From an optimization exercise on the open Yosys and OpenROAD flow, aimed at small area, a short achievable clock period and few clock cycles per item; shortcuts taken in it are not production practice. At most, simulation tests tie the RTL to the original design; equivalence was not proved. The series may have gaps, and a smaller design here may also do less where the tests do not look. For runs 2 to 5 and 10 to 14, only the layout was checked, not whether the RTL still works.

==> run_1/detail.png <==
Region (93, 93) to (118, 118) µm. Cells in gray, sequential cells in the stronger gray; small squares are vias.
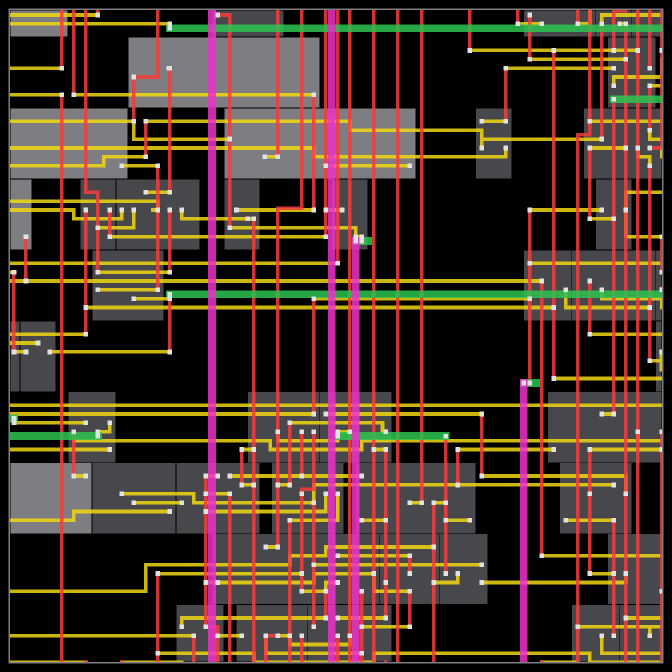
==> run_1/logic_types.png <==
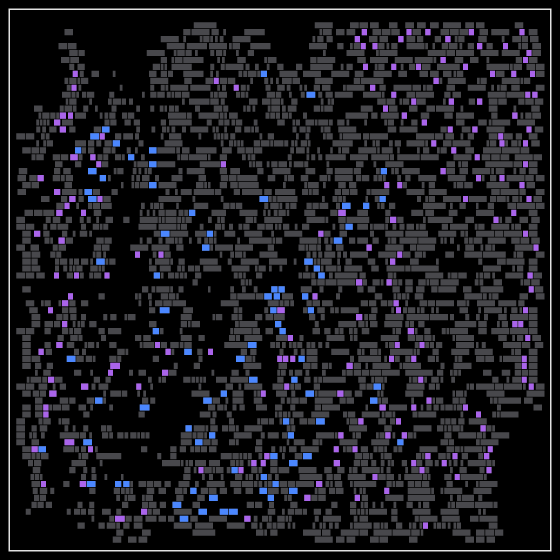
==> run_1/clock_tree.png <==
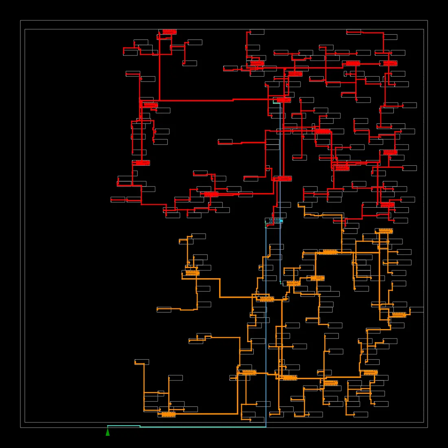
[flow/design.v]
/*verilator lint_off DECLFILENAME*/
module exe_log2_plus_one
(
    input [31:0] in,
    output [5:0] out
);
    reg [5:0] a;
    reg [31:0] b;
    always @* begin
        b = in;
        a = 0;
        if(b>=65536)begin a = a+16; b = {16'b0,b[31:16]};end
        if(b>=256)  begin a = a+ 8; b = {24'b0,b[15:8]}; end
        if(b>=16)   begin a = a+ 4; b = {28'b0,b[7:4]};  end
        case(b[3:0])
            4'h0: a = a+0;
            4'h1: a = a+1;
            4'h2: a = a+2;
            4'h3: a = a+2;
            4'h4: a = a+3;
            4'h5: a = a+3;
            4'h6: a = a+3;
            4'h7: a = a+3;
            4'h8: a = a+4;
            4'h9: a = a+4;
            4'ha: a = a+4;
            4'hb: a = a+4;
            4'hc: a = a+4;
            4'hd: a = a+4;
            4'he: a = a+4;
            4'hf: a = a+4;
        endcase
    end
    assign out = a;
endmodule
/*verilator lint_off DECLFILENAME*/
module div(
    input [0:0]         clk,
    input [0:0]         rstn,
    input flush_by_writeback,
    input [0:0]         div_en_in,
    input [0:0]         div_op,   
    input [0:0]         div_sign,
    input [ 31:0 ]      div_sr0,
    input [ 31:0 ]      div_sr1,
    input [ 4:0 ]       div_addr_in,
    input [31:0]        div_pc_in,
    input [31:0]        div_inst_in,
    output reg [0:0]    div_en_out,
    output reg [0:0]    stall_by_div,
    output reg [ 31:0 ] div_result,
    output reg [ 4:0 ]  div_addr_out,
    output [31:0]       div_pc_out,
    output [31:0]       div_inst_out
);
parameter IDLE      = 0;
parameter PREPARE   = 1;
parameter CALCULATE = 2;
parameter FINISH    = 3;
reg [1:0]   state;
reg [1:0]   next_state;
reg [5:0]   i;
reg [31:0]  dividend;
reg [31:0]  divisor;
reg [0:0]   op;
reg [0:0]   dividend_sign;
reg [0:0]   divisor_sign;
reg [4:0]   addr;
reg [31:0]  qoucient;
reg [5:0]   m;
reg [5:0]   n;
reg [31:0]  div_pc;
reg [31:0]  div_inst;
wire [5:0]  m_pre;
wire [5:0]  n_pre;
wire [31:0] a;
wire [31:0] b;
assign a                 = div_sign?div_sr0[31]==1?~div_sr0+1:div_sr0:div_sr0;
assign b                 = div_sign?div_sr1[31]==1?~div_sr1+1:div_sr1:div_sr1;
assign div_pc_out        = {32{div_en_out}}& div_pc;
assign div_inst_out      = {32{div_en_out}}&div_inst;
exe_log2_plus_one log2_1(a,m_pre);
exe_log2_plus_one log2_2(b,n_pre);
always @(posedge clk) begin
    if (!rstn||div_en_out||flush_by_writeback) begin
        state <= 0;
    end else begin
        state <= next_state;
    end
end
always @(*) begin
    case (state)
        IDLE: begin
            if(div_en_in)begin
                next_state = PREPARE;
            end else begin
                next_state = IDLE;
            end
        end
        PREPARE:begin
            if(m<n||n==0)begin
                next_state = FINISH;
            end else begin
                next_state = CALCULATE;
            end
        end
        CALCULATE:begin
            if(i==m-n+2)begin
                next_state = FINISH;
            end else begin
                next_state = CALCULATE;
            end
        end 
        FINISH:begin
            next_state     = IDLE;           
        end
    endcase
end
always @(posedge clk) 
    if(~rstn) begin
        div_en_out<=0;
        stall_by_div<=0;
        div_result<=0;
        div_addr_out<=0;
        i<=0;
        dividend<=0;
        divisor<=0;
        op<=0;
        dividend_sign<=0;
        divisor_sign<=0;
        addr<=0;
        qoucient<=0;
        m<=0;
        n<=0;
        div_pc<=0;
        div_inst<=0;
    end else begin
    case (state)
        IDLE: begin
            if(div_en_in)begin
                div_en_out             <= 0;
                stall_by_div <= 1;
                div_result             <= 0;
                div_addr_out           <= 0;
                i                      <= 0;
                dividend               <= a;
                divisor                <= b;
                op                     <= div_op;
                dividend_sign          <= div_sign?div_sr0[31]:0;
                divisor_sign           <= div_sign?div_sr1[31]:0;
                addr                   <= div_addr_in;
                qoucient               <= 0;
                m                      <= m_pre;
                n                      <= n_pre;
                div_pc                 <= div_pc_in;
                div_inst               <= div_inst_in;
            end else begin
                {div_en_out,
                stall_by_div,
                div_result,
                div_addr_out,
                i,
                dividend,
                divisor,
                op,
                dividend_sign,
                divisor_sign,
                addr,
                qoucient,
                m,
                n,
                div_pc,
                div_inst}               <= 0;
            end
        end
        PREPARE:begin
            if(m<n||n==0)begin
                div_en_out             <= 0;
                stall_by_div <= 1;
                div_result             <= op?(dividend_sign?~dividend+1:dividend):(divisor_sign==dividend_sign?qoucient:~qoucient+1);
                div_addr_out           <= addr;
                i                      <= 0;
                dividend               <= 0;
                divisor                <= 0;
                op                     <= 0;
                dividend_sign          <= 0;
                divisor_sign           <= 0;
                addr                   <= 0;
                qoucient               <= 0;
                m                      <= 0;
                n                      <= 0;
                div_pc                 <= div_pc;
                div_inst               <= div_inst;
            end else begin
                div_en_out             <= 0;
                stall_by_div <= 1;
                div_result             <= 0;
                div_addr_out           <= 0;
                i                      <= i+1;
                dividend               <= dividend;
                divisor                <= divisor<<m-n;
                op                     <= op;
                dividend_sign          <= dividend_sign;
                divisor_sign           <= divisor_sign;
                addr                   <= addr;
                qoucient               <= 0;
                m                      <= m;
                n                      <= n;
                div_pc                 <= div_pc;
                div_inst               <= div_inst;
            end
        end
        CALCULATE:begin
            if(i==m-n+2)begin
                div_en_out             <= 0;
                stall_by_div <= 1;
                div_result             <= op?(dividend_sign?~dividend+1:dividend):(divisor_sign==dividend_sign?qoucient:~qoucient+1);
                div_addr_out           <= addr;
                i                      <= 0;
                dividend               <= 0;
                divisor                <= 0;
                op                     <= 0;
                dividend_sign          <= 0;
                divisor_sign           <= 0;
                addr                   <= 0;
                qoucient               <= 0;
                m                      <= 0;
                n                      <= 0;
                div_pc                 <= div_pc;
                div_inst               <= div_inst;
            end else begin
                div_en_out             <= 0;
                stall_by_div <= 1;
                div_result             <= 0;
                div_addr_out           <= 0;
                i                      <= i+1;
                dividend               <= dividend>=divisor?dividend-divisor:dividend;
                divisor                <= {1'b0,divisor[31:1]};
                op                     <= op;
                dividend_sign          <= dividend_sign;
                divisor_sign           <= divisor_sign;
                addr                   <= addr;
                qoucient               <= dividend>=divisor?{qoucient[30:0],1'b1}:{qoucient[30:0],1'b0};
                m                      <= m;
                n                      <= n;
                div_pc                 <= div_pc;
                div_inst               <= div_inst;
            end
        end 
        FINISH:begin
            div_en_out                 <= 1;
            stall_by_div     <= 0;
            div_pc                     <= div_pc;
            div_inst                   <= div_inst;
        end
    endcase
end
endmodule
[flow/run.sh]
#!/bin/bash
# synth_recipe.tcl (not shown) runs the flow's synth.tcl, then flattens the netlist and writes it again
# the make line also repeats each setting of config.mk as NAME=value (left out here)
make -C /OpenROAD-flow-scripts/flow DESIGN_CONFIG=/design/flow/config.mk WORK_HOME=/design/flow/orfs CLKGATE_MAP_FILE= SYNTH_SCRIPT=/design/flow/synth_recipe.tcl finish
[flow/config.mk]
export PLATFORM = sky130hd
export DESIGN_NAME = div
export DESIGN_NICKNAME = div
export VERILOG_FILES = /design/flow/design.v
export SDC_FILE = /design/flow/constraint.sdc
export NUM_CORES = 4
export LEC_CHECK = 0
export CAP_MARGIN = 20
export CORE_MARGIN = 2
export CORE_UTILIZATION = 40
export PLACE_DENSITY = 0.6
export SLEW_MARGIN = 20
[flow/constraint.sdc]
create_clock -name core_clock -period 6.0 [get_ports {clk}]
set_input_delay 1.2000 -clock core_clock [delete_from_list [all_inputs] [get_ports {clk}]]
set_output_delay 1.2000 -clock core_clock [all_outputs]
set_load 0.01 [all_outputs]
==> flow_summary.toml, run 1 <==
[status]
outcome = "timing/DRC/antenna clean"

[floorplan]
initial_core_util_pct = 40.7
die_w_um = 211
ios = 242

[sta]
min_period_ns = 5.19
rsz0062_at_grt = "false"
setup_violations = 0
fmax_mhz = 193
finClkSkew_ns = 0.0267
fin_setup_tns_ns = 0
hold_ws_ns = 0.458

[cells_and_area]
finalInstanceArea_um2 = 21300
layout_common_cells = "259 x nor2_1, 241 x clkdlybuf4s50_1, 226 x dfxtp_1"
final_cells = 2981
drive_gt1_share_pct = 8.76
antenna_cells = 0

[routing]
first_pass_iters = 5
viasPerCell = 6.01
vias = 17900
drt-total-wl_um = 63100

[synth]
synth_fp_nets = 2421
ys_types = 92
synth_seq_cells = 227
synth-xor-area-share_pct = 7.95
syn-cell-area_um2 = 17200
synth_fa_ha_area_share_pct = 3.94
synth_most_common_cell = "nor2_1"
synth_edf_count = 0
synth_ff_type = "dfxtp_1"
netlist_instances = 2229
synth_mux_area_share_pct = 4.93
synth_top_family_by_area = "compound AO/OA/AOI/OAI gates"

[setup_path]
reg2reg_depth = 17
endpoint = "m[4]$_SDFFE_PN0P_"
required_ns = 6.44
endpoint_kind = "register"
cp_max_fo = 9
worstReg2RegStart = "m[0]$_SDFFE_PN0P_"

[placement]
port_buffers = 241
pre_cts_slack_ns = 0.281
hpwl_um = 48100
placed_area_um2 = 20400

[global_route]
grt_pass1_wl_um = 97500
grt.busiest_layer = "met2"
grt_max_degree = 80
grt_usage_pct = 27.4

[clocking]
ctsResizeCount = 0
cts_hold_buf = 0
path_clk_slew_ns = 0.06
clk_latency_ns = 0.56

[flow_run]
cap_violations = 0
Testbench counts for the RTL of run 1, summed over its fixed seeds: cycles 147,551, items 12,000.
About detail.png:
[metal 2] red
[metal 3] green
[metal 1] yellow
[metal 4] magenta
cells with their middle in the window: 34
most frequent: a21o_1 (6), a21oi_1 (5)
netlist names of flops here include: `divisor` (2), `dividend_sign` (1)
sequential cells in the window: 3

About logic_types.png:
[AND and OR gates] purple | cells: 180 | where: all over the die
[AND-OR and OR-AND gates] blue | cells: 83

About clock_tree.png:
clock sink count: 227
seq_cells: 227
CTS root buffer: clkbuf_16
htree depth: 1
CTS Buf Count: 27

-- run 1: per-layer routing --
layer / share of wire [%] / vias up / wire length, µm
met4: 3.6 / 0 / 2260
met1: 44 / 8514 / 27500
met3: 7.3 / 94 / 4590
met2: 46 / 715 / 28700
li1: - / 8604 / -
met5: 0 / - / 0
-- run 1: critical path, cell delays in order --
cell	delay [ns]
clkdlybuf4s50_1	0.48
or4_1	0.69
or4_4	0.62
or4_4	0.51
a21oi_2	0.18
o2111ai_2	0.20
nor3_2	0.33
o221ai_1	0.19
o31ai_2	0.30
nor2_4	0.06
inv_2	0.07
ha_1	0.13
inv_1	0.04
or3_1	0.36
a32o_1	0.25
-- run 1: cell type report --
cell class	instances	area, µm²
repair buffers	328	3090
flip-flops and latches	227	4550
fillers	4158	20900
clock inverters	15	199
inverters	78	299
multi-input cells	1760	11800
well taps	539	674
clock buffers	34	732
==> run 2, diff against run 1 <==
==> flow/design.v (replaced) <==
/*verilator lint_off DECLFILENAME*/
module exe_log2_plus_one
(
    input [31:0] in,
    output [5:0] out
);
    wire [7:0] v;
    wire [1:0] p [0:7];
    genvar g;
    generate
        for (g = 0; g < 8; g = g + 1) begin : nib
            wire [3:0] x = in[4*g+3:4*g];
            assign v[g] = |x;
            assign p[g] = x[3] ? 2'd3 : x[2] ? 2'd2 : x[1] ? 2'd1 : 2'd0;
        end
    endgenerate
    wire [2:0] k = v[7] ? 3'd7 : v[6] ? 3'd6 : v[5] ? 3'd5 : v[4] ? 3'd4 :
                   v[3] ? 3'd3 : v[2] ? 3'd2 : v[1] ? 3'd1 : 3'd0;
    assign out = (|v) ? {1'b0, k, p[k]} + 6'd1 : 6'd0;
endmodule
/*verilator lint_off DECLFILENAME*/
module div(
    input [0:0]         clk,
    input [0:0]         rstn,
    input flush_by_writeback,
    input [0:0]         div_en_in,
    input [0:0]         div_op,
    input [0:0]         div_sign,
    input [ 31:0 ]      div_sr0,
    input [ 31:0 ]      div_sr1,
    input [ 4:0 ]       div_addr_in,
    input [31:0]        div_pc_in,
    input [31:0]        div_inst_in,
    output reg [0:0]    div_en_out,
    output reg [0:0]    stall_by_div,
    output [ 31:0 ]     div_result,
    output [ 4:0 ]      div_addr_out,
    output [31:0]       div_pc_out,
    output [31:0]       div_inst_out
);
localparam PREP = 2'd0;
localparam ITER = 2'd1;
localparam NEG  = 2'd2;
reg [1:0]  phase;
reg [31:0] rem;       
reg [31:0] y;         
reg        cin;       
reg [31:0] quo;       
reg [4:0]  cnt;       
reg        sel;       
reg        neg;       
reg [4:0]  addr;
reg [31:0] pc;
reg [31:0] inst;
wire        sa = div_sign & div_sr0[31];
wire        sb = div_sign & div_sr1[31];
wire [31:0] va = div_sr0 ^ {32{sa}};
wire [31:0] vb = div_sr1 ^ {32{sb}};
wire        pa = sa & ~|(div_sr0[30:0] & ~div_sr0[31:1]);
wire        pb = sb & ~|(div_sr1[30:0] & ~div_sr1[31:1]);
wire [31:0] xa = va | ({va[30:0], 1'b1} & {32{pa}});
wire [31:0] xb = vb | ({vb[30:0], 1'b1} & {32{pb}});
wire [5:0]  la;
wire [5:0]  lb;
exe_log2_plus_one log2_1(xa, la);
exe_log2_plus_one log2_2(xb, lb);
wire [6:0]  d  = {1'b0, la} - {1'b0, lb};
wire        go = ~d[6] && (div_sr1 != 0);
wire [31:0] bx = div_sr1 ^ {32{~sb}};
wire [63:0] ysh = {y, {32{cin}}} << cnt;
wire [32:0] t  = {1'b0, rem} + {1'b0, y} + {32'd0, cin};
wire        ge = t[32];
wire [31:0] mag = sel ? rem : quo;
assign div_result   = mag;
assign div_addr_out = addr;
assign div_pc_out   = pc;
assign div_inst_out = inst;
wire start = div_en_in & ~div_en_out;
always @(posedge clk) begin
    if (!rstn || flush_by_writeback) begin
        stall_by_div <= 0;
        div_en_out   <= 0;
    end else if (stall_by_div) begin
        if (phase == NEG || (phase == ITER && cnt == 0 && !neg)) begin
            stall_by_div <= 0;
            div_en_out   <= 1;
        end
    end else begin
        stall_by_div <= start & (go | (div_op & sa));
        div_en_out   <= start & ~(go | (div_op & sa));
    end
end
always @(posedge clk) begin
    if (stall_by_div) begin
        case (phase)
            PREP: begin
                y     <= ysh[63:32];
                phase <= ITER;
            end
            ITER: begin
                rem <= ge ? t[31:0] : rem;
                quo <= {quo[30:0], ge};
                y   <= {1'b1, y[31:1]};
                cnt <= cnt - 1;
                if (cnt == 0) phase <= NEG;
            end
            default: begin
                rem <= -mag;
                sel <= 1;
            end
        endcase
    end else begin
        phase <= go ? PREP : NEG;
        rem   <= sa ? -div_sr0 : div_sr0;
        quo   <= 0;
        y     <= bx;
        cin   <= ~sb;
        cnt   <= d[4:0];
        sel   <= div_op;
        neg   <= div_op ? sa : go & (sa ^ sb);
        addr  <= div_addr_in;
        pc    <= div_pc_in;
        inst  <= div_inst_in;
    end
end
endmodule
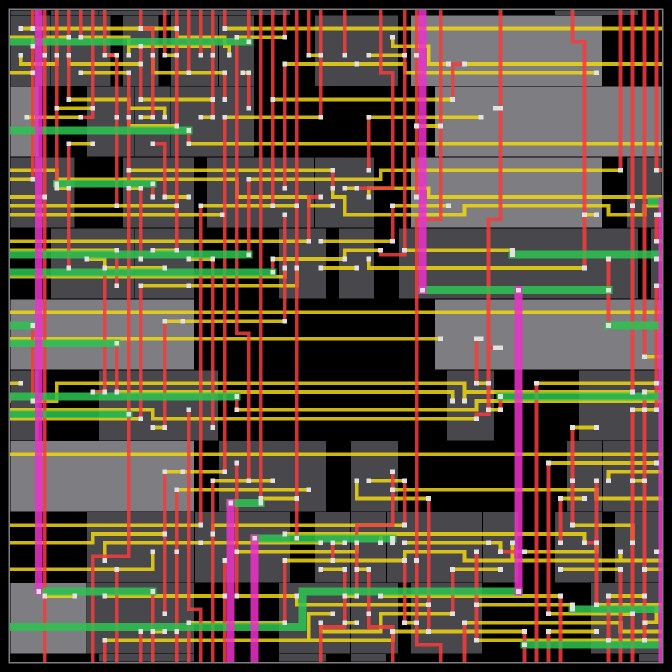
(run_2/detail.png)
Region (84, 84) to (109, 109) µm. Cells in gray, sequential cells in the stronger gray; small squares are vias.
[metal 3] green
[metal 1] yellow
[metal 2] red
[metal 4] magenta
sequential cells in the window: 6
netlist names of flops here include: `rem` (3), `quo` (2)
most frequent: mux2_2 (5), nand2_1 (5)
cells with their middle in the window: 46

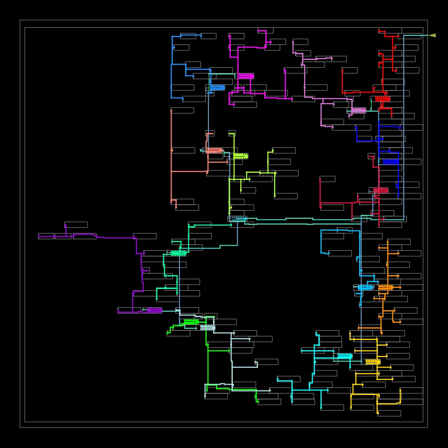
(run_2/clock_tree.png)
htree depth: 4
seq_cells: 177
CTS Buf Count: 17
clock sink count: 177

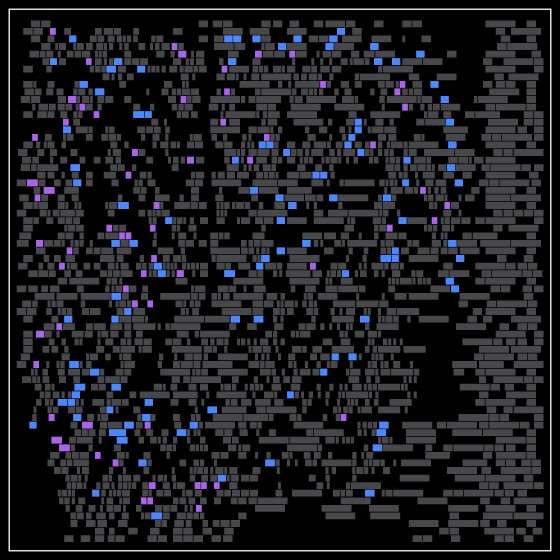
(run_2/logic_types.png)
[AND-OR and OR-AND gates] blue | cells: 108 | where: all over the die
[AND and OR gates] purple | cells: 65 | where: all over the die

==> run 2 against run 1 <==
Still clean on timing, DRC and antenna. Synthesized cell count is 26% lower. Via count fell by 20%. Synthesized area down 16%. First-iteration DRC count fell by 32%. Cell count is 17% lower. Clock skew decreased by 0.017 ns. Critical path depth grew 9. Critical path type unchanged.
==> flow_summary.toml, run 2 <==
[placement]
dp_cells = 2424
port_buffers = 241
pre_cts_slack_ns = -0.627
hpwl_um = 40000
placed_area_um2 = 18400

[routing]
wl_met3_um = 3590
top_layer_used = "met5"
wire_per_inst_um = 20.9
first_pass_iters = 7
drt-met1-wl_um = 23000
route.met2.wl_um = 23000
drt-total-wl_um = 51300
vias = 14300
viasPerCell = 5.82

[global_route]
grt.busiest_layer = "met2"
grt_pass1_vias = 13500
grt_usage_pct = 26.5
grt_use_met1_pct = 36.4
grt_max_degree = 83
grt_pass1_wl_um = 78100

[cells_and_area]
nClkBuffers = 17
finalInstanceArea_um2 = 19100
drive_gt1_share_pct = 17.1
multi_input_area_share_pct = 46.3
nFillCells = 3384
regArea_um2 = 4980
antenna_cells = 0
buf_share_pct = 20.3
largest_class = "multi-input combinational cells"
signal_buffers = 434
clk_share_pct = 3.10
layout_common_cells = "239 x clkdlybuf4s50_1, 192 x buf_4, 145 x nor2_1"
nNonClkInverters = 66
final_cells = 2460
multi_input_area_um2 = 8850
multi_input_gates = 1290
seq_share_pct = 26.0

[sta]
fin_setup_tns_ns = 0
hold_ws_ns = 0.498
fmax_mhz = 171
min_period_ns = 5.85
setup_violations = 0
rsz0062_at_grt = "true"

[flow_run]
cap_violations = 0

[clocking]
ctsResizeCount = 2
cts_hold_buf = 0
clk_latency_ns = 0.45
cts-root-buf = "clkbuf_16"
path_clk_slew_ns = 0.07

[synth]
synth-compound-area-share_pct = 24.5
ys_types = 95
synth_most_common_cell = "nor2_1"
synth_fa_ha_area_share_pct = 4.14
synth_top_family_by_area = "compound AO/OA/AOI/OAI gates"
synth_top_area_share_pct = 29.7
syn-cell-area_um2 = 14400
ys_warn_count = 2
synth-xor-area-share_pct = 7.58
synth_fp_nets = 1839
netlist_instances = 1654
synth_top_area_cell = "edfxtp_1"
synth_ff_type = "edfxtp_1"
synth_edf_count = 143
synth_seq_cells = 177

[setup_path]
critPathMaxStageDelay_ns = 0.54
crit_type = "in -> reg"
cp_top_family = "compound AO/OA/AOI/OAI gates"
crit_buf_inv = 3
required_ns = 6.39
crit_chain = "clkdlybuf4s50_1 > nor2_2 > a21oi_1 > or4_4 > or4_4 > buf_8 > buf_4 > and3_1 > o21ai_0 > o21ai_1 > a2bb2oi_1 > o2111a_1 > o31a_1 > nor2_1 > ha_1 > and2_1 > fa_2 > a21o_1 > a21oi_2 > o21bai_1 > a21oi_2 > nor2_4 > o31a_1 > nor2_1"
cp_max_fo = 17
endpoint_kind = "register"

[status]
outcome = "timing/DRC/antenna clean"

[floorplan]
initial_core_util_pct = 40.6
tap-cell-count = 461
ios = 242
die_h_um = 194
die_w_um = 194
[run 2: changes by cell type after synthesis, moves of 54 or more]
cell,before,now
clkbuf_1,148,92
nor2_1,259,150
edfxtp_1,0,143
and2_1,103,12
a22oi_1,84,30
dfxtp_1,227,34
[run 2: path summary, 6_finish.rpt]
kind,startpoint,endpoint,cells past startpoint
max,div_sr0[1],div_en_out$_SDFFE_PP0P_,24
min,quo[25]$_SDFFE_PN0P_,quo[26]$_SDFFE_PN0P_,1
max reg2reg,cin$_DFFE_PN_,rem[27]$_DFFE_PP_,17
min reg2reg,quo[25]$_SDFFE_PN0P_,quo[26]$_SDFFE_PN0P_,1
[run 2: kinds of logic after synthesis]
family	after synthesis
AND/OR/NAND/NOR	497
buffers and inverters	187
flip-flops	177
adder cells (fa/ha/maj)	46
XOR/XNOR	125
AO/OA/AOI/OAI	529
multiplexers	93
==> run 3, diff against run 2 <==
--- a/flow/config.mk
+++ b/flow/config.mk
@@ -10,3 +10,4 @@
 export CORE_UTILIZATION = 40
 export PLACE_DENSITY = 0.6
+export SETUP_SLACK_MARGIN = 2.5
 export SLEW_MARGIN = 20
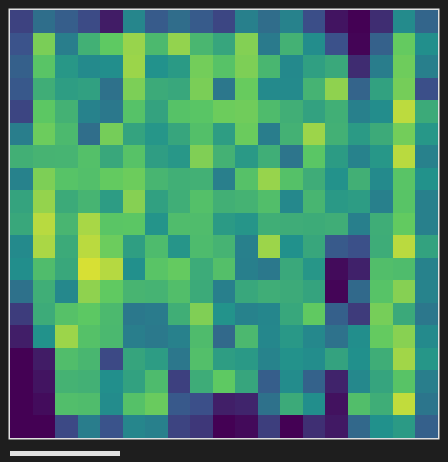
(run_3/cell_density.png)
Bar = 50 µm. The die is cut into 19 by 19 equal tiles; dark purple is low, yellow is high, 0 to 100% covered.
fullest tile: 94%
mean over tiles: 54%
densest ninth of the die: west

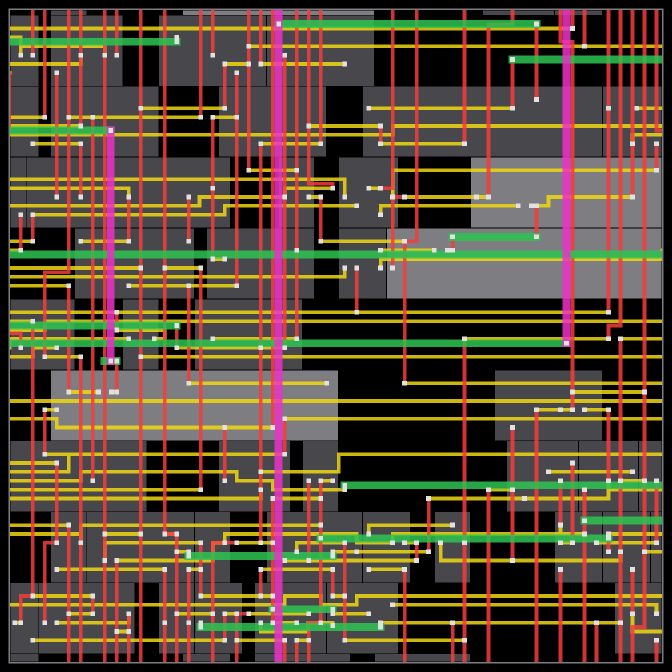
(run_3/detail.png)
Region (84, 84) to (109, 109) µm. Cells in gray, sequential cells in the stronger gray; small squares are vias.
[metal 1] yellow
[metal 2] red
[metal 4] magenta
[metal 3] green
sequential cells in the window: 3
netlist names of flops here include: `rem` (3)
most frequent: nor2_1 (5), buf_6 (5)
cells with their middle in the window: 40

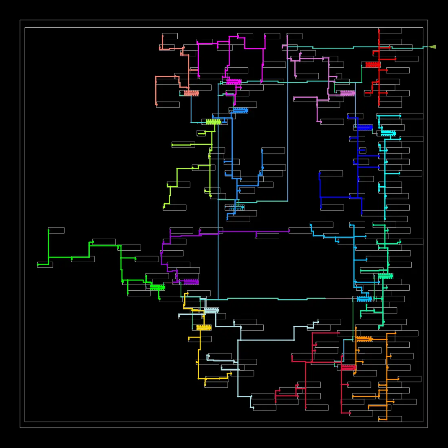
(run_3/clock_tree.png)

==> run 3 against run 2 <==
Non-clock buffer count rose by 65. Register-to-register slack improved by 1.3 ns. Global-route usage rose by 1.3 points. Sequential cell count did not move. First-iteration DRC count rose by 17%. Count of clock-buffer cells in the layout did not move. Synthesized area did not move. Maximum frequency rose by 6.8%. Critical endpoint is now rem[19]$_DFFE_PP_. Largest cell class unchanged.
==> flow_summary.toml, run 3 <==
[status]
outcome = "timing/DRC/antenna clean"

[clocking]
h-tree-depth = 4
path_clk_slew_ns = 0.07

[setup_path]
crit_type = "in -> reg"
path_common_cell = "buf_6"
worstReg2RegStart = "sel$_SDFFCE_PP1P_"
crit_buf_inv = 36

[synth]
synth_fp_nets = 1839
synth_top_area_share_pct = 29.7
synth_ff_type = "edfxtp_1"
synth_top_area_cell = "edfxtp_1"
synth_edf_count = 143
synth_seq_cells = 177
ys_types = 95
netlist_instances = 1654

[cells_and_area]
multi_input_area_share_pct = 46.8
multi_input_gates = 1293
largest_class = "multi-input combinational cells"
nClkBuffers = 17
buf_share_pct = 22.2
nFillCells = 3201

[placement]
port_buffers = 241
dp_cells = 2390
placed_area_um2 = 18400

[global_route]
grt_max_degree = 79
grt_pass1_vias = 14200

[routing]
vias = 14900
wire_per_inst_um = 21.3
wl_met3_um = 3960

[sta]
hold_ws_ns = 0.500
setup_violations = 0

[floorplan]
ios = 242
die_h_um = 194
tap-cell-count = 461

[worst_hold_path]
hp-start = "quo[31]$_SDFFE_PN0P_"
whs_path_depth = 1
-- run 3: worst max path at each step --
stage                startpoint                 end  depth (start not counted)
floorplan           div_sr0[14]       neg$_DFFE_PN_                         22
global placement     div_sr0[7]       neg$_DFFE_PN_                         23
detailed placement  div_sign[0]       neg$_DFFE_PN_                         21
CTS                  div_sr0[1]       neg$_DFFE_PN_                         23
global route         div_sr0[0]  phase[1]$_DFFE_PP_                         43
finish               div_sr0[0]   rem[19]$_DFFE_PP_                         44
-- run 3: per-layer routing --
| layer | up-vias | track usage, % |
|---|---|---|
| met2 | 685 | 45.5 |
| met1 | 7170 | 38.1 |
| li1 | 6953 | - |
| met5 | - | 0 |
| met4 | 0 | 7.83 |
| met3 | 92 | 4.54 |
-- run 3: cells by family (layout without fill, tap and decap cells) --
family | Yosys count | count (layout) | share of synthesized area, %
AO/OA/AOI/OAI | 529 | 532 | 24.5
XOR/XNOR | 125 | 125 | 7.58
adder cells (fa/ha/maj) | 46 | 46 | 4.14
buffers and inverters | 187 | 597 | 5.10
flip-flops | 177 | 177 | 34.5
multiplexers | 93 | 93 | 7.89
AND/OR/NAND/NOR | 497 | 497 | 16.3
## Run 4: files that changed since run 3, shown whole
==> flow/design.v <==
/*verilator lint_off DECLFILENAME*/
module exe_log2_plus_one
(
    input [31:0] in,
    output [5:0] out
);
    wire [7:0] v;
    wire [1:0] p [0:7];
    genvar g;
    generate
        for (g = 0; g < 8; g = g + 1) begin : nib
            wire [3:0] x = in[4*g+3:4*g];
            assign v[g] = |x;
            assign p[g] = x[3] ? 2'd3 : x[2] ? 2'd2 : x[1] ? 2'd1 : 2'd0;
        end
    endgenerate
    wire [2:0] k = v[7] ? 3'd7 : v[6] ? 3'd6 : v[5] ? 3'd5 : v[4] ? 3'd4 :
                   v[3] ? 3'd3 : v[2] ? 3'd2 : v[1] ? 3'd1 : 3'd0;
    assign out = (|v) ? {1'b0, k, p[k]} + 6'd1 : 6'd0;
endmodule
module exe_add_pfx #(parameter W = 32, parameter L = 5)
(
    input  [W-1:0] a,
    input  [W-1:0] b,
    input          ci,
    output [W-1:0] s,
    output         co
);
    wire [W-1:0] g [0:L];
    wire [W-1:0] p [0:L];
    assign g[0] = a & b;
    assign p[0] = a ^ b;
    genvar i, j;
    generate
        for (i = 0; i < L; i = i + 1) begin : lvl
            for (j = 0; j < W; j = j + 1) begin : bt
                if (j & (1 << i)) begin : blk
                    localparam integer K = ((j >> i) << i) - 1;
                    assign g[i+1][j] = g[i][j] | (p[i][j] & g[i][K]);
                    assign p[i+1][j] = p[i][j] & p[i][K];
                end else begin : pass
                    assign g[i+1][j] = g[i][j];
                    assign p[i+1][j] = p[i][j];
                end
            end
        end
    endgenerate
    wire [W:0] c;
    assign c[0] = ci;
    generate
        for (j = 1; j <= W; j = j + 1) begin : cy
            assign c[j] = g[L][j-1] | (p[L][j-1] & ci);
        end
    endgenerate
    assign s  = p[0] ^ c[W-1:0];
    assign co = c[W];
endmodule
module exe_neg_pfx #(parameter W = 32, parameter L = 5)
(
    input  [W-1:0] x,
    output [W-1:0] y
);
    wire [W-1:0] o [0:L];
    assign o[0] = x;
    genvar i, j;
    generate
        for (i = 0; i < L; i = i + 1) begin : lvl
            for (j = 0; j < W; j = j + 1) begin : bt
                if (j & (1 << i)) begin : blk
                    localparam integer K = ((j >> i) << i) - 1;
                    assign o[i+1][j] = o[i][j] | o[i][K];
                end else begin : pass
                    assign o[i+1][j] = o[i][j];
                end
            end
        end
    endgenerate
    assign y = x ^ {o[L][W-2:0], 1'b0};
endmodule
/*verilator lint_off DECLFILENAME*/
module div(
    input [0:0]         clk,
    input [0:0]         rstn,
    input flush_by_writeback,
    input [0:0]         div_en_in,
    input [0:0]         div_op,
    input [0:0]         div_sign,
    input [ 31:0 ]      div_sr0,
    input [ 31:0 ]      div_sr1,
    input [ 4:0 ]       div_addr_in,
    input [31:0]        div_pc_in,
    input [31:0]        div_inst_in,
    output reg [0:0]    div_en_out,
    output reg [0:0]    stall_by_div,
    output [ 31:0 ]     div_result,
    output [ 4:0 ]      div_addr_out,
    output [31:0]       div_pc_out,
    output [31:0]       div_inst_out
);
localparam PREP = 2'd0;
localparam ITER = 2'd1;
localparam NEG  = 2'd2;
reg [1:0]  phase;
reg [31:0] rem;       
reg [31:0] y;         
reg        cin;       
reg [31:0] quo;       
reg [5:0]  la;        
reg [5:0]  lb;        
reg        bz;        
reg [4:0]  cnt;       
reg        sa_r;      
reg        qn;        
reg        sel;       
reg        neg;       
reg [4:0]  addr;
reg [31:0] pc;
reg [31:0] inst;
wire        sa = div_sign & div_sr0[31];
wire        sb = div_sign & div_sr1[31];
wire [31:0] va = div_sr0 ^ {32{sa}};
wire [31:0] vb = div_sr1 ^ {32{sb}};
wire        pa = sa & ~|(div_sr0[30:0] & ~div_sr0[31:1]);
wire        pb = sb & ~|(div_sr1[30:0] & ~div_sr1[31:1]);
wire [31:0] xa = va | ({va[30:0], 1'b1} & {32{pa}});
wire [31:0] xb = vb | ({vb[30:0], 1'b1} & {32{pb}});
wire [5:0]  la_w;
wire [5:0]  lb_w;
exe_log2_plus_one log2_1(xa, la_w);
exe_log2_plus_one log2_2(xb, lb_w);
wire [6:0]  d   = {1'b0, la} - {1'b0, lb};
wire        go  = ~d[6] & ~bz;
wire [63:0] ysh = {y, {32{cin}}} << d[4:0];
wire [31:0] t;
wire        ge;
exe_add_pfx #(.W(32), .L(5)) add (.a(rem), .b(y), .ci(cin), .s(t), .co(ge));
wire [31:0] mag = sel ? rem : quo;
wire [31:0] nmag;
exe_neg_pfx #(.W(32), .L(5)) ng (.x(mag), .y(nmag));
assign div_result   = mag;
assign div_addr_out = addr;
assign div_pc_out   = pc;
assign div_inst_out = inst;
wire start = div_en_in & ~div_en_out;
wire fin   = (phase == NEG) || (phase == ITER && cnt == 0 && !neg) ||
             (phase == PREP && !go);
always @(posedge clk) begin
    if (!rstn || flush_by_writeback) begin
        stall_by_div <= 0;
        div_en_out   <= 0;
    end else if (stall_by_div) begin
        if (fin) begin
            stall_by_div <= 0;
            div_en_out   <= 1;
        end
    end else begin
        stall_by_div <= start;
        div_en_out   <= 0;
    end
end
always @(posedge clk) begin
    if (stall_by_div) begin
        case (phase)
            PREP: begin
                if (sa_r & go) rem <= nmag;
                quo   <= 0;
                y     <= ysh[63:32];
                cnt   <= d[4:0];
                neg   <= go & (sel ? sa_r : qn);
                phase <= ITER;
            end
            ITER: begin
                if (ge) rem <= t;
                quo <= {quo[30:0], ge};
                y   <= {1'b1, y[31:1]};
                cnt <= cnt - 1;
                if (cnt == 0) phase <= NEG;
            end
            default: begin
                rem <= nmag;
                sel <= 1;
            end
        endcase
    end else begin
        phase <= PREP;
        rem   <= div_sr0;
        quo   <= div_sr0;
        y     <= div_sr1 ^ {32{~sb}};
        cin   <= ~sb;
        la    <= la_w;
        lb    <= lb_w;
        bz    <= div_sr1 == 0;
        sa_r  <= sa;
        qn    <= sa ^ sb;
        sel   <= div_op;
        addr  <= div_addr_in;
        pc    <= div_pc_in;
        inst  <= div_inst_in;
    end
end
endmodule
==> flow/config.mk <==
export PLATFORM = sky130hd
export DESIGN_NAME = div
export DESIGN_NICKNAME = div
export VERILOG_FILES = /design/flow/design.v
export SDC_FILE = /design/flow/constraint.sdc
export NUM_CORES = 4
export LEC_CHECK = 0
export CAP_MARGIN = 20
export CORE_MARGIN = 2
export CORE_UTILIZATION = 40
export PLACE_DENSITY = 0.6
export SETUP_SLACK_MARGIN = 3.0
export SLEW_MARGIN = 20
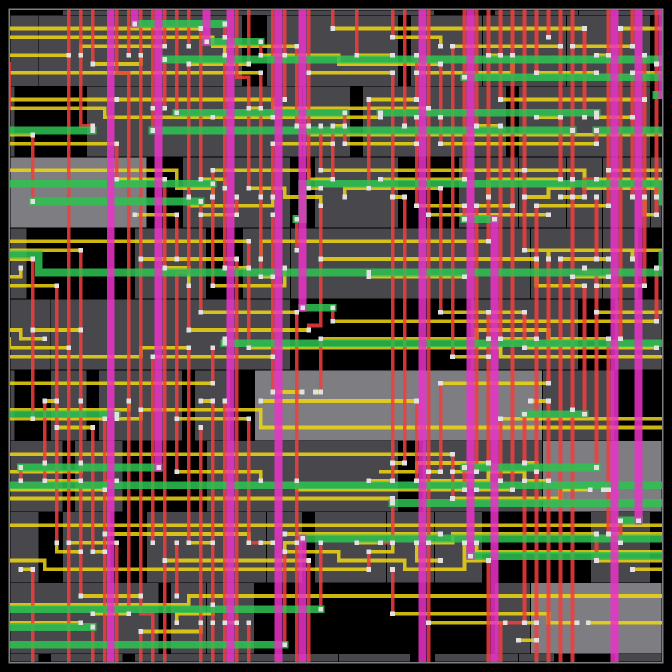
(run_4/detail.png)
Region (84, 84) to (109, 109) µm. Cells in gray, sequential cells in the stronger gray; small squares are vias.
[metal 3] green
[metal 2] red
[metal 4] magenta
[metal 1] yellow
cells with their middle in the window: 43
most frequent: nor2_1 (6), a21oi_1 (6), buf_4 (5)
sequential cells in the window: 1
netlist names of flops here include: `y` (1)

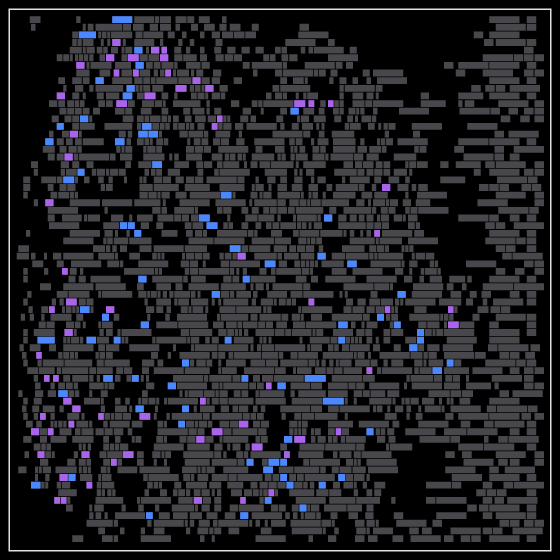
(run_4/logic_types.png)
[AND and OR gates] purple | cells: 68
[AND-OR and OR-AND gates] blue | cells: 77

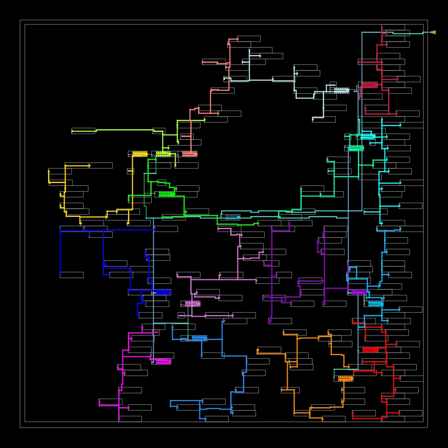
(run_4/clock_tree.png)
seq_cells: 192
clock sink count: 192

==> run 4 against run 3 <==
Still clean on timing, DRC and antenna. Sequential cell count grew 15. Sequential share of layout area grew 2.3 points. Critical path depth shrank 26. Via count shrank 1.2%. Synthesized area shrank 1.6%. Synthesized cell count shrank 8.8%.
==> flow_summary.toml, run 4 <==
[setup_path]
reg2reg_depth = 16
crit_slowest_cell = "a221oi_2"
endpoint_kind = "register"
endpoint = "lb[2]$_SDFFCE_PN0N_"
r2r-end = "rem[28]$_DFFE_PP_"
critPathMaxStageDelay_ns = 0.40
required_ns = 6.18
crit_type = "in -> reg"
crit_start = "div_sr1[12]"
path_common_cell = "buf_6"
crit_chain = "buf_6 > buf_6 > or2_4 > a221oi_4 > nand4_4 > buf_12 > buf_4 > o211ai_1 > o311ai_1 > a221oi_2 > nand3b_1 > o211ai_1 > a21oi_2 > ha_2 > buf_4 > buf_6 > xor2_1 > nor2_1"
worstReg2RegStart = "sel$_SDFFCE_PP1N_"
cp_max_fo = 5

[clocking]
cts_made_buffers = 17
clk_latency_ns = 0.46
ctsResizeCount = 583
h-tree-depth = 4
path_clk_slew_ns = 0.08
post_cts_buffers = 159
cts-root-buf = "clkbuf_16"
cts_tree = "done"
cts_hold_buf = 0

[cells_and_area]
multi_input_area_share_pct = 45.1
multi_input_area_um2 = 9810
largest_class = "multi-input combinational cells"
nFillCells = 2909
signal_buffers = 507
layout_common_cells = "202 x buf_4, 188 x edfxtp_1, 144 x clkdlybuf4s50_1"
drive_gt1_share_pct = 37.6
finalInstanceArea_um2 = 21700
multi_input_gates = 1162
syn2layout_area_growth_pct = 53.1
nNonClkInverters = 62
clk_share_pct = 2.89
regArea_um2 = 5730
nClkBuffers = 18
antenna_cells = 0
buf_share_pct = 21.8
seq_share_pct = 26.3

[sta]
finClkSkew_ns = 0.0140
min_period_ns = 4.08
slew_headroom_pct = 31.6
fin_setup_tns_ns = 0
setup_violations = 0
fmax_mhz = 245
rsz0062_at_grt = "true"

[global_route]
grt_usage_pct = 29.6
grt_pass1_vias = 13600
grt_pass1_wl_um = 82300
grt_max_degree = 75

[synth]
synth-xor-area-share_pct = 5.61
synth-compound-area-share_pct = 21.4
synth_fa_ha_area_share_pct = 4.42
synth_simple_gate_area_share_pct = 16.6
syn_avg_cell_area_um2 = 9.42
ys_warn_count = 4
synth_seq_cells = 192
synth_top_family_by_area = "compound AO/OA/AOI/OAI gates"
synth_fp_nets = 1696
synth_edf_count = 188
synth_ff_type = "edfxtp_1"
synth_most_common_cell = "edfxtp_1"
synth_top_area_cell = "edfxtp_1"
netlist_instances = 1508
syn-cell-area_um2 = 14200
synth_mux_area_share_pct = 7.22
ys_types = 89
synth_top_area_share_pct = 39.7

[floorplan]
die_w_um = 192
tap-cell-count = 461
die_h_um = 192
initial_core_util_pct = 40.2
ios = 242
die_area_um2 = 37000

[worst_hold_path]
hp-start = "div_en_out$_SDFFE_PP0N_"
holdPathEnd = "div_en_out$_SDFFE_PP0N_"
whs_path_depth = 2

[placement]
placed_area_um2 = 17400
port_buffers = 241
hpwl_um = 37500

[routing]
viasPerCell = 6.09
drt-total-wl_um = 57000
vias = 14700
route.met2.wl_um = 25800
first_pass_iters = 6
wl_met3_um = 5210
wire_per_inst_um = 23.6
top_layer_used = "met4"
detail-route-antenna-nets = 0
drt-met1-wl_um = 23500

[flow_run]
cap_violations = 0

[status]
outcome = "timing/DRC/antenna clean"
run 4: critical path, delay by kind of cell:
family	cells	cell delay, ns
xor gates and xnor gates	1	0.13
adders and majority gates	1	0.21
AOI/OAI and AO/OA	6	1.29
and+or+nand+nor	4	0.67
buffers and inverters	6	0.75
run 4: layer usage:
layer	global-route usage [%]	vias to the layer above
li1	-	6569
met3	5.36	135
met1	39.9	7199
met4	12.7	0
met5	0	-
met2	46.7	818
run 4: logic make-up after synthesis:
family | Yosys count
AND/OR/NAND/NOR | 481
adder cells (fa/ha/maj) | 49
flip-flops | 192
buffers and inverters | 158
AO/OA/AOI/OAI | 455
XOR/XNOR | 91
multiplexers | 82
run 4: through the flow:
stage / setup WS (ns) / instances / hold slack, ns / utilization, %
5_1_grt: 1.82 / 2416 / 0.572 / 61.6
2_1_floorplan: 1.69 / 1508 / 0.513 / -
6_report: 1.92 / 2416 / 0.538 / 61.6
3_3_place_gp: 0.697 / 2149 / 0.503 / 49.4
3_5_place_dp: 0.719 / 2149 / 0.528 / 49.4
4_1_cts: 2.04 / 2351 / 0.538 / 58.1
==> run 5, diff against run 4 <==
--- a/flow/config.mk
+++ b/flow/config.mk
@@ -10,4 +10,3 @@
 export CORE_UTILIZATION = 40
 export PLACE_DENSITY = 0.6
-export SETUP_SLACK_MARGIN = 3.0
 export SLEW_MARGIN = 20
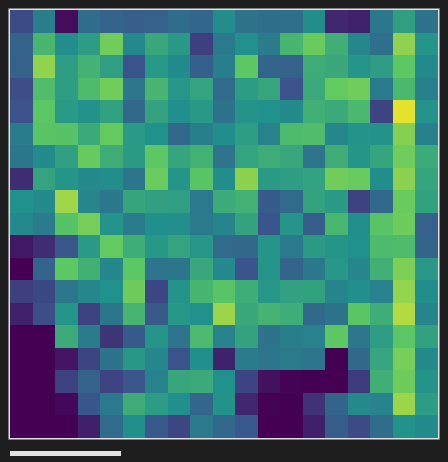
(run_5/cell_density.png)
Bar = 50 µm. The die is cut into 19 by 19 equal tiles; dark purple is low, yellow is high, 0 to 100% covered.
tiles over 75% full: 8.3%
emptiest ninth of the die: south-west
mean over tiles: 46%
fullest tile: 96%

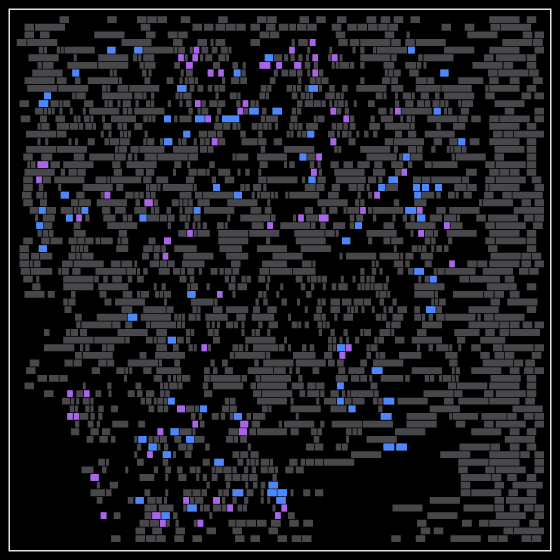
(run_5/logic_types.png)
[AND and OR gates] purple | cells: 67
[AND-OR and OR-AND gates] blue | cells: 76 | where: all over the die

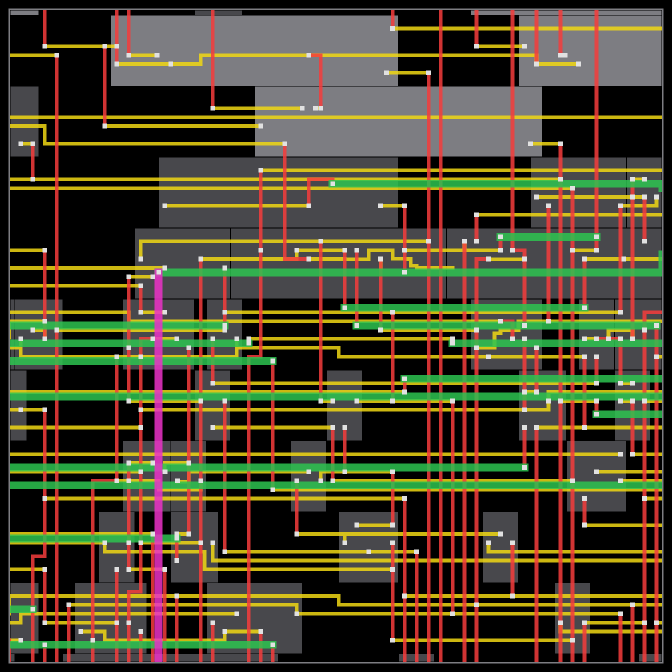
(run_5/detail.png)
Region (84, 84) to (109, 109) µm. Cells in gray, sequential cells in the stronger gray; small squares are vias.
[metal 2] red
[metal 3] green
[metal 4] magenta
[metal 1] yellow
cells with their middle in the window: 29
sequential cells in the window: 2
netlist names of flops here include: `la` (2)
most frequent: nand2_1 (10)

==> run 5 against run 4 <==
Still clean. Non-clock buffer count down 227. Design area down 19%. Cell count down 9.6%. Sequential cell count unchanged. Sequential share of layout area up 6.0 points. Largest cell class unchanged.
==> flow_summary.toml, run 5 <==
[setup_path]
crit_slowest_cell = "clkdlybuf4s50_1"
endpoint_kind = "register"
crit_buf_inv = 1
critPathMaxStageDelay_ns = 0.70
crit_chain = "clkdlybuf4s50_1 > nor2b_1 > nor4_1 > nand4_2 > o31a_1 > o32ai_1 > and2_1 > o21ai_1 > o21a_1 > o21bai_1 > a22oi_1 > ha_1 > or3b_1 > a22oi_1"
path_common_cell = "a22oi_1"
required_ns = 6.30
crit_type = "in -> reg"

[synth]
synth_top_family_by_area = "compound AO/OA/AOI/OAI gates"
ys_warn_count = 4
synth_mux_area_share_pct = 7.22
synth_ff_type = "edfxtp_1"
syn_avg_cell_area_um2 = 9.42
syn-cell-area_um2 = 14200
ys_types = 89
synth_fp_nets = 1696
synth-xor-area-share_pct = 5.61

[status]
outcome = "timing/DRC/antenna clean"

[routing]
drt-total-wl_um = 48900
wl_met3_um = 3730
vias = 13000
route.met2.wl_um = 22600
first_pass_iters = 5
viasPerCell = 5.94
top_layer_used = "met4"
drt-met1-wl_um = 21700

[global_route]
grt_pass1_vias = 12200
grt.busiest_layer = "met2"
grt_usage_pct = 26.4
grt_use_met1_pct = 36.3
grt.met2_usage_pct = 42.3
grt_max_degree = 54

[clocking]
h-tree-depth = 4
cts_tree = "done"
path_clk_slew_ns = 0.07
ctsResizeCount = 0
cts_made_buffers = 17
clk_latency_ns = 0.47
post_cts_buffers = 0
clock_sinks = 192
cts-root-buf = "clkbuf_16"

[floorplan]
die_w_um = 192
initial_core_util_pct = 40.2
die_area_um2 = 37000

[cells_and_area]
drive_gt1_share_pct = 9.05
finalInstanceArea_um2 = 17700
antenna_cells = 0
nFillCells = 3346

[sta]
slew_headroom_pct = 33.1
fmax_mhz = 197
min_period_ns = 5.08

[placement]
placed_area_um2 = 17100

[flow_run]
cap_violations = 0
run 5: through the flow:
stage | hold WS (ns) | instances | util [%] | setup slack, ns
after floorplan | 0.513 | 1508 | - | 1.38
after global placement | 0.507 | 2153 | 48.5 | 0.607
after CTS | 0.549 | 2185 | 50.1 | 1.01
after detailed placement | 0.536 | 2153 | 48.5 | 0.545
final | 0.542 | 2185 | 50.1 | 0.918
after global routing | 0.575 | 2185 | 50.1 | 0.609
run 5: path summary, 6_finish.rpt:
check                           cells after the start                       to               startpoint  slack (ns)
worst max register to register                     12        rem[27]$_DFFE_PP_          y[13]$_DFFE_PP_        1.33
worst min register to register                      2  div_en_out$_SDFFE_PP0N_  div_en_out$_SDFFE_PP0N_        0.54
worst min-delay path                                2  div_en_out$_SDFFE_PP0N_  div_en_out$_SDFFE_PP0N_        0.54
worst max-delay path                               14      lb[4]$_SDFFCE_PN0N_               div_sr1[1]        0.92
run 5: cell type report:
class,count,area [µm²],share of cell area (%)
clock inverters,15,133,0.750
flip-flops and latches,192,5730,32.4
clock buffers,17,425,2.41
repair buffers,280,2710,15.3
well taps,461,577,3.26
multi-input cells,1158,7890,44.6
inverters,62,235,1.33
==> run 6, diff against run 5 <==
--- a/flow/design.v
+++ b/flow/design.v
@@ -17,5 +17,5 @@
     wire [2:0] k = v[7] ? 3'd7 : v[6] ? 3'd6 : v[5] ? 3'd5 : v[4] ? 3'd4 :
                    v[3] ? 3'd3 : v[2] ? 3'd2 : v[1] ? 3'd1 : 3'd0;
-    assign out = (|v) ? {1'b0, k, p[k]} + 6'd1 : 6'd0;
+    assign out = (|v) ? {1'b0, k, p[k]} : 6'b111111;
 endmodule
 module exe_add_pfx #(parameter W = 32, parameter L = 5)
@@ -103,11 +103,11 @@
 reg [1:0]  phase;
 reg [31:0] rem;       
-reg [31:0] y;         
+reg [32:0] y;         
 reg        cin;       
 reg [31:0] quo;       
-reg [5:0]  la;        
-reg [5:0]  lb;        
+reg [5:0]  pa;        
+reg [5:0]  pb;        
 reg        bz;        
-reg [4:0]  cnt;       
+reg [5:0]  cnt;       
 reg        sa_r;      
 reg        qn;        
@@ -119,20 +119,14 @@
 wire        sa = div_sign & div_sr0[31];
 wire        sb = div_sign & div_sr1[31];
-wire [31:0] va = div_sr0 ^ {32{sa}};
-wire [31:0] vb = div_sr1 ^ {32{sb}};
-wire        pa = sa & ~|(div_sr0[30:0] & ~div_sr0[31:1]);
-wire        pb = sb & ~|(div_sr1[30:0] & ~div_sr1[31:1]);
-wire [31:0] xa = va | ({va[30:0], 1'b1} & {32{pa}});
-wire [31:0] xb = vb | ({vb[30:0], 1'b1} & {32{pb}});
-wire [5:0]  la_w;
-wire [5:0]  lb_w;
-exe_log2_plus_one log2_1(xa, la_w);
-exe_log2_plus_one log2_2(xb, lb_w);
-wire [6:0]  d   = {1'b0, la} - {1'b0, lb};
+wire [5:0]  pa_w;
+wire [5:0]  pb_w;
+exe_log2_plus_one log2_1(div_sr0 ^ {32{sa}}, pa_w);
+exe_log2_plus_one log2_2(div_sr1 ^ {32{sb}}, pb_w);
+wire [6:0]  d   = {pa[5], pa} - {pb[5], pb} + {6'd0, sa_r};
 wire        go  = ~d[6] & ~bz;
-wire [63:0] ysh = {y, {32{cin}}} << d[4:0];
-wire [31:0] t;
+wire [65:0] ysh = {y, {33{cin}}} << d[5:0];
+wire [32:0] t;
 wire        ge;
-exe_add_pfx #(.W(32), .L(5)) add (.a(rem), .b(y), .ci(cin), .s(t), .co(ge));
+exe_add_pfx #(.W(33), .L(6)) add (.a({1'b0, rem}), .b(y), .ci(cin), .s(t), .co(ge));
 wire [31:0] mag = sel ? rem : quo;
 wire [31:0] nmag;
@@ -165,13 +159,13 @@
                 if (sa_r & go) rem <= nmag;
                 quo   <= 0;
-                y     <= ysh[63:32];
-                cnt   <= d[4:0];
+                y     <= ysh[65:33];
+                cnt   <= d[5:0];
                 neg   <= go & (sel ? sa_r : qn);
                 phase <= ITER;
             end
             ITER: begin
-                if (ge) rem <= t;
+                if (ge) rem <= t[31:0];
                 quo <= {quo[30:0], ge};
-                y   <= {1'b1, y[31:1]};
+                y   <= {1'b1, y[32:1]};
                 cnt <= cnt - 1;
                 if (cnt == 0) phase <= NEG;
@@ -186,8 +180,8 @@
         rem   <= div_sr0;
         quo   <= div_sr0;
-        y     <= div_sr1 ^ {32{~sb}};
+        y     <= {1'b1, div_sr1 ^ {32{~sb}}};
         cin   <= ~sb;
-        la    <= la_w;
-        lb    <= lb_w;
+        pa    <= pa_w;
+        pb    <= pb_w;
         bz    <= div_sr1 == 0;
         sa_r  <= sa;
--- a/flow/config.mk
+++ b/flow/config.mk
@@ -10,3 +10,4 @@
 export CORE_UTILIZATION = 40
 export PLACE_DENSITY = 0.6
+export SETUP_SLACK_MARGIN = 0
 export SLEW_MARGIN = 20
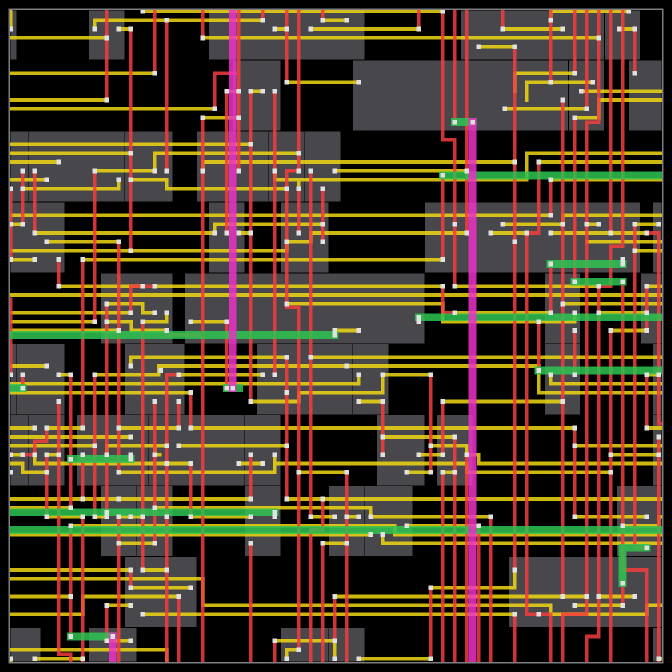
(run_6/detail.png)
Region (83, 83) to (108, 108) µm. Cells in gray, sequential cells in the stronger gray; small squares are vias.
[metal 3] green
[metal 4] magenta
[metal 1] yellow
[metal 2] red
cells with their middle in the window: 39
sequential cells in the window: 0
most frequent: nor2_1 (9), nand2_1 (6), a211oi_1 (4)

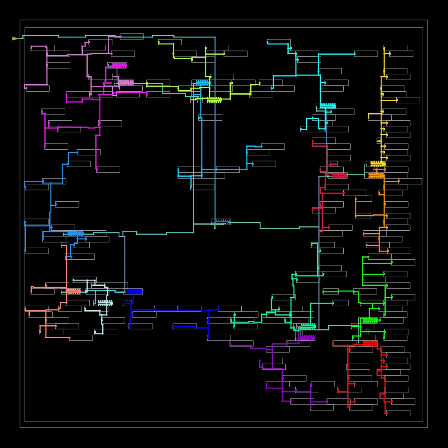
(run_6/clock_tree.png)
seq_cells: 194
clock sink count: 194

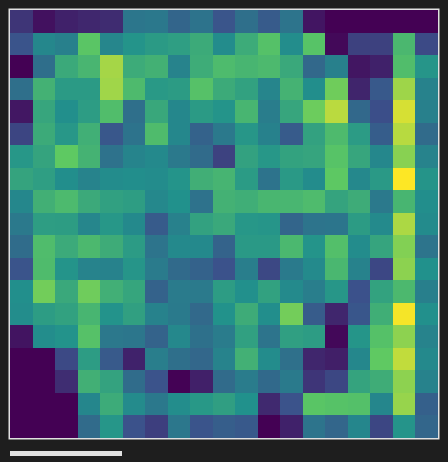
(run_6/cell_density.png)
Bar = 50 µm. The die is cut into 19 by 19 equal tiles; dark purple is low, yellow is high, 0 to 100% covered.
nearly empty tiles: 5.0%
tiles over 75% full: 6.4%
mean over tiles: 46%
emptiest ninth of the die: south-west
fullest tile: 100%

==> run 6 against run 5 <==
Still clean. Via count down 4.8%. Utilization up 0.30 points. Sequential cell count up 2. Global-route usage down 1.3 points. Cell count down 4.0%. Clock skew down 0.0047 ns. Maximum frequency up 14%. Setup slack better by 0.64 ns. Critical path type unchanged. Critical endpoint is now pb[1]$_SDFFCE_PP1N_.
==> flow_summary.toml, run 6 <==
[clocking]
post_cts_buffers = 0
path_clk_slew_ns = 0.08
cts_made_buffers = 17
clk_latency_ns = 0.47
cts_hold_buf = 0

[synth]
synth_fp_nets = 1628
synth_seq_cells = 194
synth_edf_count = 189
synth_ff_type = "edfxtp_1"
syn-cell-area_um2 = 14000
synth_most_common_cell = "edfxtp_1"

[routing]
drt-met1-wl_um = 20500
viasPerCell = 5.89
first_pass_iters = 6
drt-total-wl_um = 46000
route.met2.wl_um = 21100
wl_met3_um = 3460
detail-route-antenna-nets = 0
top_layer_used = "met4"

[sta]
setup_violations = 0
layout_setup_ws_ns = 1.55
hold_ws_ns = 0.512
slew_headroom_pct = 25.1
fin_setup_tns_ns = 0
min_period_ns = 4.45
fmax_mhz = 225

[cells_and_area]
antenna_cells = 0
nFillCells = 3249
finalInstanceArea_um2 = 17400
utilization_pct = 50.4
final_cells = 2098

[setup_path]
cp_max_fo = 20
reg2reg_depth = 11
endpoint_kind = "register"
required_ns = 6.20
endpoint = "pb[1]$_SDFFCE_PP1N_"
crit_buf_inv = 2
crit_chain = "clkdlybuf4s50_1 > and2_4 > inv_2 > a22oi_1 > o21ai_1 > nand2_1 > a21oi_2 > mux4_1 > a41oi_1 > mux2i_1 > or4_1"
worstReg2RegStart = "y[2]$_DFFE_PP_"

[placement]
pre_cts_slack_ns = 1.08
hpwl_um = 34000
placed_area_um2 = 16900
port_buffers = 241

[global_route]
grt_usage_pct = 25.0
grt_pass1_wl_um = 69400
grt.met2_usage_pct = 40.1

[floorplan]
die_w_um = 191
ios = 242
die_h_um = 191
die_area_um2 = 36600

[flow_run]
cap_violations = 0

[status]
outcome = "timing/DRC/antenna clean"
Testbench counts for the RTL of run 6, summed over its fixed seeds: cycles 131,977, items 12,000.
## run 6: changes by cell type in the layout (fill, tap and decap cells not counted), moves of 13 or more
cell | previous run | this run
o31ai_1 | 18 | 5
nor2_1 | 121 | 108
o22ai_1 | 25 | 11
nor3_1 | 27 | 43
inv_1 | 58 | 44
buf_4 | 39 | 21
a21oi_1 | 105 | 91
o21ai_0 | 86 | 101
## run 6: cells by family (layout without fill, tap and decap cells)
| group | count (synthesis) | after routing | share of synthesized area [%] |
|---|---|---|---|
| adders and majority gates | 53 | 53 | 4.83 |
| and+or+nand+nor | 463 | 463 | 16.1 |
| muxes | 93 | 93 | 8.72 |
| xor gates and xnor gates | 93 | 93 | 5.81 |
| buffers and inverters | 134 | 341 | 4.05 |
| AOI/OAI and AO/OA | 406 | 406 | 19.3 |
| DFF | 194 | 194 | 41.2 |
## run 6: cell type report
class	count	area (µm²)	share of cell area, %
clock buffer	18	429	2.47
clock inverter	14	123	0.704
inverter	47	179	1.03
multi-input combinational	1108	7760	44.6
sequential	194	5780	33.2
tap	455	569	3.27
timing repair buffer	262	2570	14.8
## run 6: worst min-delay path, stage by stage (launching register included)
cell and delay (ns):
dfxtp_1 0.33, nand2_1 0.06, o211ai_1 0.07
==> run 7, diff against run 6 <==
--- a/flow/config.mk
+++ b/flow/config.mk
@@ -10,4 +10,4 @@
 export CORE_UTILIZATION = 40
 export PLACE_DENSITY = 0.6
-export SETUP_SLACK_MARGIN = 0
+export SETUP_SLACK_MARGIN = 3
 export SLEW_MARGIN = 20
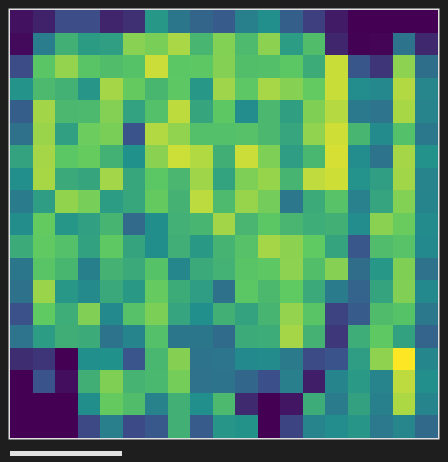
(run_7/cell_density.png)
Bar = 50 µm. The die is cut into 19 by 19 equal tiles; dark purple is low, yellow is high, 0 to 100% covered.
mean over tiles: 56%
fullest tile: 100%
nearly empty tiles: 4.4%
tiles over 75% full: 23%

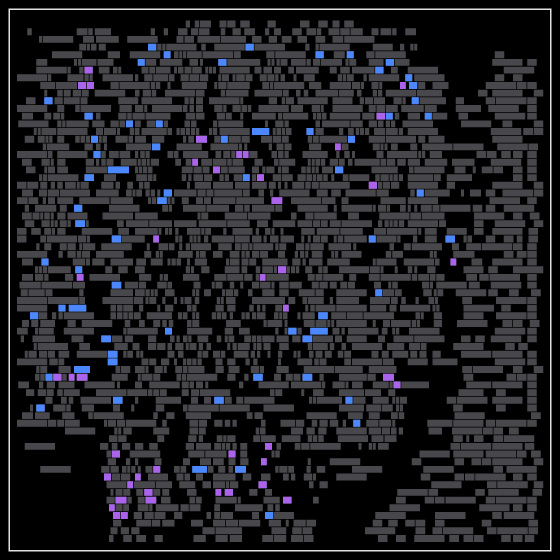
(run_7/logic_types.png)
[AND and OR gates] purple | cells: 43
[AND-OR and OR-AND gates] blue | cells: 64

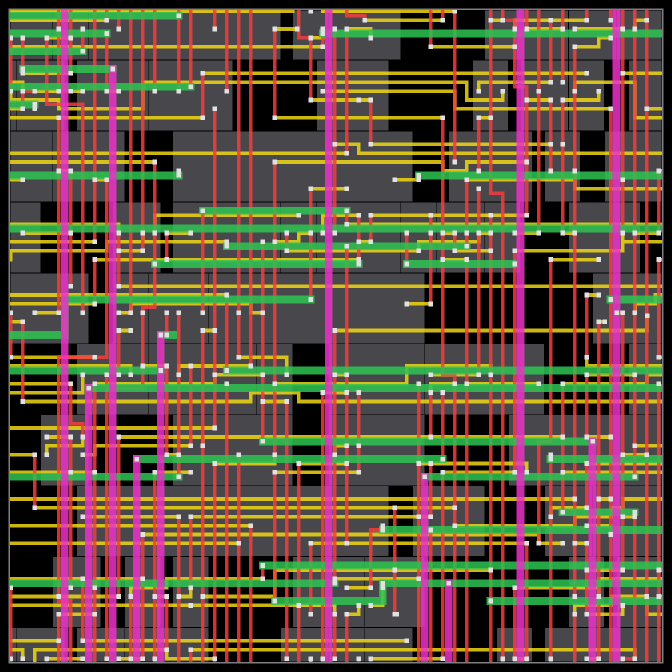
(run_7/detail.png)
Region (83, 83) to (108, 108) µm. Cells in gray, sequential cells in the stronger gray; small squares are vias.
[metal 1] yellow
[metal 3] green
[metal 4] magenta
[metal 2] red
cells with their middle in the window: 52
most frequent: nand2_1 (10), buf_4 (7)
sequential cells in the window: 0

==> run 7 against run 6 <==
Register-to-register slack better by 0.65 ns. Synthesized cell count unchanged. Cell count grew 9.0%. Design area increased by 21%. Hold slack improved by 0.015 ns. Setup slack gained 0.72 ns. Utilization rose by 11 points. Synthesized area did not move. Largest cell class unchanged.
==> flow_summary.toml, run 7 <==
[setup_path]
required_ns = 6.18
reg2reg_depth = 13
critPathMaxStageDelay_ns = 0.88
cp.arrival_ns = 3.91
crit_chain = "inv_2 > ha_4 > inv_2 > ha_4 > fa_4 > buf_16 > mux4_2 > nand2_1 > nand3_1 > a21oi_2 > a211oi_2 > a311oi_2 > o22ai_1"
r2r_setup_slack_ns = 2.28
crit_slowest_cell = "fa_4"
crit_cells = 13
crit_type = "reg -> reg"
r2r-end = "y[17]$_DFFE_PP_"
cp_top_family = "adder cells"
crit_buf_inv = 3
endpoint_kind = "register"
endpoint = "y[17]$_DFFE_PP_"
cp_max_fo = 18
crit_start = "sa_r$_DFFE_PN_"
worstReg2RegStart = "sa_r$_DFFE_PN_"

[floorplan]
die_h_um = 191
die_w_um = 191
die_area_um2 = 36600
ios = 242
initial_core_util_pct = 40.6
tap-cell-count = 455

[sta]
finClkSkew_ns = 0.0193
rsz0062_at_grt = "true"
min_period_ns = 3.72
fmax_mhz = 269
hold_viol = 0
worst_slew_pin_slew_ns = 1.09
slew_headroom_pct = 27.5
fin_setup_tns_ns = 0
setup_violations = 0

[clocking]
h-tree-depth = 4
cts_tree = "done"
cts-root-buf = "clkbuf_16"
clock_sinks = 194
cts_hold_buf = 0
path_clk_slew_ns = 0.08
clk_latency_ns = 0.46
cts_made_buffers = 17

[worst_hold_path]
holdPathEnd = "div_en_out$_SDFFE_PP0N_"
whs_path_depth = 1
hp-start = "div_en_out$_SDFFE_PP0N_"

[synth]
syn_avg_cell_area_um2 = 9.77
synth_edf_count = 189
synth_fp_nets = 1628
synth_top_area_share_pct = 40.4
synth_seq_cells = 194
synth_ff_type = "edfxtp_1"
ys_warn_count = 4
syn-cell-area_um2 = 14000
netlist_instances = 1436
synth_top_area_cell = "edfxtp_1"
ys_types = 93
synth_most_common_cell = "edfxtp_1"

[cells_and_area]
signal_buffers = 447
nClkBuffers = 19
finalInstanceArea_um2 = 21000
regArea_um2 = 5780
nNonClkInverters = 49
multi_input_area_share_pct = 44.3
drive_gt1_share_pct = 31.1
buf_share_pct = 21.7
nFillCells = 2913
multi_input_area_um2 = 9310
layout_common_cells = "189 x edfxtp_1, 174 x clkdlybuf4s50_1, 144 x nand2_1"
clk_share_pct = 2.83
flops_and_latches = 194
largest_class = "multi-input combinational cells"
antenna_cells = 0
final_cells = 2287
layout_commonest_cell = "edfxtp_1"
seq_share_pct = 27.5
syn2layout_area_growth_pct = 49.9
multi_input_gates = 1110

[routing]
drt-met1-wl_um = 21800
vias = 13700
wire_per_inst_um = 23.5
wl_met3_um = 5080
drt-total-wl_um = 53800
viasPerCell = 5.99
first_pass_iters = 5
detail-route-antenna-nets = 0
top_layer_used = "met4"
route.met2.wl_um = 24800

[placement]
hpwl_um = 34400
dp_cells = 2066
port_buffers = 241
placed_area_um2 = 16900

[global_route]
met3_usage_pct = 5.29
grt.met2_usage_pct = 45.7
grt_use_met1_pct = 38.1
grt_usage_pct = 28.7
grt_pass1_wl_um = 78800
grt_pass1_vias = 13000
grt.busiest_layer = "met2"
grt_max_degree = 81
grt.overflow.total = 0

[flow_run]
cap_violations = 0

[status]
outcome = "timing/DRC/antenna clean"
[run 7: cell counts after synthesis]
No cell type changed its count.
[run 7: metrics by stage]
step                      setup WS [ns]  utilization (%)  hold slack, ns
after floorplan                    2.54                -           0.472
after global placement             1.13             49.1           0.502
after detailed placement           1.09             49.1           0.514
after CTS                          2.39             57.3           0.531
after global routing               2.24             60.9           0.565
final                              2.28             60.9           0.527
[run 7: cells by family (layout without fill, tap and decap cells)]
group | after synthesis | after routing | share of synthesized area [%]
AOI/OAI and AO/OA | 406 | 406 | 19.3
xor gates and xnor gates | 93 | 93 | 5.81
adders and majority gates | 53 | 53 | 4.83
buffers and inverters | 134 | 528 | 4.05
DFF | 194 | 194 | 41.2
muxes | 93 | 93 | 8.72
and+or+nand+nor | 463 | 465 | 16.1
[run 7: timing repair]
action	4_1_cts	5_1_grt
endpoints found under the setup margin	132	127
gates cloned	13	2
pin swaps	75	71
setup buffers	114	60
resized for setup	361	232
==> run 8, diff against run 7 <==
--- a/flow/config.mk
+++ b/flow/config.mk
@@ -10,4 +10,4 @@
 export CORE_UTILIZATION = 40
 export PLACE_DENSITY = 0.6
-export SETUP_SLACK_MARGIN = 3
+export SETUP_SLACK_MARGIN = 4
 export SLEW_MARGIN = 20
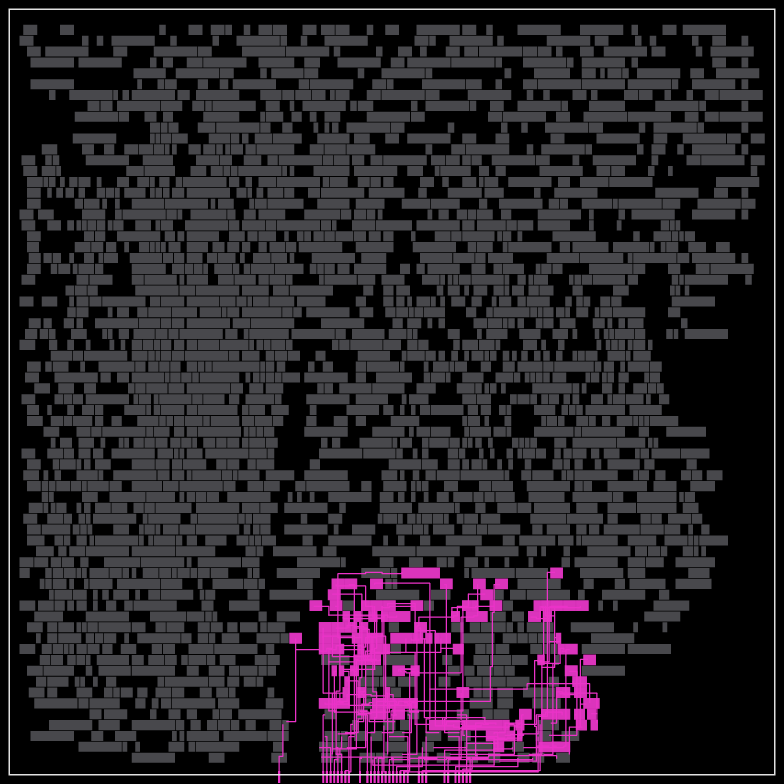
(run_8/io_fan.png)
[`div_sr1`] magenta | bits: 32 | direction: input | end cells: 101 | buffers: 33 | wire: 2340 µm

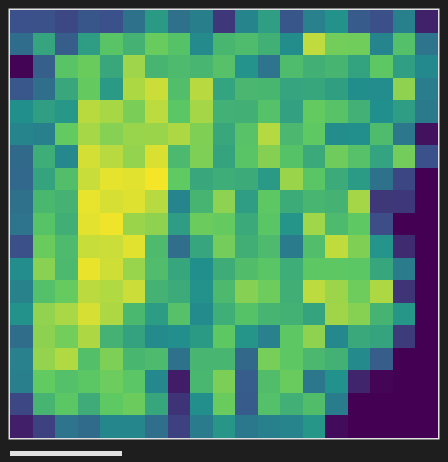
(run_8/cell_density.png)
Bar = 50 µm. The die is cut into 19 by 19 equal tiles; dark purple is low, yellow is high, 0 to 100% covered.
mean over tiles: 58%
nearly empty tiles: 6.4%
tiles over 75% full: 26%

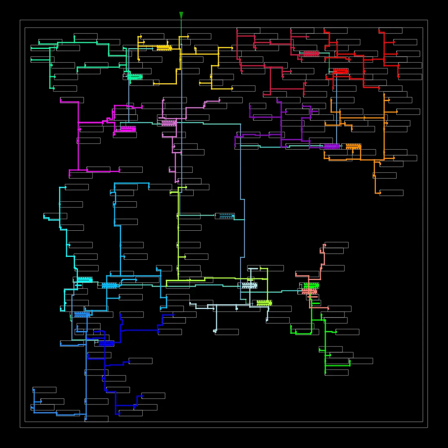
(run_8/clock_tree.png)

==> run 8 against run 7 <==
Register-to-register slack worse by 0.03 ns. Clock skew is 0.0028 ns lower. Maximum frequency is 0.79% lower. Design area increased by 3.0%. Highest routed layer unchanged. Routed wire length grew 7.2%. Still clean.
==> flow_summary.toml, run 8 <==
[sta]
layout_setup_ws_ns = 2.25
min_period_ns = 3.75
fin_setup_tns_ns = 0
rsz0062_at_grt = "true"
worst_slew_pin_slew_ns = 0.991
setup_violations = 0
finClkSkew_ns = 0.0165
hold_ws_ns = 0.551
hold_viol = 0

[floorplan]
die_w_um = 191
ios = 242
die_area_um2 = 36600
tap-cell-count = 455
initial_core_util_pct = 40.6

[synth]
synth-compound-area-share_pct = 19.3
synth_seq_cells = 194
synth_fp_nets = 1628
netlist_instances = 1436
synth_top_area_cell = "edfxtp_1"
synth_edf_count = 189
synth-xor-area-share_pct = 5.81
synth_most_common_cell = "edfxtp_1"
synth_simple_gate_area_share_pct = 16.1
ys_types = 93
synth_ff_type = "edfxtp_1"
syn_avg_cell_area_um2 = 9.77
syn-cell-area_um2 = 14000
synth_mux_area_share_pct = 8.72
synth_fa_ha_area_share_pct = 4.83

[status]
outcome = "timing/DRC/antenna clean"

[global_route]
grt_max_degree = 82
grt_usage_pct = 30.0
grt_pass1_wl_um = 82400
grt_pass1_vias = 13400

[cells_and_area]
buf_share_pct = 21.9
layout_common_cells = "189 x edfxtp_1, 171 x buf_4, 147 x nand2_1"
flops_and_latches = 194
multi_input_area_um2 = 9750
antenna_cells = 0
multi_input_area_share_pct = 45.0
nFillCells = 2787
signal_buffers = 503
multi_input_gates = 1117
syn2layout_area_growth_pct = 54.4
nClkBuffers = 18
regArea_um2 = 5780

[routing]
first_pass_iters = 6
detail-route-antenna-nets = 0
viasPerCell = 6.02
drt-total-wl_um = 57600
wire_per_inst_um = 24.5

[setup_path]
endpoint_kind = "register"
crit_slowest_cell = "fa_4"
cp_max_fo = 5
required_ns = 6.21
crit_type = "reg -> reg"
cp.arrival_ns = 3.96

[clocking]
clock_sinks = 194
cts_made_buffers = 17
h-tree-depth = 4

[flow_run]
cap_violations = 0

[placement]
placed_area_um2 = 17500
dp_cells = 2063
port_buffers = 241
-- run 8: what timing repair did --
action | in CTS | in global routing
buffers inserted | 167 | 69
endpoints found under the hold margin | 0 | 0
gates cloned | 16 | 2
resized for setup | 722 | 186
pin swaps | 104 | 103
setup endpoints to repair | 399 | 262
-- run 8: final timing paths --
kind                          start           endpoint  slack (ns)  cells past startpoint
setup / recovery     sa_r$_DFFE_PN_    y[23]$_DFFE_PP_        2.25                     14
hold / removal    quo[28]$_DFFE_PP_  quo[29]$_DFFE_PP_        0.55                      2
setup reg to reg     sa_r$_DFFE_PN_    y[23]$_DFFE_PP_        2.25                     14
hold reg to reg   quo[28]$_DFFE_PP_  quo[29]$_DFFE_PP_        0.55                      2
-- run 8: worst max-delay path: cells and delay by family (launching register included) --
family / cells / cell delay (ns)
DFF: 1 / 0.38
AOI/OAI and AO/OA: 3 / 0.66
adders and majority gates: 3 / 1.30
and+or+nand+nor: 2 / 0.26
buffers and inverters: 3 / 0.27
muxes: 3 / 0.61
-- run 8: per-layer routing --
layer  track usage, %  part of all wire [%]  up-vias
met5                0                     0        -
met4             10.6                   3.9        0
met3             5.16                   8.4      129
met2             49.4                    48      762
met1             39.8                    39     6948
li1                 -                     -     6311
==> run 9, diff against run 8 <==
--- a/flow/config.mk
+++ b/flow/config.mk
@@ -10,4 +10,4 @@
 export CORE_UTILIZATION = 40
 export PLACE_DENSITY = 0.6
-export SETUP_SLACK_MARGIN = 4
+export SETUP_SLACK_MARGIN = 2
 export SLEW_MARGIN = 20
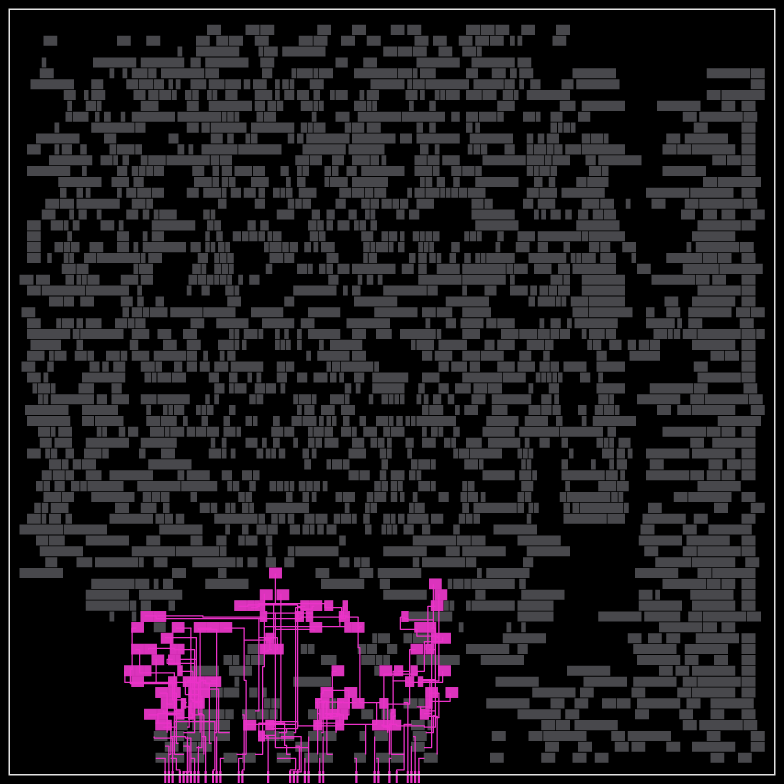
(run_9/io_fan.png)
[`div_sr1`] magenta | bits: 32 | direction: input | end cells: 99 | buffers: 32 | wire: 1740 µm

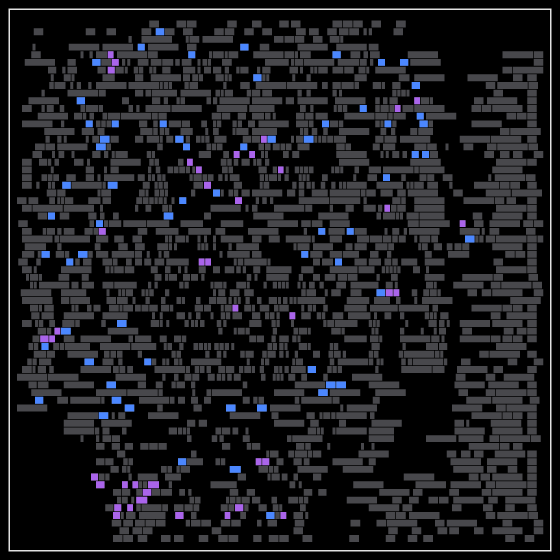
(run_9/logic_types.png)
[AND-OR and OR-AND gates] blue | cells: 64 | where: all over the die
[AND and OR gates] purple | cells: 41

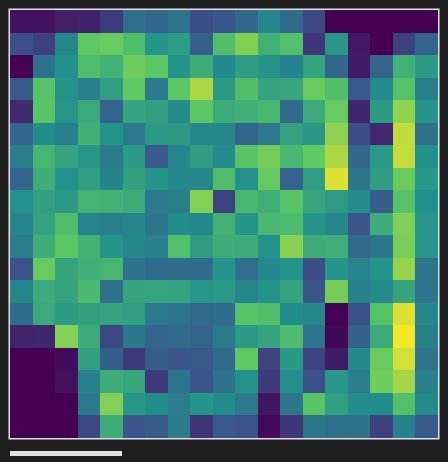
(run_9/cell_density.png)
Bar = 50 µm. The die is cut into 19 by 19 equal tiles; dark purple is low, yellow is high, 0 to 100% covered.
nearly empty tiles: 5.3%
fullest tile: 99%
emptiest ninth of the die: south-west
mean over tiles: 47%
tiles over 75% full: 9.1%

==> run 9 against run 8 <==
Synthesized cell count is the same. Maximum frequency shrank 3.4%. Count of clock-buffer cells in the layout is the same. First-iteration DRC count shrank 19%. Design area shrank 19%. Hold slack lost 0.030 ns. Die area is the same. Critical path type is now in -> reg. Largest cell class unchanged. Highest routed layer is now met5.
==> flow_summary.toml, run 9 <==
[cells_and_area]
final_cells = 2103
finalInstanceArea_um2 = 17600
layout_common_cells = "238 x clkdlybuf4s50_1, 189 x edfxtp_1, 157 x nand2_1"

[setup_path]
endpoint_kind = "register"
endpoint = "pb[1]$_SDFFCE_PP1N_"
r2r-end = "y[26]$_DFFE_PP_"
worstReg2RegStart = "pb[0]$_SDFFCE_PP1N_"
crit_type = "in -> reg"
r2r_setup_slack_ns = 2.15
cp.arrival_ns = 4.08
required_ns = 6.20
cp_max_fo = 6
crit_cells = 10
crit_slowest_cell = "or4_1"
crit_start = "div_sr1[18]"
crit_chain = "clkdlybuf4s50_1 > or2_0 > or3_4 > o22ai_4 > nand2_1 > a21oi_4 > mux4_1 > a41oi_1 > mux2i_1 > or4_1"

[synth]
synth_top_area_cell = "edfxtp_1"
synth_mux_area_share_pct = 8.72
synth_top_area_share_pct = 40.4
synth_fp_nets = 1628
synth_top_family_by_area = "compound AO/OA/AOI/OAI gates"
syn-cell-area_um2 = 14000
synth-xor-area-share_pct = 5.81
synth-compound-area-share_pct = 19.3
synth_seq_cells = 194
synth_most_common_cell = "edfxtp_1"
netlist_instances = 1436

[clocking]
post_cts_buffers = 0
cts-root-buf = "clkbuf_16"
cts_tree = "done"
ctsResizeCount = 5
h-tree-depth = 4
clk_latency_ns = 0.46

[sta]
min_period_ns = 3.88
setup_violations = 0
fin_setup_tns_ns = 0
hold_viol = 0
finClkSkew_ns = 0.0161
hold_ws_ns = 0.521
rsz0062_at_grt = "false"
layout_setup_ws_ns = 2.12
slew_headroom_pct = 34.9
fmax_mhz = 258

[routing]
drt-total-wl_um = 46300
viasPerCell = 5.89
vias = 12400
detail-route-antenna-nets = 0

[placement]
hpwl_um = 34000
pre_cts_slack_ns = 1.10
placed_area_um2 = 16900
port_buffers = 241
dp_cells = 2067

[status]
outcome = "timing/DRC/antenna clean"

[global_route]
grt_pass1_wl_um = 69300
grt_usage_pct = 24.9
grt_max_degree = 82
grt_pass1_vias = 11700

[floorplan]
die_area_um2 = 36600
initial_core_util_pct = 40.6
die_h_um = 191

[flow_run]
cap_violations = 0

[worst_hold_path]
holdPathEnd = "y[32]$_SDFFE_PN1P_"
==> run 9: final cells by class <==
class	instances	area, µm²	area share (%)
inverter	47	181	1.03
timing repair buffer	267	2650	15.0
tap	455	569	3.23
clock inverter	14	148	0.838
multi-input combinational	1108	7870	44.7
clock buffer	18	429	2.44
sequential	194	5780	32.8
==> run 9: worst reg2reg max path: stages, from the launching register on <==
cell and delay [ns]:
edfxtp_1 0.45, ha_1 0.31, inv_1 0.05, ha_4 0.16, fa_4 0.86, buf_4 0.18
mux2i_1 0.23, nor2b_1 0.19, a211oi_1 0.07, a211oi_1 0.35, a211oi_1 0.11, o21ai_0 0.18
a21oi_1 0.14, a221o_1 0.29
==> run 9: layer usage <==
metal  track usage [%]  routed length (µm)  part of all wire, %  vias up
met1              34.0               20300                   44     5939
li1                  -                   -                    -     5823
met3              5.12                3670                  7.9       65
met5                 0                  48                 0.10        -
met4              8.61                1170                  2.5        2
met2              39.3               21100                   46      561
==> run 10, diff against run 9 <==
--- a/flow/design.v
+++ b/flow/design.v
@@ -121,7 +121,9 @@
 wire [5:0]  pa_w;
 wire [5:0]  pb_w;
-exe_log2_plus_one log2_1(div_sr0 ^ {32{sa}}, pa_w);
+exe_log2_plus_one log2_1(sa ? {~div_sr0[30:0], 1'b1} : div_sr0, pa_w);
 exe_log2_plus_one log2_2(div_sr1 ^ {32{sb}}, pb_w);
-wire [6:0]  d   = {pa[5], pa} - {pb[5], pb} + {6'd0, sa_r};
+wire [6:0]  d;
+wire        d_co;
+exe_add_pfx #(.W(7), .L(3)) dsub (.a({pa[5], pa}), .b(~{pb[5], pb}), .ci(1'b1), .s(d), .co(d_co));
 wire        go  = ~d[6] & ~bz;
 wire [65:0] ysh = {y, {33{cin}}} << d[5:0];
@@ -173,4 +175,6 @@
             default: begin
                 rem <= nmag;
+                quo <= {quo[30:0], ge};
+                y   <= {1'b1, y[32:1]};
                 sel <= 1;
             end
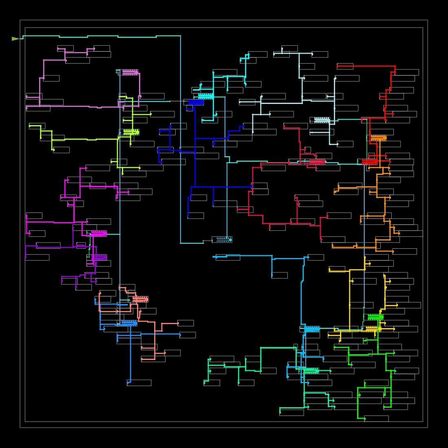
(run_10/clock_tree.png)

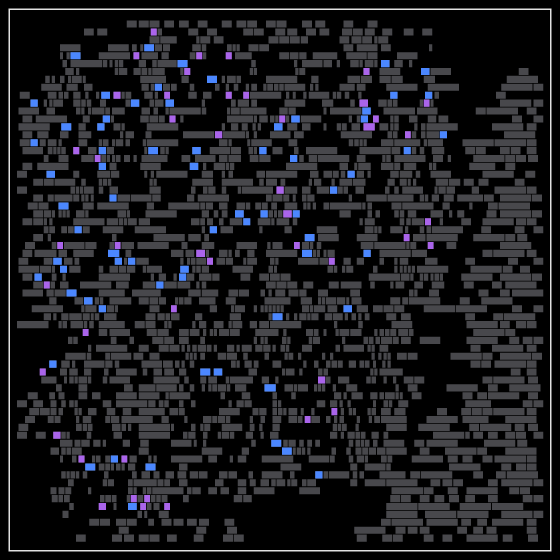
(run_10/logic_types.png)
[AND-OR and OR-AND gates] blue | cells: 69
[AND and OR gates] purple | cells: 46

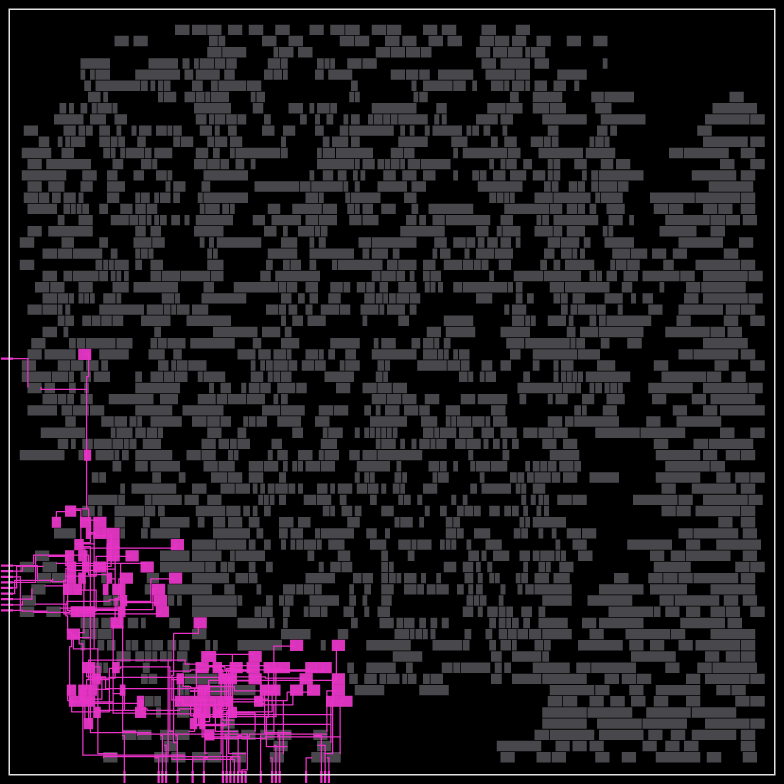
(run_10/io_fan.png)
[`div_sr1`] magenta | bits: 32 | direction: input | end cells: 99 | buffers: 32 | wire: 2250 µm

==> run 10 against run 9 <==
Design area shrank 4.7%. Routed wire length is 0.22% lower. Critical path type is now reg -> reg. Synthesized cell count is 1.0% higher. Global-route usage is 1.6 points higher. Non-clock buffer count up 4. Cell count rose by 0.52%. Still clean. Hold slack lost 0.066 ns. Die area shrank 5.7%. Via count is 0.53% higher. Maximum frequency rose by 1.1%.
==> flow_summary.toml, run 10 <==
[synth]
synth_top_area_share_pct = 28.6
synth_edf_count = 126
synth-xor-area-share_pct = 5.63
synth_most_common_cell = "nand2_1"
syn_avg_cell_area_um2 = 9.10
synth_fp_nets = 1637
synth_top_family_by_area = "compound AO/OA/AOI/OAI gates"
synth_simple_gate_area_share_pct = 17.4
ys_warn_count = 5
netlist_instances = 1451
synth-compound-area-share_pct = 19.8
synth_seq_cells = 194
synth_ff_type = "edfxtp_1"
ys_types = 81

[global_route]
grt_pass1_wl_um = 69400
grt_use_met1_pct = 36.2
grt_usage_pct = 26.5
met3_usage_pct = 4.15
grt.overflow.total = 0
grt_max_degree = 80
grt_pass1_vias = 11800
grt.busiest_layer = "met2"

[routing]
wire_per_inst_um = 21.8
detail-route-antenna-nets = 0
drt-total-wl_um = 46200
drt-met1-wl_um = 20300
viasPerCell = 5.89
wl_met3_um = 3530
vias = 12500
first_pass_iters = 6
top_layer_used = "met4"

[clocking]
h-tree-depth = 4
clock_sinks = 194
cts_tree = "done"

[setup_path]
r2r-end = "rem[12]$_DFFE_PP_"
endpoint_kind = "register"
crit_type = "reg -> reg"
required_ns = 6.13
worstReg2RegStart = "rem[3]$_DFFE_PP_"
cp.arrival_ns = 3.97
endpoint = "rem[12]$_DFFE_PP_"

[worst_hold_path]
holdPathEnd = "quo[1]$_DFF_P_"
whs_path_depth = 2

[floorplan]
ios = 242
initial_core_util_pct = 40.6
die_h_um = 186
die_w_um = 186

[sta]
worst_slew_pin_slew_ns = 1.11
fin_setup_tns_ns = 0
slew_headroom_pct = 25.9
rsz0062_at_grt = "false"
finClkSkew_ns = 0.0128
hold_viol = 0
fmax_mhz = 260
hold_ws_ns = 0.455

[cells_and_area]
syn2layout_area_growth_pct = 27.1
drive_gt1_share_pct = 8.67
finalInstanceArea_um2 = 16800

[placement]
port_buffers = 241

[status]
outcome = "timing/DRC/antenna clean"
==> run 10: what timing repair did <==
item	in CTS	in global routing
resized for setup	5	12
pin swaps	0	1
endpoints found under the setup margin	50	30
buffers inserted	3	5
hold buffers	0	0
gates cloned	0	0
==> run 10: cell type report <==
class	instances	area (µm²)
well taps	442	553
flip-flops and latches	194	5150
clock buffers	18	429
multi-input cells	1129	7680
clock inverters	14	145
repair buffers	271	2650
fillers	3085	15800
inverters	46	184
==> run 10: critical path, cell delays in order, from the launching register on <==
cell and delay, ns:
edfxtp_1 0.44, ha_1 0.36, and2_1 0.19, nand3_1 0.12, a21oi_1 0.38, o21ai_2 0.19
a21oi_1 0.29, o2111a_1 0.24, nor2_1 0.09, o21a_1 0.24, a31oi_4 0.53, buf_4 0.42
==> run 10: through the flow <==
step | instances | setup WS (ns)
floorplan | 1451 | 2.14
global placement | 2074 | 1.28
detailed placement | 2074 | 1.14
CTS | 2109 | 2.03
global route | 2114 | 1.99
finish | 2114 | 2.16
==> run 11, diff against run 10 <==
--- a/flow/config.mk
+++ b/flow/config.mk
@@ -9,4 +9,5 @@
 export CORE_MARGIN = 2
 export CORE_UTILIZATION = 40
+export CTS_BUF_LIST = sky130_fd_sc_hd__clkbuf_4 sky130_fd_sc_hd__clkbuf_8
 export PLACE_DENSITY = 0.6
 export SETUP_SLACK_MARGIN = 2
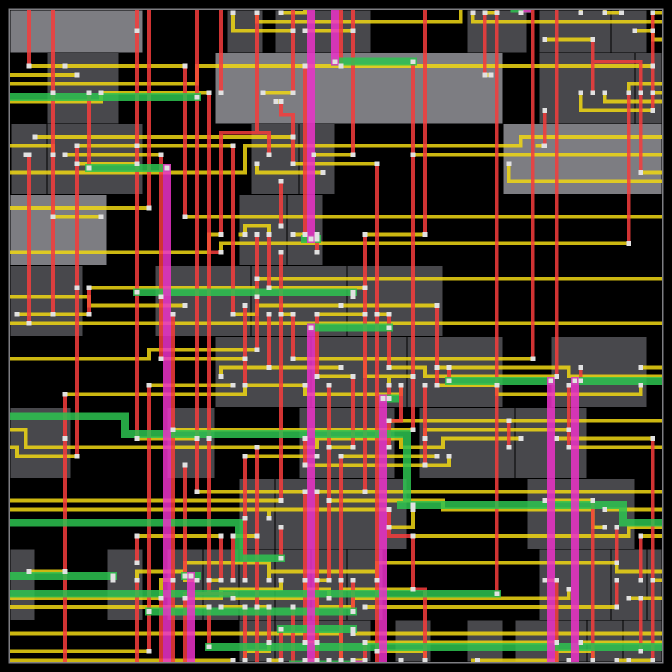
(run_11/detail.png)
Region (80, 80) to (105, 105) µm. Cells in gray, sequential cells in the stronger gray; small squares are vias.
[metal 1] yellow
[metal 4] magenta
[metal 2] red
[metal 3] green
sequential cells in the window: 4
cells with their middle in the window: 50
netlist names of flops here include: `y` (2)
most frequent: nand2_1 (14), mux2i_1 (13), inv_1 (4)

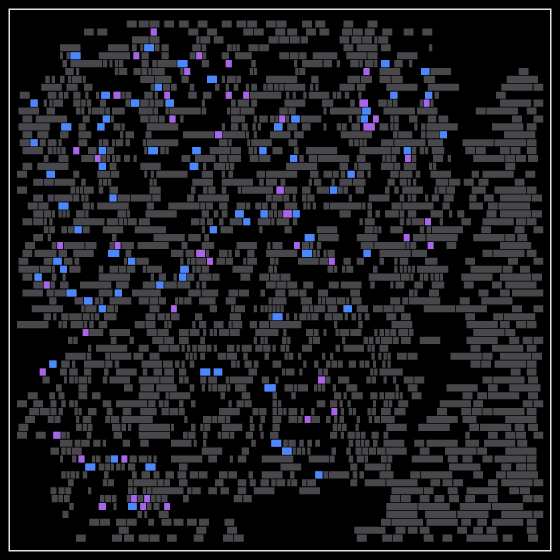
(run_11/logic_types.png)
[AND-OR and OR-AND gates] blue | cells: 69
[AND and OR gates] purple | cells: 46

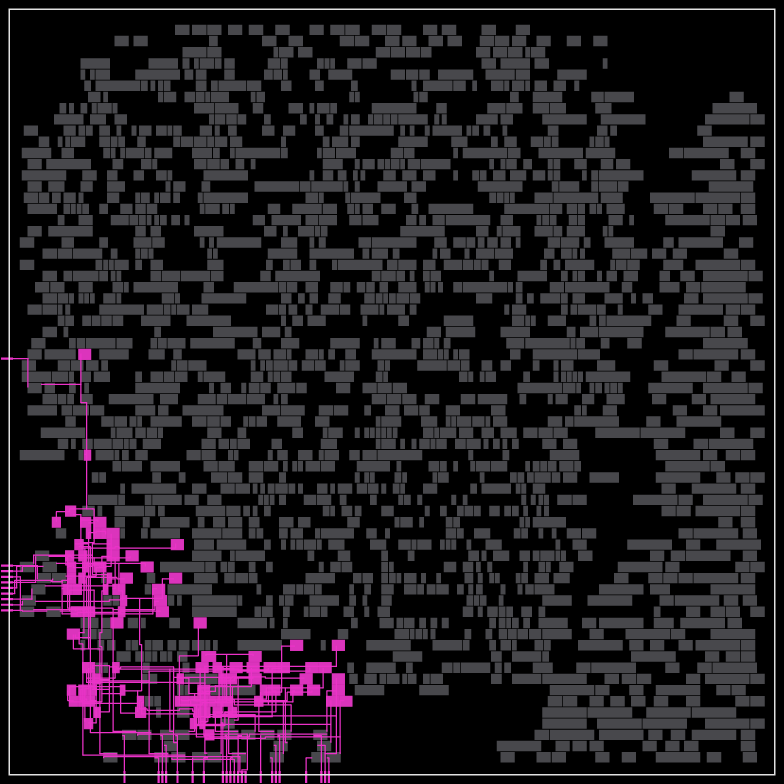
(run_11/io_fan.png)
[`div_sr1`] magenta | bits: 32 | direction: input | end cells: 99 | buffers: 32 | wire: 2250 µm

==> run 11 against run 10 <==
Critical endpoint is now pa[0]$_SDFFCE_PP1N_. First-iteration DRC count down 0.86%. Design area shrank 1.2%. Global-route usage shrank 0.17 points. Non-clock buffer count up 1.
==> flow_summary.toml, run 11 <==
[cells_and_area]
signal_buffers = 272
largest_class = "multi-input combinational cells"
buf_share_pct = 15.9
nClkBuffers = 18
multi_input_area_share_pct = 46.3
antenna_cells = 0
finalInstanceArea_um2 = 16600
seq_share_pct = 31.0
drive_gt1_share_pct = 8.79

[routing]
top_layer_used = "met5"
viasPerCell = 5.86
route.met2.wl_um = 20700
drt-met1-wl_um = 20100
vias = 12400

[setup_path]
r2r_setup_slack_ns = 2.18
cp.arrival_ns = 4.12
cp_max_fo = 20
endpoint_kind = "register"

[synth]
ys_warn_count = 5
synth_ff_type = "edfxtp_1"
synth_top_area_cell = "edfxtp_1"
synth_seq_cells = 194
synth_mux_area_share_pct = 9.90
synth_most_common_cell = "nand2_1"
ys_types = 81

[global_route]
grt.met2_usage_pct = 41.1
grt.overflow.total = 0
grt_use_met1_pct = 35.9
grt_usage_pct = 26.4

[placement]
hpwl_um = 34100

[floorplan]
die_w_um = 186
die_area_um2 = 34500

[sta]
worst_slew_pin_slew_ns = 1.05
finClkSkew_ns = 0.0179

[status]
outcome = "timing/DRC/antenna clean"
run 11: per-stage QoR:
stage | setup WS (ns) | util (%)
3_5_place_dp | 1.14 | 49.4
2_1_floorplan | 2.14 | -
4_1_cts | 2.01 | 50.6
6_report | 2.15 | 51.0
3_3_place_gp | 1.28 | 49.4
5_1_grt | 1.96 | 51.0
run 11: worst max-delay path, cell delays in order:
cell,delay [ns]
clkdlybuf4s50_1,0.54
nand2_1,0.13
buf_4,0.26
clkinvlp_4,0.22
buf_4,0.18
or3_1,0.34
o32ai_2,0.33
a21boi_4,0.32
o311ai_0,0.16
a221oi_1,0.36
nand2_1,0.08
run 11: repair_timing:
action | 4_1_cts | 5_1_grt
pin swaps | 0 | 1
hold buffers | 0 | 0
setup endpoints to repair | 50 | 33
resized for setup | 3 | 10
setup buffers | 1 | 8
==> run 12, diff against run 11 <==
--- a/flow/config.mk
+++ b/flow/config.mk
@@ -8,7 +8,6 @@
 export CAP_MARGIN = 20
 export CORE_MARGIN = 2
-export CORE_UTILIZATION = 40
-export CTS_BUF_LIST = sky130_fd_sc_hd__clkbuf_4 sky130_fd_sc_hd__clkbuf_8
-export PLACE_DENSITY = 0.6
+export CORE_UTILIZATION = 65
+export PLACE_DENSITY = 0.75
 export SETUP_SLACK_MARGIN = 2
 export SLEW_MARGIN = 20
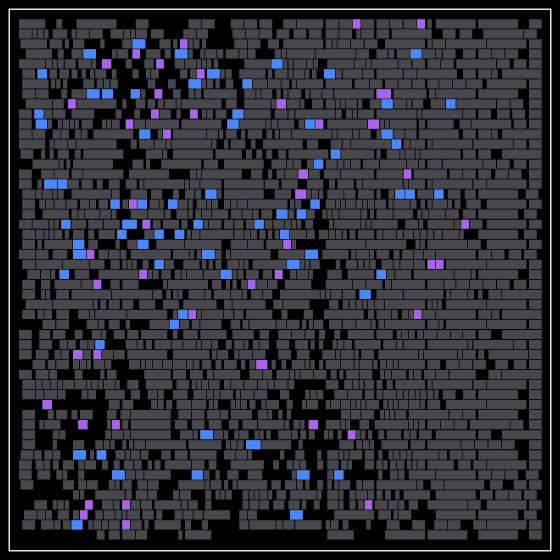
(run_12/logic_types.png)
[AND and OR gates] purple | cells: 46 | where: all over the die
[AND-OR and OR-AND gates] blue | cells: 69

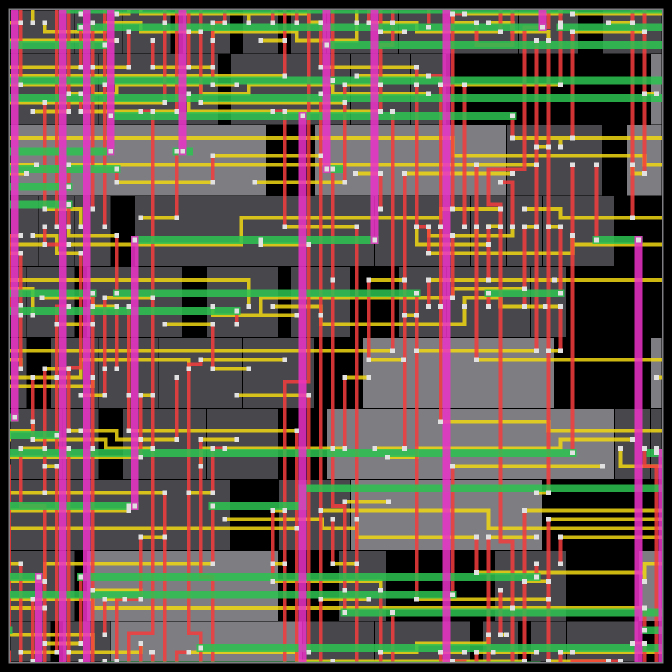
(run_12/detail.png)
Region (61, 61) to (86, 86) µm. Cells in gray, sequential cells in the stronger gray; small squares are vias.
[metal 1] yellow
[metal 3] green
[metal 4] magenta
[metal 2] red
cells with their middle in the window: 58
sequential cells in the window: 7
most frequent: nand2_1 (7), buf_4 (6), dfxtp_1 (5)
netlist names of flops here include: `y` (4), `phase` (2)

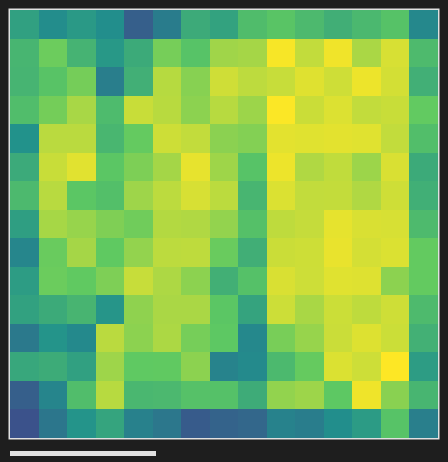
(run_12/cell_density.png)
Bar = 50 µm. The die is cut into 15 by 15 equal tiles; dark purple is low, yellow is high, 0 to 100% covered.
mean over tiles: 76%
fullest tile: 100%
tiles over 75% full: 59%

==> run 12 against run 11 <==
Global-route usage is 17 points higher. Utilization rose by 32 points. Maximum frequency decreased by 1.9%. Sequential share of layout area barely moved. Clock skew barely moved. Hold slack lost 0.011 ns. Critical path type is now reg -> reg.
==> flow_summary.toml, run 12 <==
[global_route]
met3_usage_pct = 9.75
grt_usage_pct = 42.9

[clocking]
h-tree-depth = 4
cts_made_buffers = 17
cts_hold_buf = 0
path_clk_slew_ns = 0.08
ctsResizeCount = 3

[sta]
fmax_mhz = 255
slew_headroom_pct = 22.4
hold_ws_ns = 0.452
setup_violations = 0
fin_setup_tns_ns = 0
layout_setup_ws_ns = 2.08
min_period_ns = 3.92
finClkSkew_ns = 0.0179

[status]
outcome = "timing/DRC/antenna clean"

[synth]
ys_types = 81
synth_ff_type = "edfxtp_1"
synth_edf_count = 126
synth_most_common_cell = "nand2_1"

[routing]
top_layer_used = "met4"
detail-route-antenna-nets = 0
viasPerCell = 6.97
drt-total-wl_um = 47700
wire_per_inst_um = 24.5

[cells_and_area]
layout_common_cells = "239 x clkdlybuf4s50_1, 188 x nand2_1, 126 x edfxtp_1"
finalInstanceArea_um2 = 16600
drive_gt1_share_pct = 8.60
syn2layout_area_growth_pct = 25.7

[placement]
dp_cells = 1901
hpwl_um = 33600
port_buffers = 241

[floorplan]
die_w_um = 147

[setup_path]
required_ns = 6.19
r2r_setup_slack_ns = 2.08
reg2reg_depth = 11

[worst_hold_path]
holdPathEnd = "quo[19]$_DFF_P_"
-- run 12: worst max path at each step --
stage                      start                   to  slack [ns]  cells after the start
6_report       sel$_SDFFCE_PP1N_    rem[24]$_DFFE_PP_        2.08                     11
5_1_grt        sel$_SDFFCE_PP1N_    rem[30]$_DFFE_PP_        1.99                     11
4_1_cts              div_sr0[31]  pa[0]$_SDFFCE_PP1N_        2.02                     10
3_5_place_dp         div_sr0[31]  pa[0]$_SDFFCE_PP1N_        1.02                     10
3_3_place_gp         div_sr0[31]  pa[0]$_SDFFCE_PP1N_        1.11                     10
2_1_floorplan  sel$_SDFFCE_PP1N_    rem[21]$_DFFE_PP_        2.14                     13
-- run 12: final cells by class --
cell class                 count  area [µm²]
tap                          270         338
timing repair buffer         272        2680
multi-input combinational   1130        7650
fill                        1150        3500
sequential                   194        5150
clock buffer                  17         425
inverter                      46         183
clock inverter                15         175
-- run 12: cells by family after synthesis --
kind of cell             Yosys count  share of synthesized area, %
AND/OR/NAND/NOR                  486                          17.4
flip-flops                       194                          39.0
buffers and inverters            128                          3.76
XOR/XNOR                          84                          5.63
multiplexers                     121                          9.90
adder cells (fa/ha/maj)           47                          4.51
AO/OA/AOI/OAI                    391                          19.8
==> run 13, diff against run 12 <==
--- a/flow/design.v
+++ b/flow/design.v
@@ -98,8 +98,5 @@
     output [31:0]       div_inst_out
 );
-localparam PREP = 2'd0;
-localparam ITER = 2'd1;
-localparam NEG  = 2'd2;
-reg [1:0]  phase;
+reg        iter;      
 reg [31:0] rem;       
 reg [32:0] y;         
@@ -121,9 +118,7 @@
 wire [5:0]  pa_w;
 wire [5:0]  pb_w;
-exe_log2_plus_one log2_1(sa ? {~div_sr0[30:0], 1'b1} : div_sr0, pa_w);
+exe_log2_plus_one log2_1(div_sr0 ^ {32{sa}}, pa_w);
 exe_log2_plus_one log2_2(div_sr1 ^ {32{sb}}, pb_w);
-wire [6:0]  d;
-wire        d_co;
-exe_add_pfx #(.W(7), .L(3)) dsub (.a({pa[5], pa}), .b(~{pb[5], pb}), .ci(1'b1), .s(d), .co(d_co));
+wire [6:0]  d   = {pa[5], pa} - {pb[5], pb} + {6'd0, sa_r};
 wire        go  = ~d[6] & ~bz;
 wire [65:0] ysh = {y, {33{cin}}} << d[5:0];
@@ -134,11 +129,10 @@
 wire [31:0] nmag;
 exe_neg_pfx #(.W(32), .L(5)) ng (.x(mag), .y(nmag));
-assign div_result   = mag;
+assign div_result   = neg ? nmag : mag;
 assign div_addr_out = addr;
 assign div_pc_out   = pc;
 assign div_inst_out = inst;
 wire start = div_en_in & ~div_en_out;
-wire fin   = (phase == NEG) || (phase == ITER && cnt == 0 && !neg) ||
-             (phase == PREP && !go);
+wire fin   = iter ? cnt == 0 : !go;
 always @(posedge clk) begin
     if (!rstn || flush_by_writeback) begin
@@ -157,29 +151,20 @@
 always @(posedge clk) begin
     if (stall_by_div) begin
-        case (phase)
-            PREP: begin
-                if (sa_r & go) rem <= nmag;
-                quo   <= 0;
-                y     <= ysh[65:33];
-                cnt   <= d[5:0];
-                neg   <= go & (sel ? sa_r : qn);
-                phase <= ITER;
-            end
-            ITER: begin
-                if (ge) rem <= t[31:0];
-                quo <= {quo[30:0], ge};
-                y   <= {1'b1, y[32:1]};
-                cnt <= cnt - 1;
-                if (cnt == 0) phase <= NEG;
-            end
-            default: begin
-                rem <= nmag;
-                quo <= {quo[30:0], ge};
-                y   <= {1'b1, y[32:1]};
-                sel <= 1;
-            end
-        endcase
+        if (!iter) begin
+            if (sa_r & go) rem <= nmag;
+            quo  <= 0;
+            y    <= ysh[65:33];
+            cnt  <= d[5:0];
+            neg  <= go & (sel ? sa_r : qn);
+            iter <= 1;
+        end else begin
+            if (ge) rem <= t[31:0];
+            quo <= {quo[30:0], ge};
+            y   <= {1'b1, y[32:1]};
+            cnt <= cnt - 1;
+        end
     end else begin
-        phase <= PREP;
+        iter  <= 0;
+        neg   <= 0;
         rem   <= div_sr0;
         quo   <= div_sr0;
--- a/flow/config.mk
+++ b/flow/config.mk
@@ -8,6 +8,6 @@
 export CAP_MARGIN = 20
 export CORE_MARGIN = 2
-export CORE_UTILIZATION = 65
-export PLACE_DENSITY = 0.75
+export CORE_UTILIZATION = 40
+export PLACE_DENSITY = 0.6
 export SETUP_SLACK_MARGIN = 2
 export SLEW_MARGIN = 20
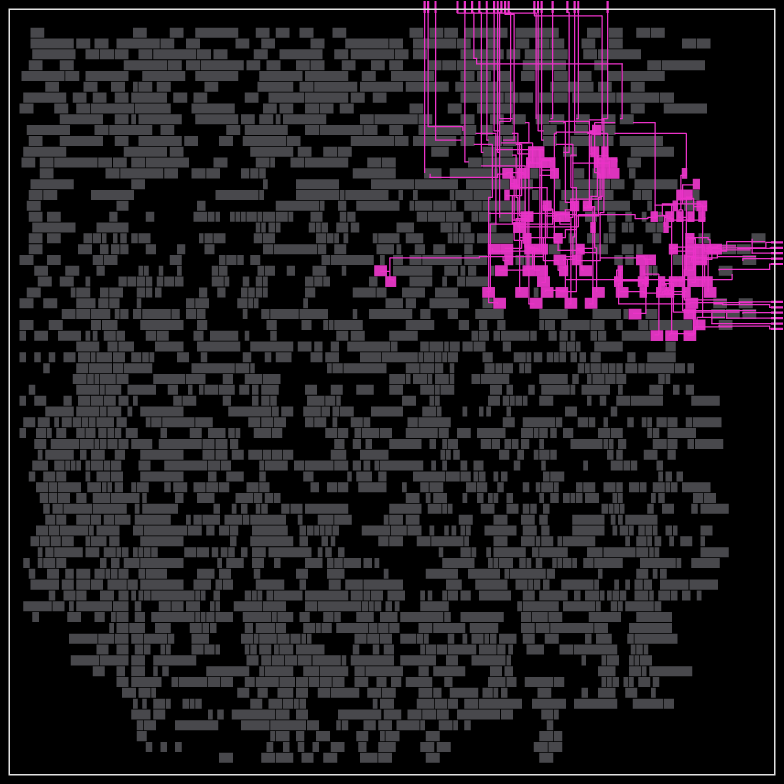
(run_13/io_fan.png)
[`div_sr1`] magenta | bits: 32 | direction: input | end cells: 103 | buffers: 32 | wire: 2730 µm

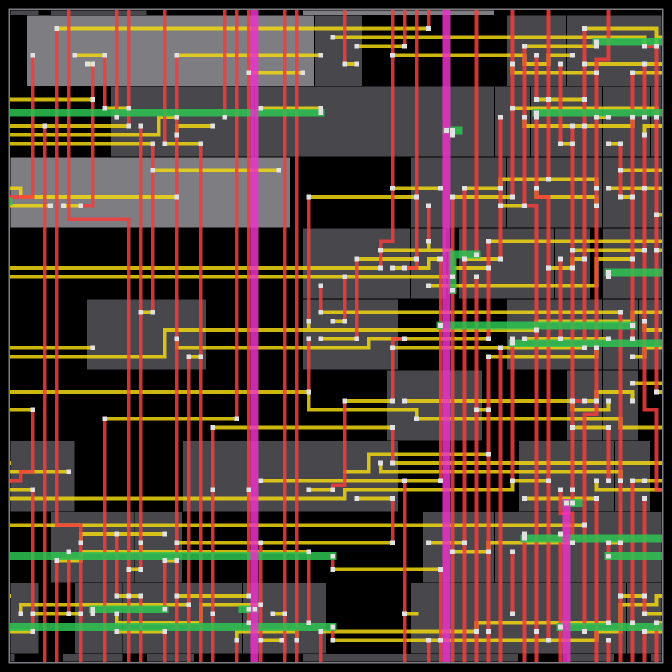
(run_13/detail.png)
Region (84, 84) to (109, 109) µm. Cells in gray, sequential cells in the stronger gray; small squares are vias.
[metal 3] green
[metal 1] yellow
[metal 2] red
[metal 4] magenta
netlist names of flops here include: `rem` (2)
most frequent: mux2i_1 (8), nand2_1 (6), mux4_2 (3)
cells with their middle in the window: 37
sequential cells in the window: 2

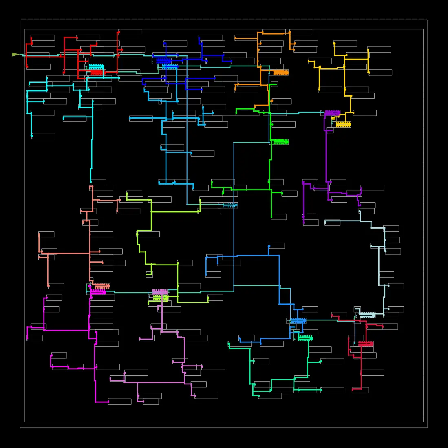
(run_13/clock_tree.png)
seq_cells: 193
clock sink count: 193

==> run 13 against run 12 <==
Count of clock-buffer cells in the layout up 7. Utilization is 30 points lower. Die area grew 72%. Critical path depth shrank 1. Sequential cell count shrank 1. Synthesized area rose by 7.1%. Global-route usage fell by 16 points. Still clean.
==> flow_summary.toml, run 13 <==
[sta]
layout_setup_ws_ns = 1.75
worst_slew_pin_slew_ns = 1.02
min_period_ns = 4.25
slew_headroom_pct = 32.1
hold_viol = 0
setup_violations = 0
hold_ws_ns = 0.453
rsz0062_at_grt = "true"
finClkSkew_ns = 0.0151
fin_setup_tns_ns = 0

[setup_path]
crit_type = "reg -> out"
cp.arrival_ns = 3.05
crit_chain = "buf_6 > buf_12 > o32a_1 > nor4_4 > nand4b_4 > buf_6 > nor3_4 > nand2b_4 > xor2_2 > buf_2"
r2r_setup_slack_ns = 1.87
worstReg2RegStart = "sel$_DFFE_PN_"
reg2reg_depth = 24
cp_top_family = "simple AND/OR/NAND/NOR gates"
crit_start = "sel$_DFFE_PN_"
crit_slowest_cell = "edfxtp_1"
cp_max_fo = 11
crit_cells = 10
crit_buf_inv = 4
required_ns = 4.80
endpoint = "div_result[29]"
endpoint_kind = "primary output"
path_common_cell = "buf_6"

[cells_and_area]
layout_commonest_cell = "clkdlybuf4s50_1"
layout_common_cells = "211 x clkdlybuf4s50_1, 178 x nand2_1, 125 x edfxtp_1"
utilization_pct = 52.5
finalInstanceArea_um2 = 18200
multi_input_area_um2 = 8830
drive_gt1_share_pct = 15.0
syn2layout_area_growth_pct = 28.9
regArea_um2 = 5120
nFillCells = 3170
final_cells = 2228

[synth]
synth-xor-area-share_pct = 7.29
synth_fp_nets = 1707
synth_top_area_cell = "edfxtp_1"
synth_fa_ha_area_share_pct = 4.80
ys_types = 97
syn-cell-area_um2 = 14100
ys_warn_count = 4
synth_mux_area_share_pct = 10.8
synth_ff_type = "edfxtp_1"
synth-compound-area-share_pct = 19.0
synth_top_area_share_pct = 26.5
netlist_instances = 1515
synth_most_common_cell = "nand2_1"
synth_edf_count = 125
syn_avg_cell_area_um2 = 9.33
synth_simple_gate_area_share_pct = 17.8

[floorplan]
die_h_um = 192
die_area_um2 = 36900
die_w_um = 192
placementRows = 68
ios = 242
initial_core_util_pct = 40.7

[routing]
vias = 13200
drt-met1-wl_um = 20400
detail-route-antenna-nets = 0
wire_per_inst_um = 22.5
wl_met3_um = 3600
route.met2.wl_um = 24400
first_pass_iters = 6
top_layer_used = "met4"
drt-total-wl_um = 50100
initialDrtViolationCount = 1207
viasPerCell = 5.92

[global_route]
grt_pass1_vias = 12800
grt_pass1_wl_um = 74300
grt_usage_pct = 26.6
grt_use_met1_pct = 34.2
grt.overflow.total = 0
grt.met2_usage_pct = 44.6
grt_max_degree = 58

[worst_hold_path]
hp-start = "quo[30]$_DFF_P_"
whs_path_depth = 2
holdPathEnd = "quo[31]$_DFF_P_"

[clocking]
cts-root-buf = "clkbuf_16"
clk_latency_ns = 0.46
cts_hold_buf = 0
cts_tree = "done"
path_clk_slew_ns = 0.08
h-tree-depth = 4
ctsResizeCount = 153
cts_made_buffers = 17

[placement]
pre_cts_slack_ns = 1.25
placed_area_um2 = 17000
port_buffers = 241
hpwl_um = 37100
dp_cells = 2142

[status]
outcome = "timing/DRC/antenna clean"

[flow_run]
cap_violations = 0
## run 13: cell count changes in the layout (fill, tap and decap cells not counted), moves of 11 or more
cell	change
o211ai_1	-17
xor2_1	+21
a21oi_1	+12
clkdlybuf4s50_1	-28
o21ai_1	+22
mux2_2	-25
buf_4	+40
nor2b_1	+12
o21ai_0	-31
mux2i_1	-11
mux4_2	+23
nand3_1	-25
o21a_1	-11
buf_2	+21
## run 13: final cells by class
type / count / share of cell area, %
Multi-Input combinational cell: 1184 / 48.5
Clock buffer: 24 / 2.60
Antenna cell: 1 / 0.0137
Inverter: 41 / 0.893
Tap cell: 455 / 3.12
Clock inverter: 8 / 0.371
Timing Repair Buffer: 322 / 16.5
Sequential cell: 193 / 28.1
==> run 14, diff against run 13 <==
--- a/flow/design.v
+++ b/flow/design.v
@@ -98,8 +98,12 @@
     output [31:0]       div_inst_out
 );
-reg        iter;      
-reg [31:0] rem;       
-reg [32:0] y;         
-reg        cin;       
+localparam PREP = 2'd0;
+localparam ITER = 2'd1;
+localparam FIX  = 2'd2;
+localparam NEG  = 2'd3;
+reg [1:0]  phase;
+reg [33:0] rem;       
+reg [33:0] y;         
+reg        cin;
 reg [31:0] quo;       
 reg [5:0]  pa;        
@@ -118,21 +122,28 @@
 wire [5:0]  pa_w;
 wire [5:0]  pb_w;
-exe_log2_plus_one log2_1(div_sr0 ^ {32{sa}}, pa_w);
+exe_log2_plus_one log2_1(sa ? {~div_sr0[30:0], 1'b1} : div_sr0, pa_w);
 exe_log2_plus_one log2_2(div_sr1 ^ {32{sb}}, pb_w);
-wire [6:0]  d   = {pa[5], pa} - {pb[5], pb} + {6'd0, sa_r};
+wire [6:0]  d;
+wire        d_co;
+exe_add_pfx #(.W(7), .L(3)) dsub (.a({pa[5], pa}), .b(~{pb[5], pb}), .ci(1'b1), .s(d), .co(d_co));
 wire        go  = ~d[6] & ~bz;
-wire [65:0] ysh = {y, {33{cin}}} << d[5:0];
-wire [32:0] t;
-wire        ge;
-exe_add_pfx #(.W(33), .L(6)) add (.a({1'b0, rem}), .b(y), .ci(cin), .s(t), .co(ge));
-wire [31:0] mag = sel ? rem : quo;
+wire [67:0] ysh = {y, {34{cin}}} << d[5:0];
+wire        rs = rem[33];
+wire [33:0] t;
+wire        t_co;
+exe_add_pfx #(.W(34), .L(6)) add (.a(rem), .b(y ^ {34{rs}}), .ci(cin ^ rs), .s(t), .co(t_co));
+wire [31:0] mag = sel ? rem[31:0] : quo;
 wire [31:0] nmag;
 exe_neg_pfx #(.W(32), .L(5)) ng (.x(mag), .y(nmag));
-assign div_result   = neg ? nmag : mag;
+assign div_result   = mag;
 assign div_addr_out = addr;
 assign div_pc_out   = pc;
 assign div_inst_out = inst;
 wire start = div_en_in & ~div_en_out;
-wire fin   = iter ? cnt == 0 : !go;
+wire last  = cnt == 0;
+wire fix   = sel & t[33];     
+wire fin   = (phase == NEG) || (phase == FIX && !neg) ||
+             (phase == ITER && last && !fix && !neg) ||
+             (phase == PREP && !go);
 always @(posedge clk) begin
     if (!rstn || flush_by_writeback) begin
@@ -151,23 +162,34 @@
 always @(posedge clk) begin
     if (stall_by_div) begin
-        if (!iter) begin
-            if (sa_r & go) rem <= nmag;
-            quo  <= 0;
-            y    <= ysh[65:33];
-            cnt  <= d[5:0];
-            neg  <= go & (sel ? sa_r : qn);
-            iter <= 1;
-        end else begin
-            if (ge) rem <= t[31:0];
-            quo <= {quo[30:0], ge};
-            y   <= {1'b1, y[32:1]};
-            cnt <= cnt - 1;
-        end
+        case (phase)
+            PREP: begin
+                if (sa_r & go) rem <= {2'b00, nmag};
+                quo   <= 0;
+                y     <= ysh[67:34];
+                cnt   <= d[5:0];
+                neg   <= go & (sel ? sa_r : qn);
+                phase <= ITER;
+            end
+            ITER: begin
+                rem <= t;
+                quo <= {quo[30:0], ~t[33]};
+                if (!last) y <= {1'b1, y[33:1]};
+                cnt <= cnt - 1;
+                if (last) phase <= fix ? FIX : NEG;
+            end
+            FIX: begin
+                rem   <= t;
+                phase <= NEG;
+            end
+            default: begin
+                rem <= {2'b00, nmag};
+                sel <= 1;
+            end
+        endcase
     end else begin
-        iter  <= 0;
-        neg   <= 0;
-        rem   <= div_sr0;
+        phase <= PREP;
+        rem   <= {2'b00, div_sr0};
         quo   <= div_sr0;
-        y     <= {1'b1, div_sr1 ^ {32{~sb}}};
+        y     <= {2'b11, div_sr1 ^ {32{~sb}}};
         cin   <= ~sb;
         pa    <= pa_w;
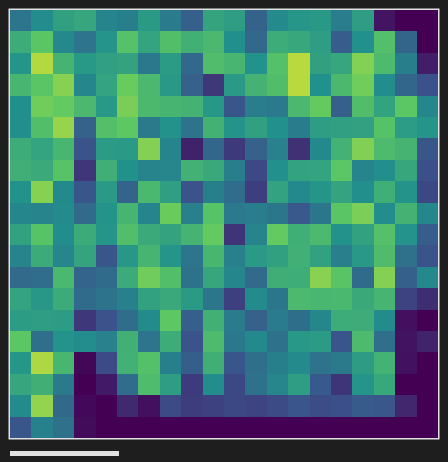
(run_14/cell_density.png)
Bar = 50 µm. The die is cut into 20 by 20 equal tiles; dark purple is low, yellow is high, 0 to 100% covered.
fullest tile: 89%
nearly empty tiles: 6.8%
emptiest ninth of the die: south-east
mean over tiles: 46%
tiles over 75% full: 6.0%

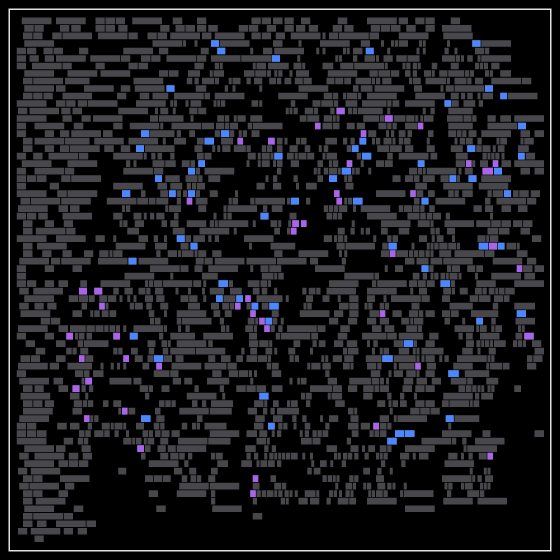
(run_14/logic_types.png)
[AND-OR and OR-AND gates] blue | cells: 65
[AND and OR gates] purple | cells: 46

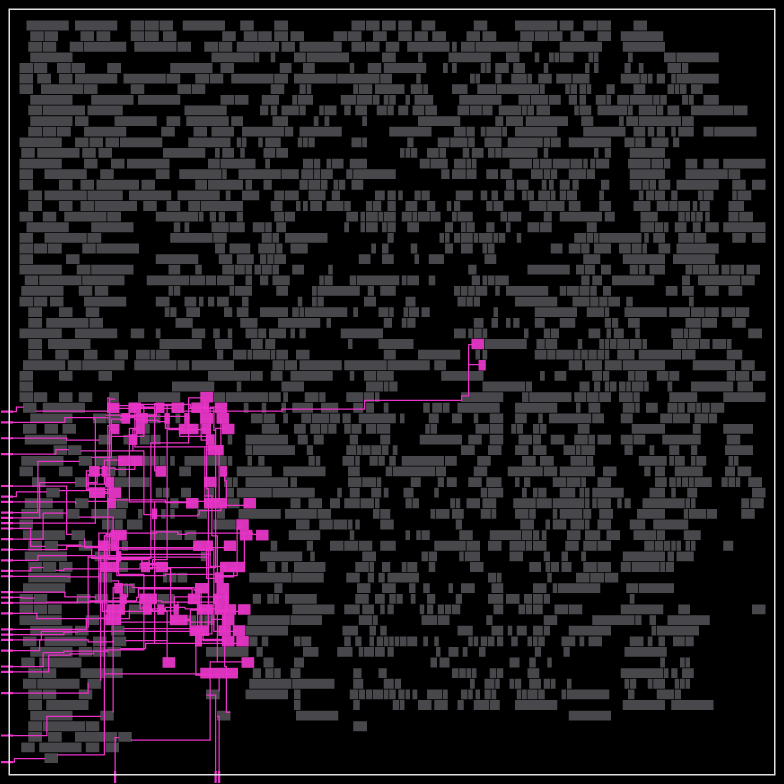
(run_14/io_fan.png)
[`div_sr1`] magenta | bits: 32 | direction: input | end cells: 99 | buffers: 33 | wire: 2870 µm

==> run 14 against run 13 <==
Non-clock buffer count is 55 lower. Cell count is 1.5% lower. Count of clock-buffer cells in the layout fell by 7. Sequential share of layout area up 3.9 points. Clock skew shrank 0.0046 ns. Critical path type unchanged. Critical endpoint is now div_result[14].
==> flow_summary.toml, run 14 <==
[sta]
hold_ws_ns = 0.492
layout_setup_ws_ns = 2.18
worst_slew_pin_slew_ns = 0.945
slew_headroom_pct = 36.9
hold_viol = 0
rsz0062_at_grt = "false"
fmax_mhz = 262

[placement]
placed_area_um2 = 17500
port_buffers = 241

[clocking]
cts_made_buffers = 17
cts-root-buf = "clkbuf_16"
clk_latency_ns = 0.46
cts_tree = "done"

[setup_path]
cp.arrival_ns = 2.62
required_ns = 4.80
crit_buf_inv = 3
crit_chain = "buf_6 > mux2i_2 > inv_1 > clkdlybuf4s50_1"
crit_type = "reg -> out"
cp_max_fo = 49
crit_slowest_cell = "edfxtp_1"

[global_route]
grt_pass1_vias = 13100
grt_pass1_wl_um = 80100

[synth]
synth_edf_count = 189
synth_simple_gate_area_share_pct = 15.3
synth_top_area_share_pct = 38.6
syn-cell-area_um2 = 14700
synth_top_area_cell = "edfxtp_1"
syn_avg_cell_area_um2 = 9.73
synth-xor-area-share_pct = 7.15
synth_most_common_cell = "edfxtp_1"
ys_types = 93
synth_ff_type = "edfxtp_1"
synth_fa_ha_area_share_pct = 4.39
ys_warn_count = 5

[routing]
viasPerCell = 6.09
vias = 13400
detail-route-antenna-nets = 0
drt-total-wl_um = 53400
initialDrtViolationCount = 1336
wire_per_inst_um = 24.3
first_pass_iters = 9

[cells_and_area]
regArea_um2 = 5840
finalInstanceArea_um2 = 18300
layout_common_cells = "240 x clkdlybuf4s50_1, 189 x edfxtp_1, 135 x nand2_1"
utilization_pct = 50.1
antenna_cells = 0
drive_gt1_share_pct = 8.57
layout_commonest_cell = "clkdlybuf4s50_1"

[floorplan]
die_h_um = 196

[status]
outcome = "timing/DRC/antenna clean"
[run 14: worst paths after layout]
kind	from	end	slack, ns	cells after the start
min	rem[32]$_SDFFE_PN0P_	rem[32]$_SDFFE_PN0P_	0.49	2
max reg2reg	pa[1]$_SDFFCE_PP1N_	rem[2]$_DFFE_PP_	2.25	8
max	sel$_SDFFCE_PP1P_	div_result[14]	2.18	4
min reg2reg	rem[32]$_SDFFE_PN0P_	rem[32]$_SDFFE_PN0P_	0.49	2
[run 14: cell type report]
type                       count  share of cell area (%)
clock inverter                15                    1.26
clock buffer                  17                    2.33
timing repair buffer         267                    14.4
tap                          468                    3.21
inverter                      45                   0.953
sequential                   197                    32.0
multi-input combinational   1185                    45.8
[run 14: routing by layer]
metal	share of wire, %	track usage [%]
met1	42	36.8
met2	46	44.4
met3	9.2	6.84
met4	2.6	8.05
met5	0	0
[run 14: timing repair]
item,4_1_cts,5_1_grt
setup buffers,0,1
gates resized for setup,3,5
gates cloned,0,2
hold buffers,0,0
pin swaps,0,2
endpoints found under the setup margin,5,9
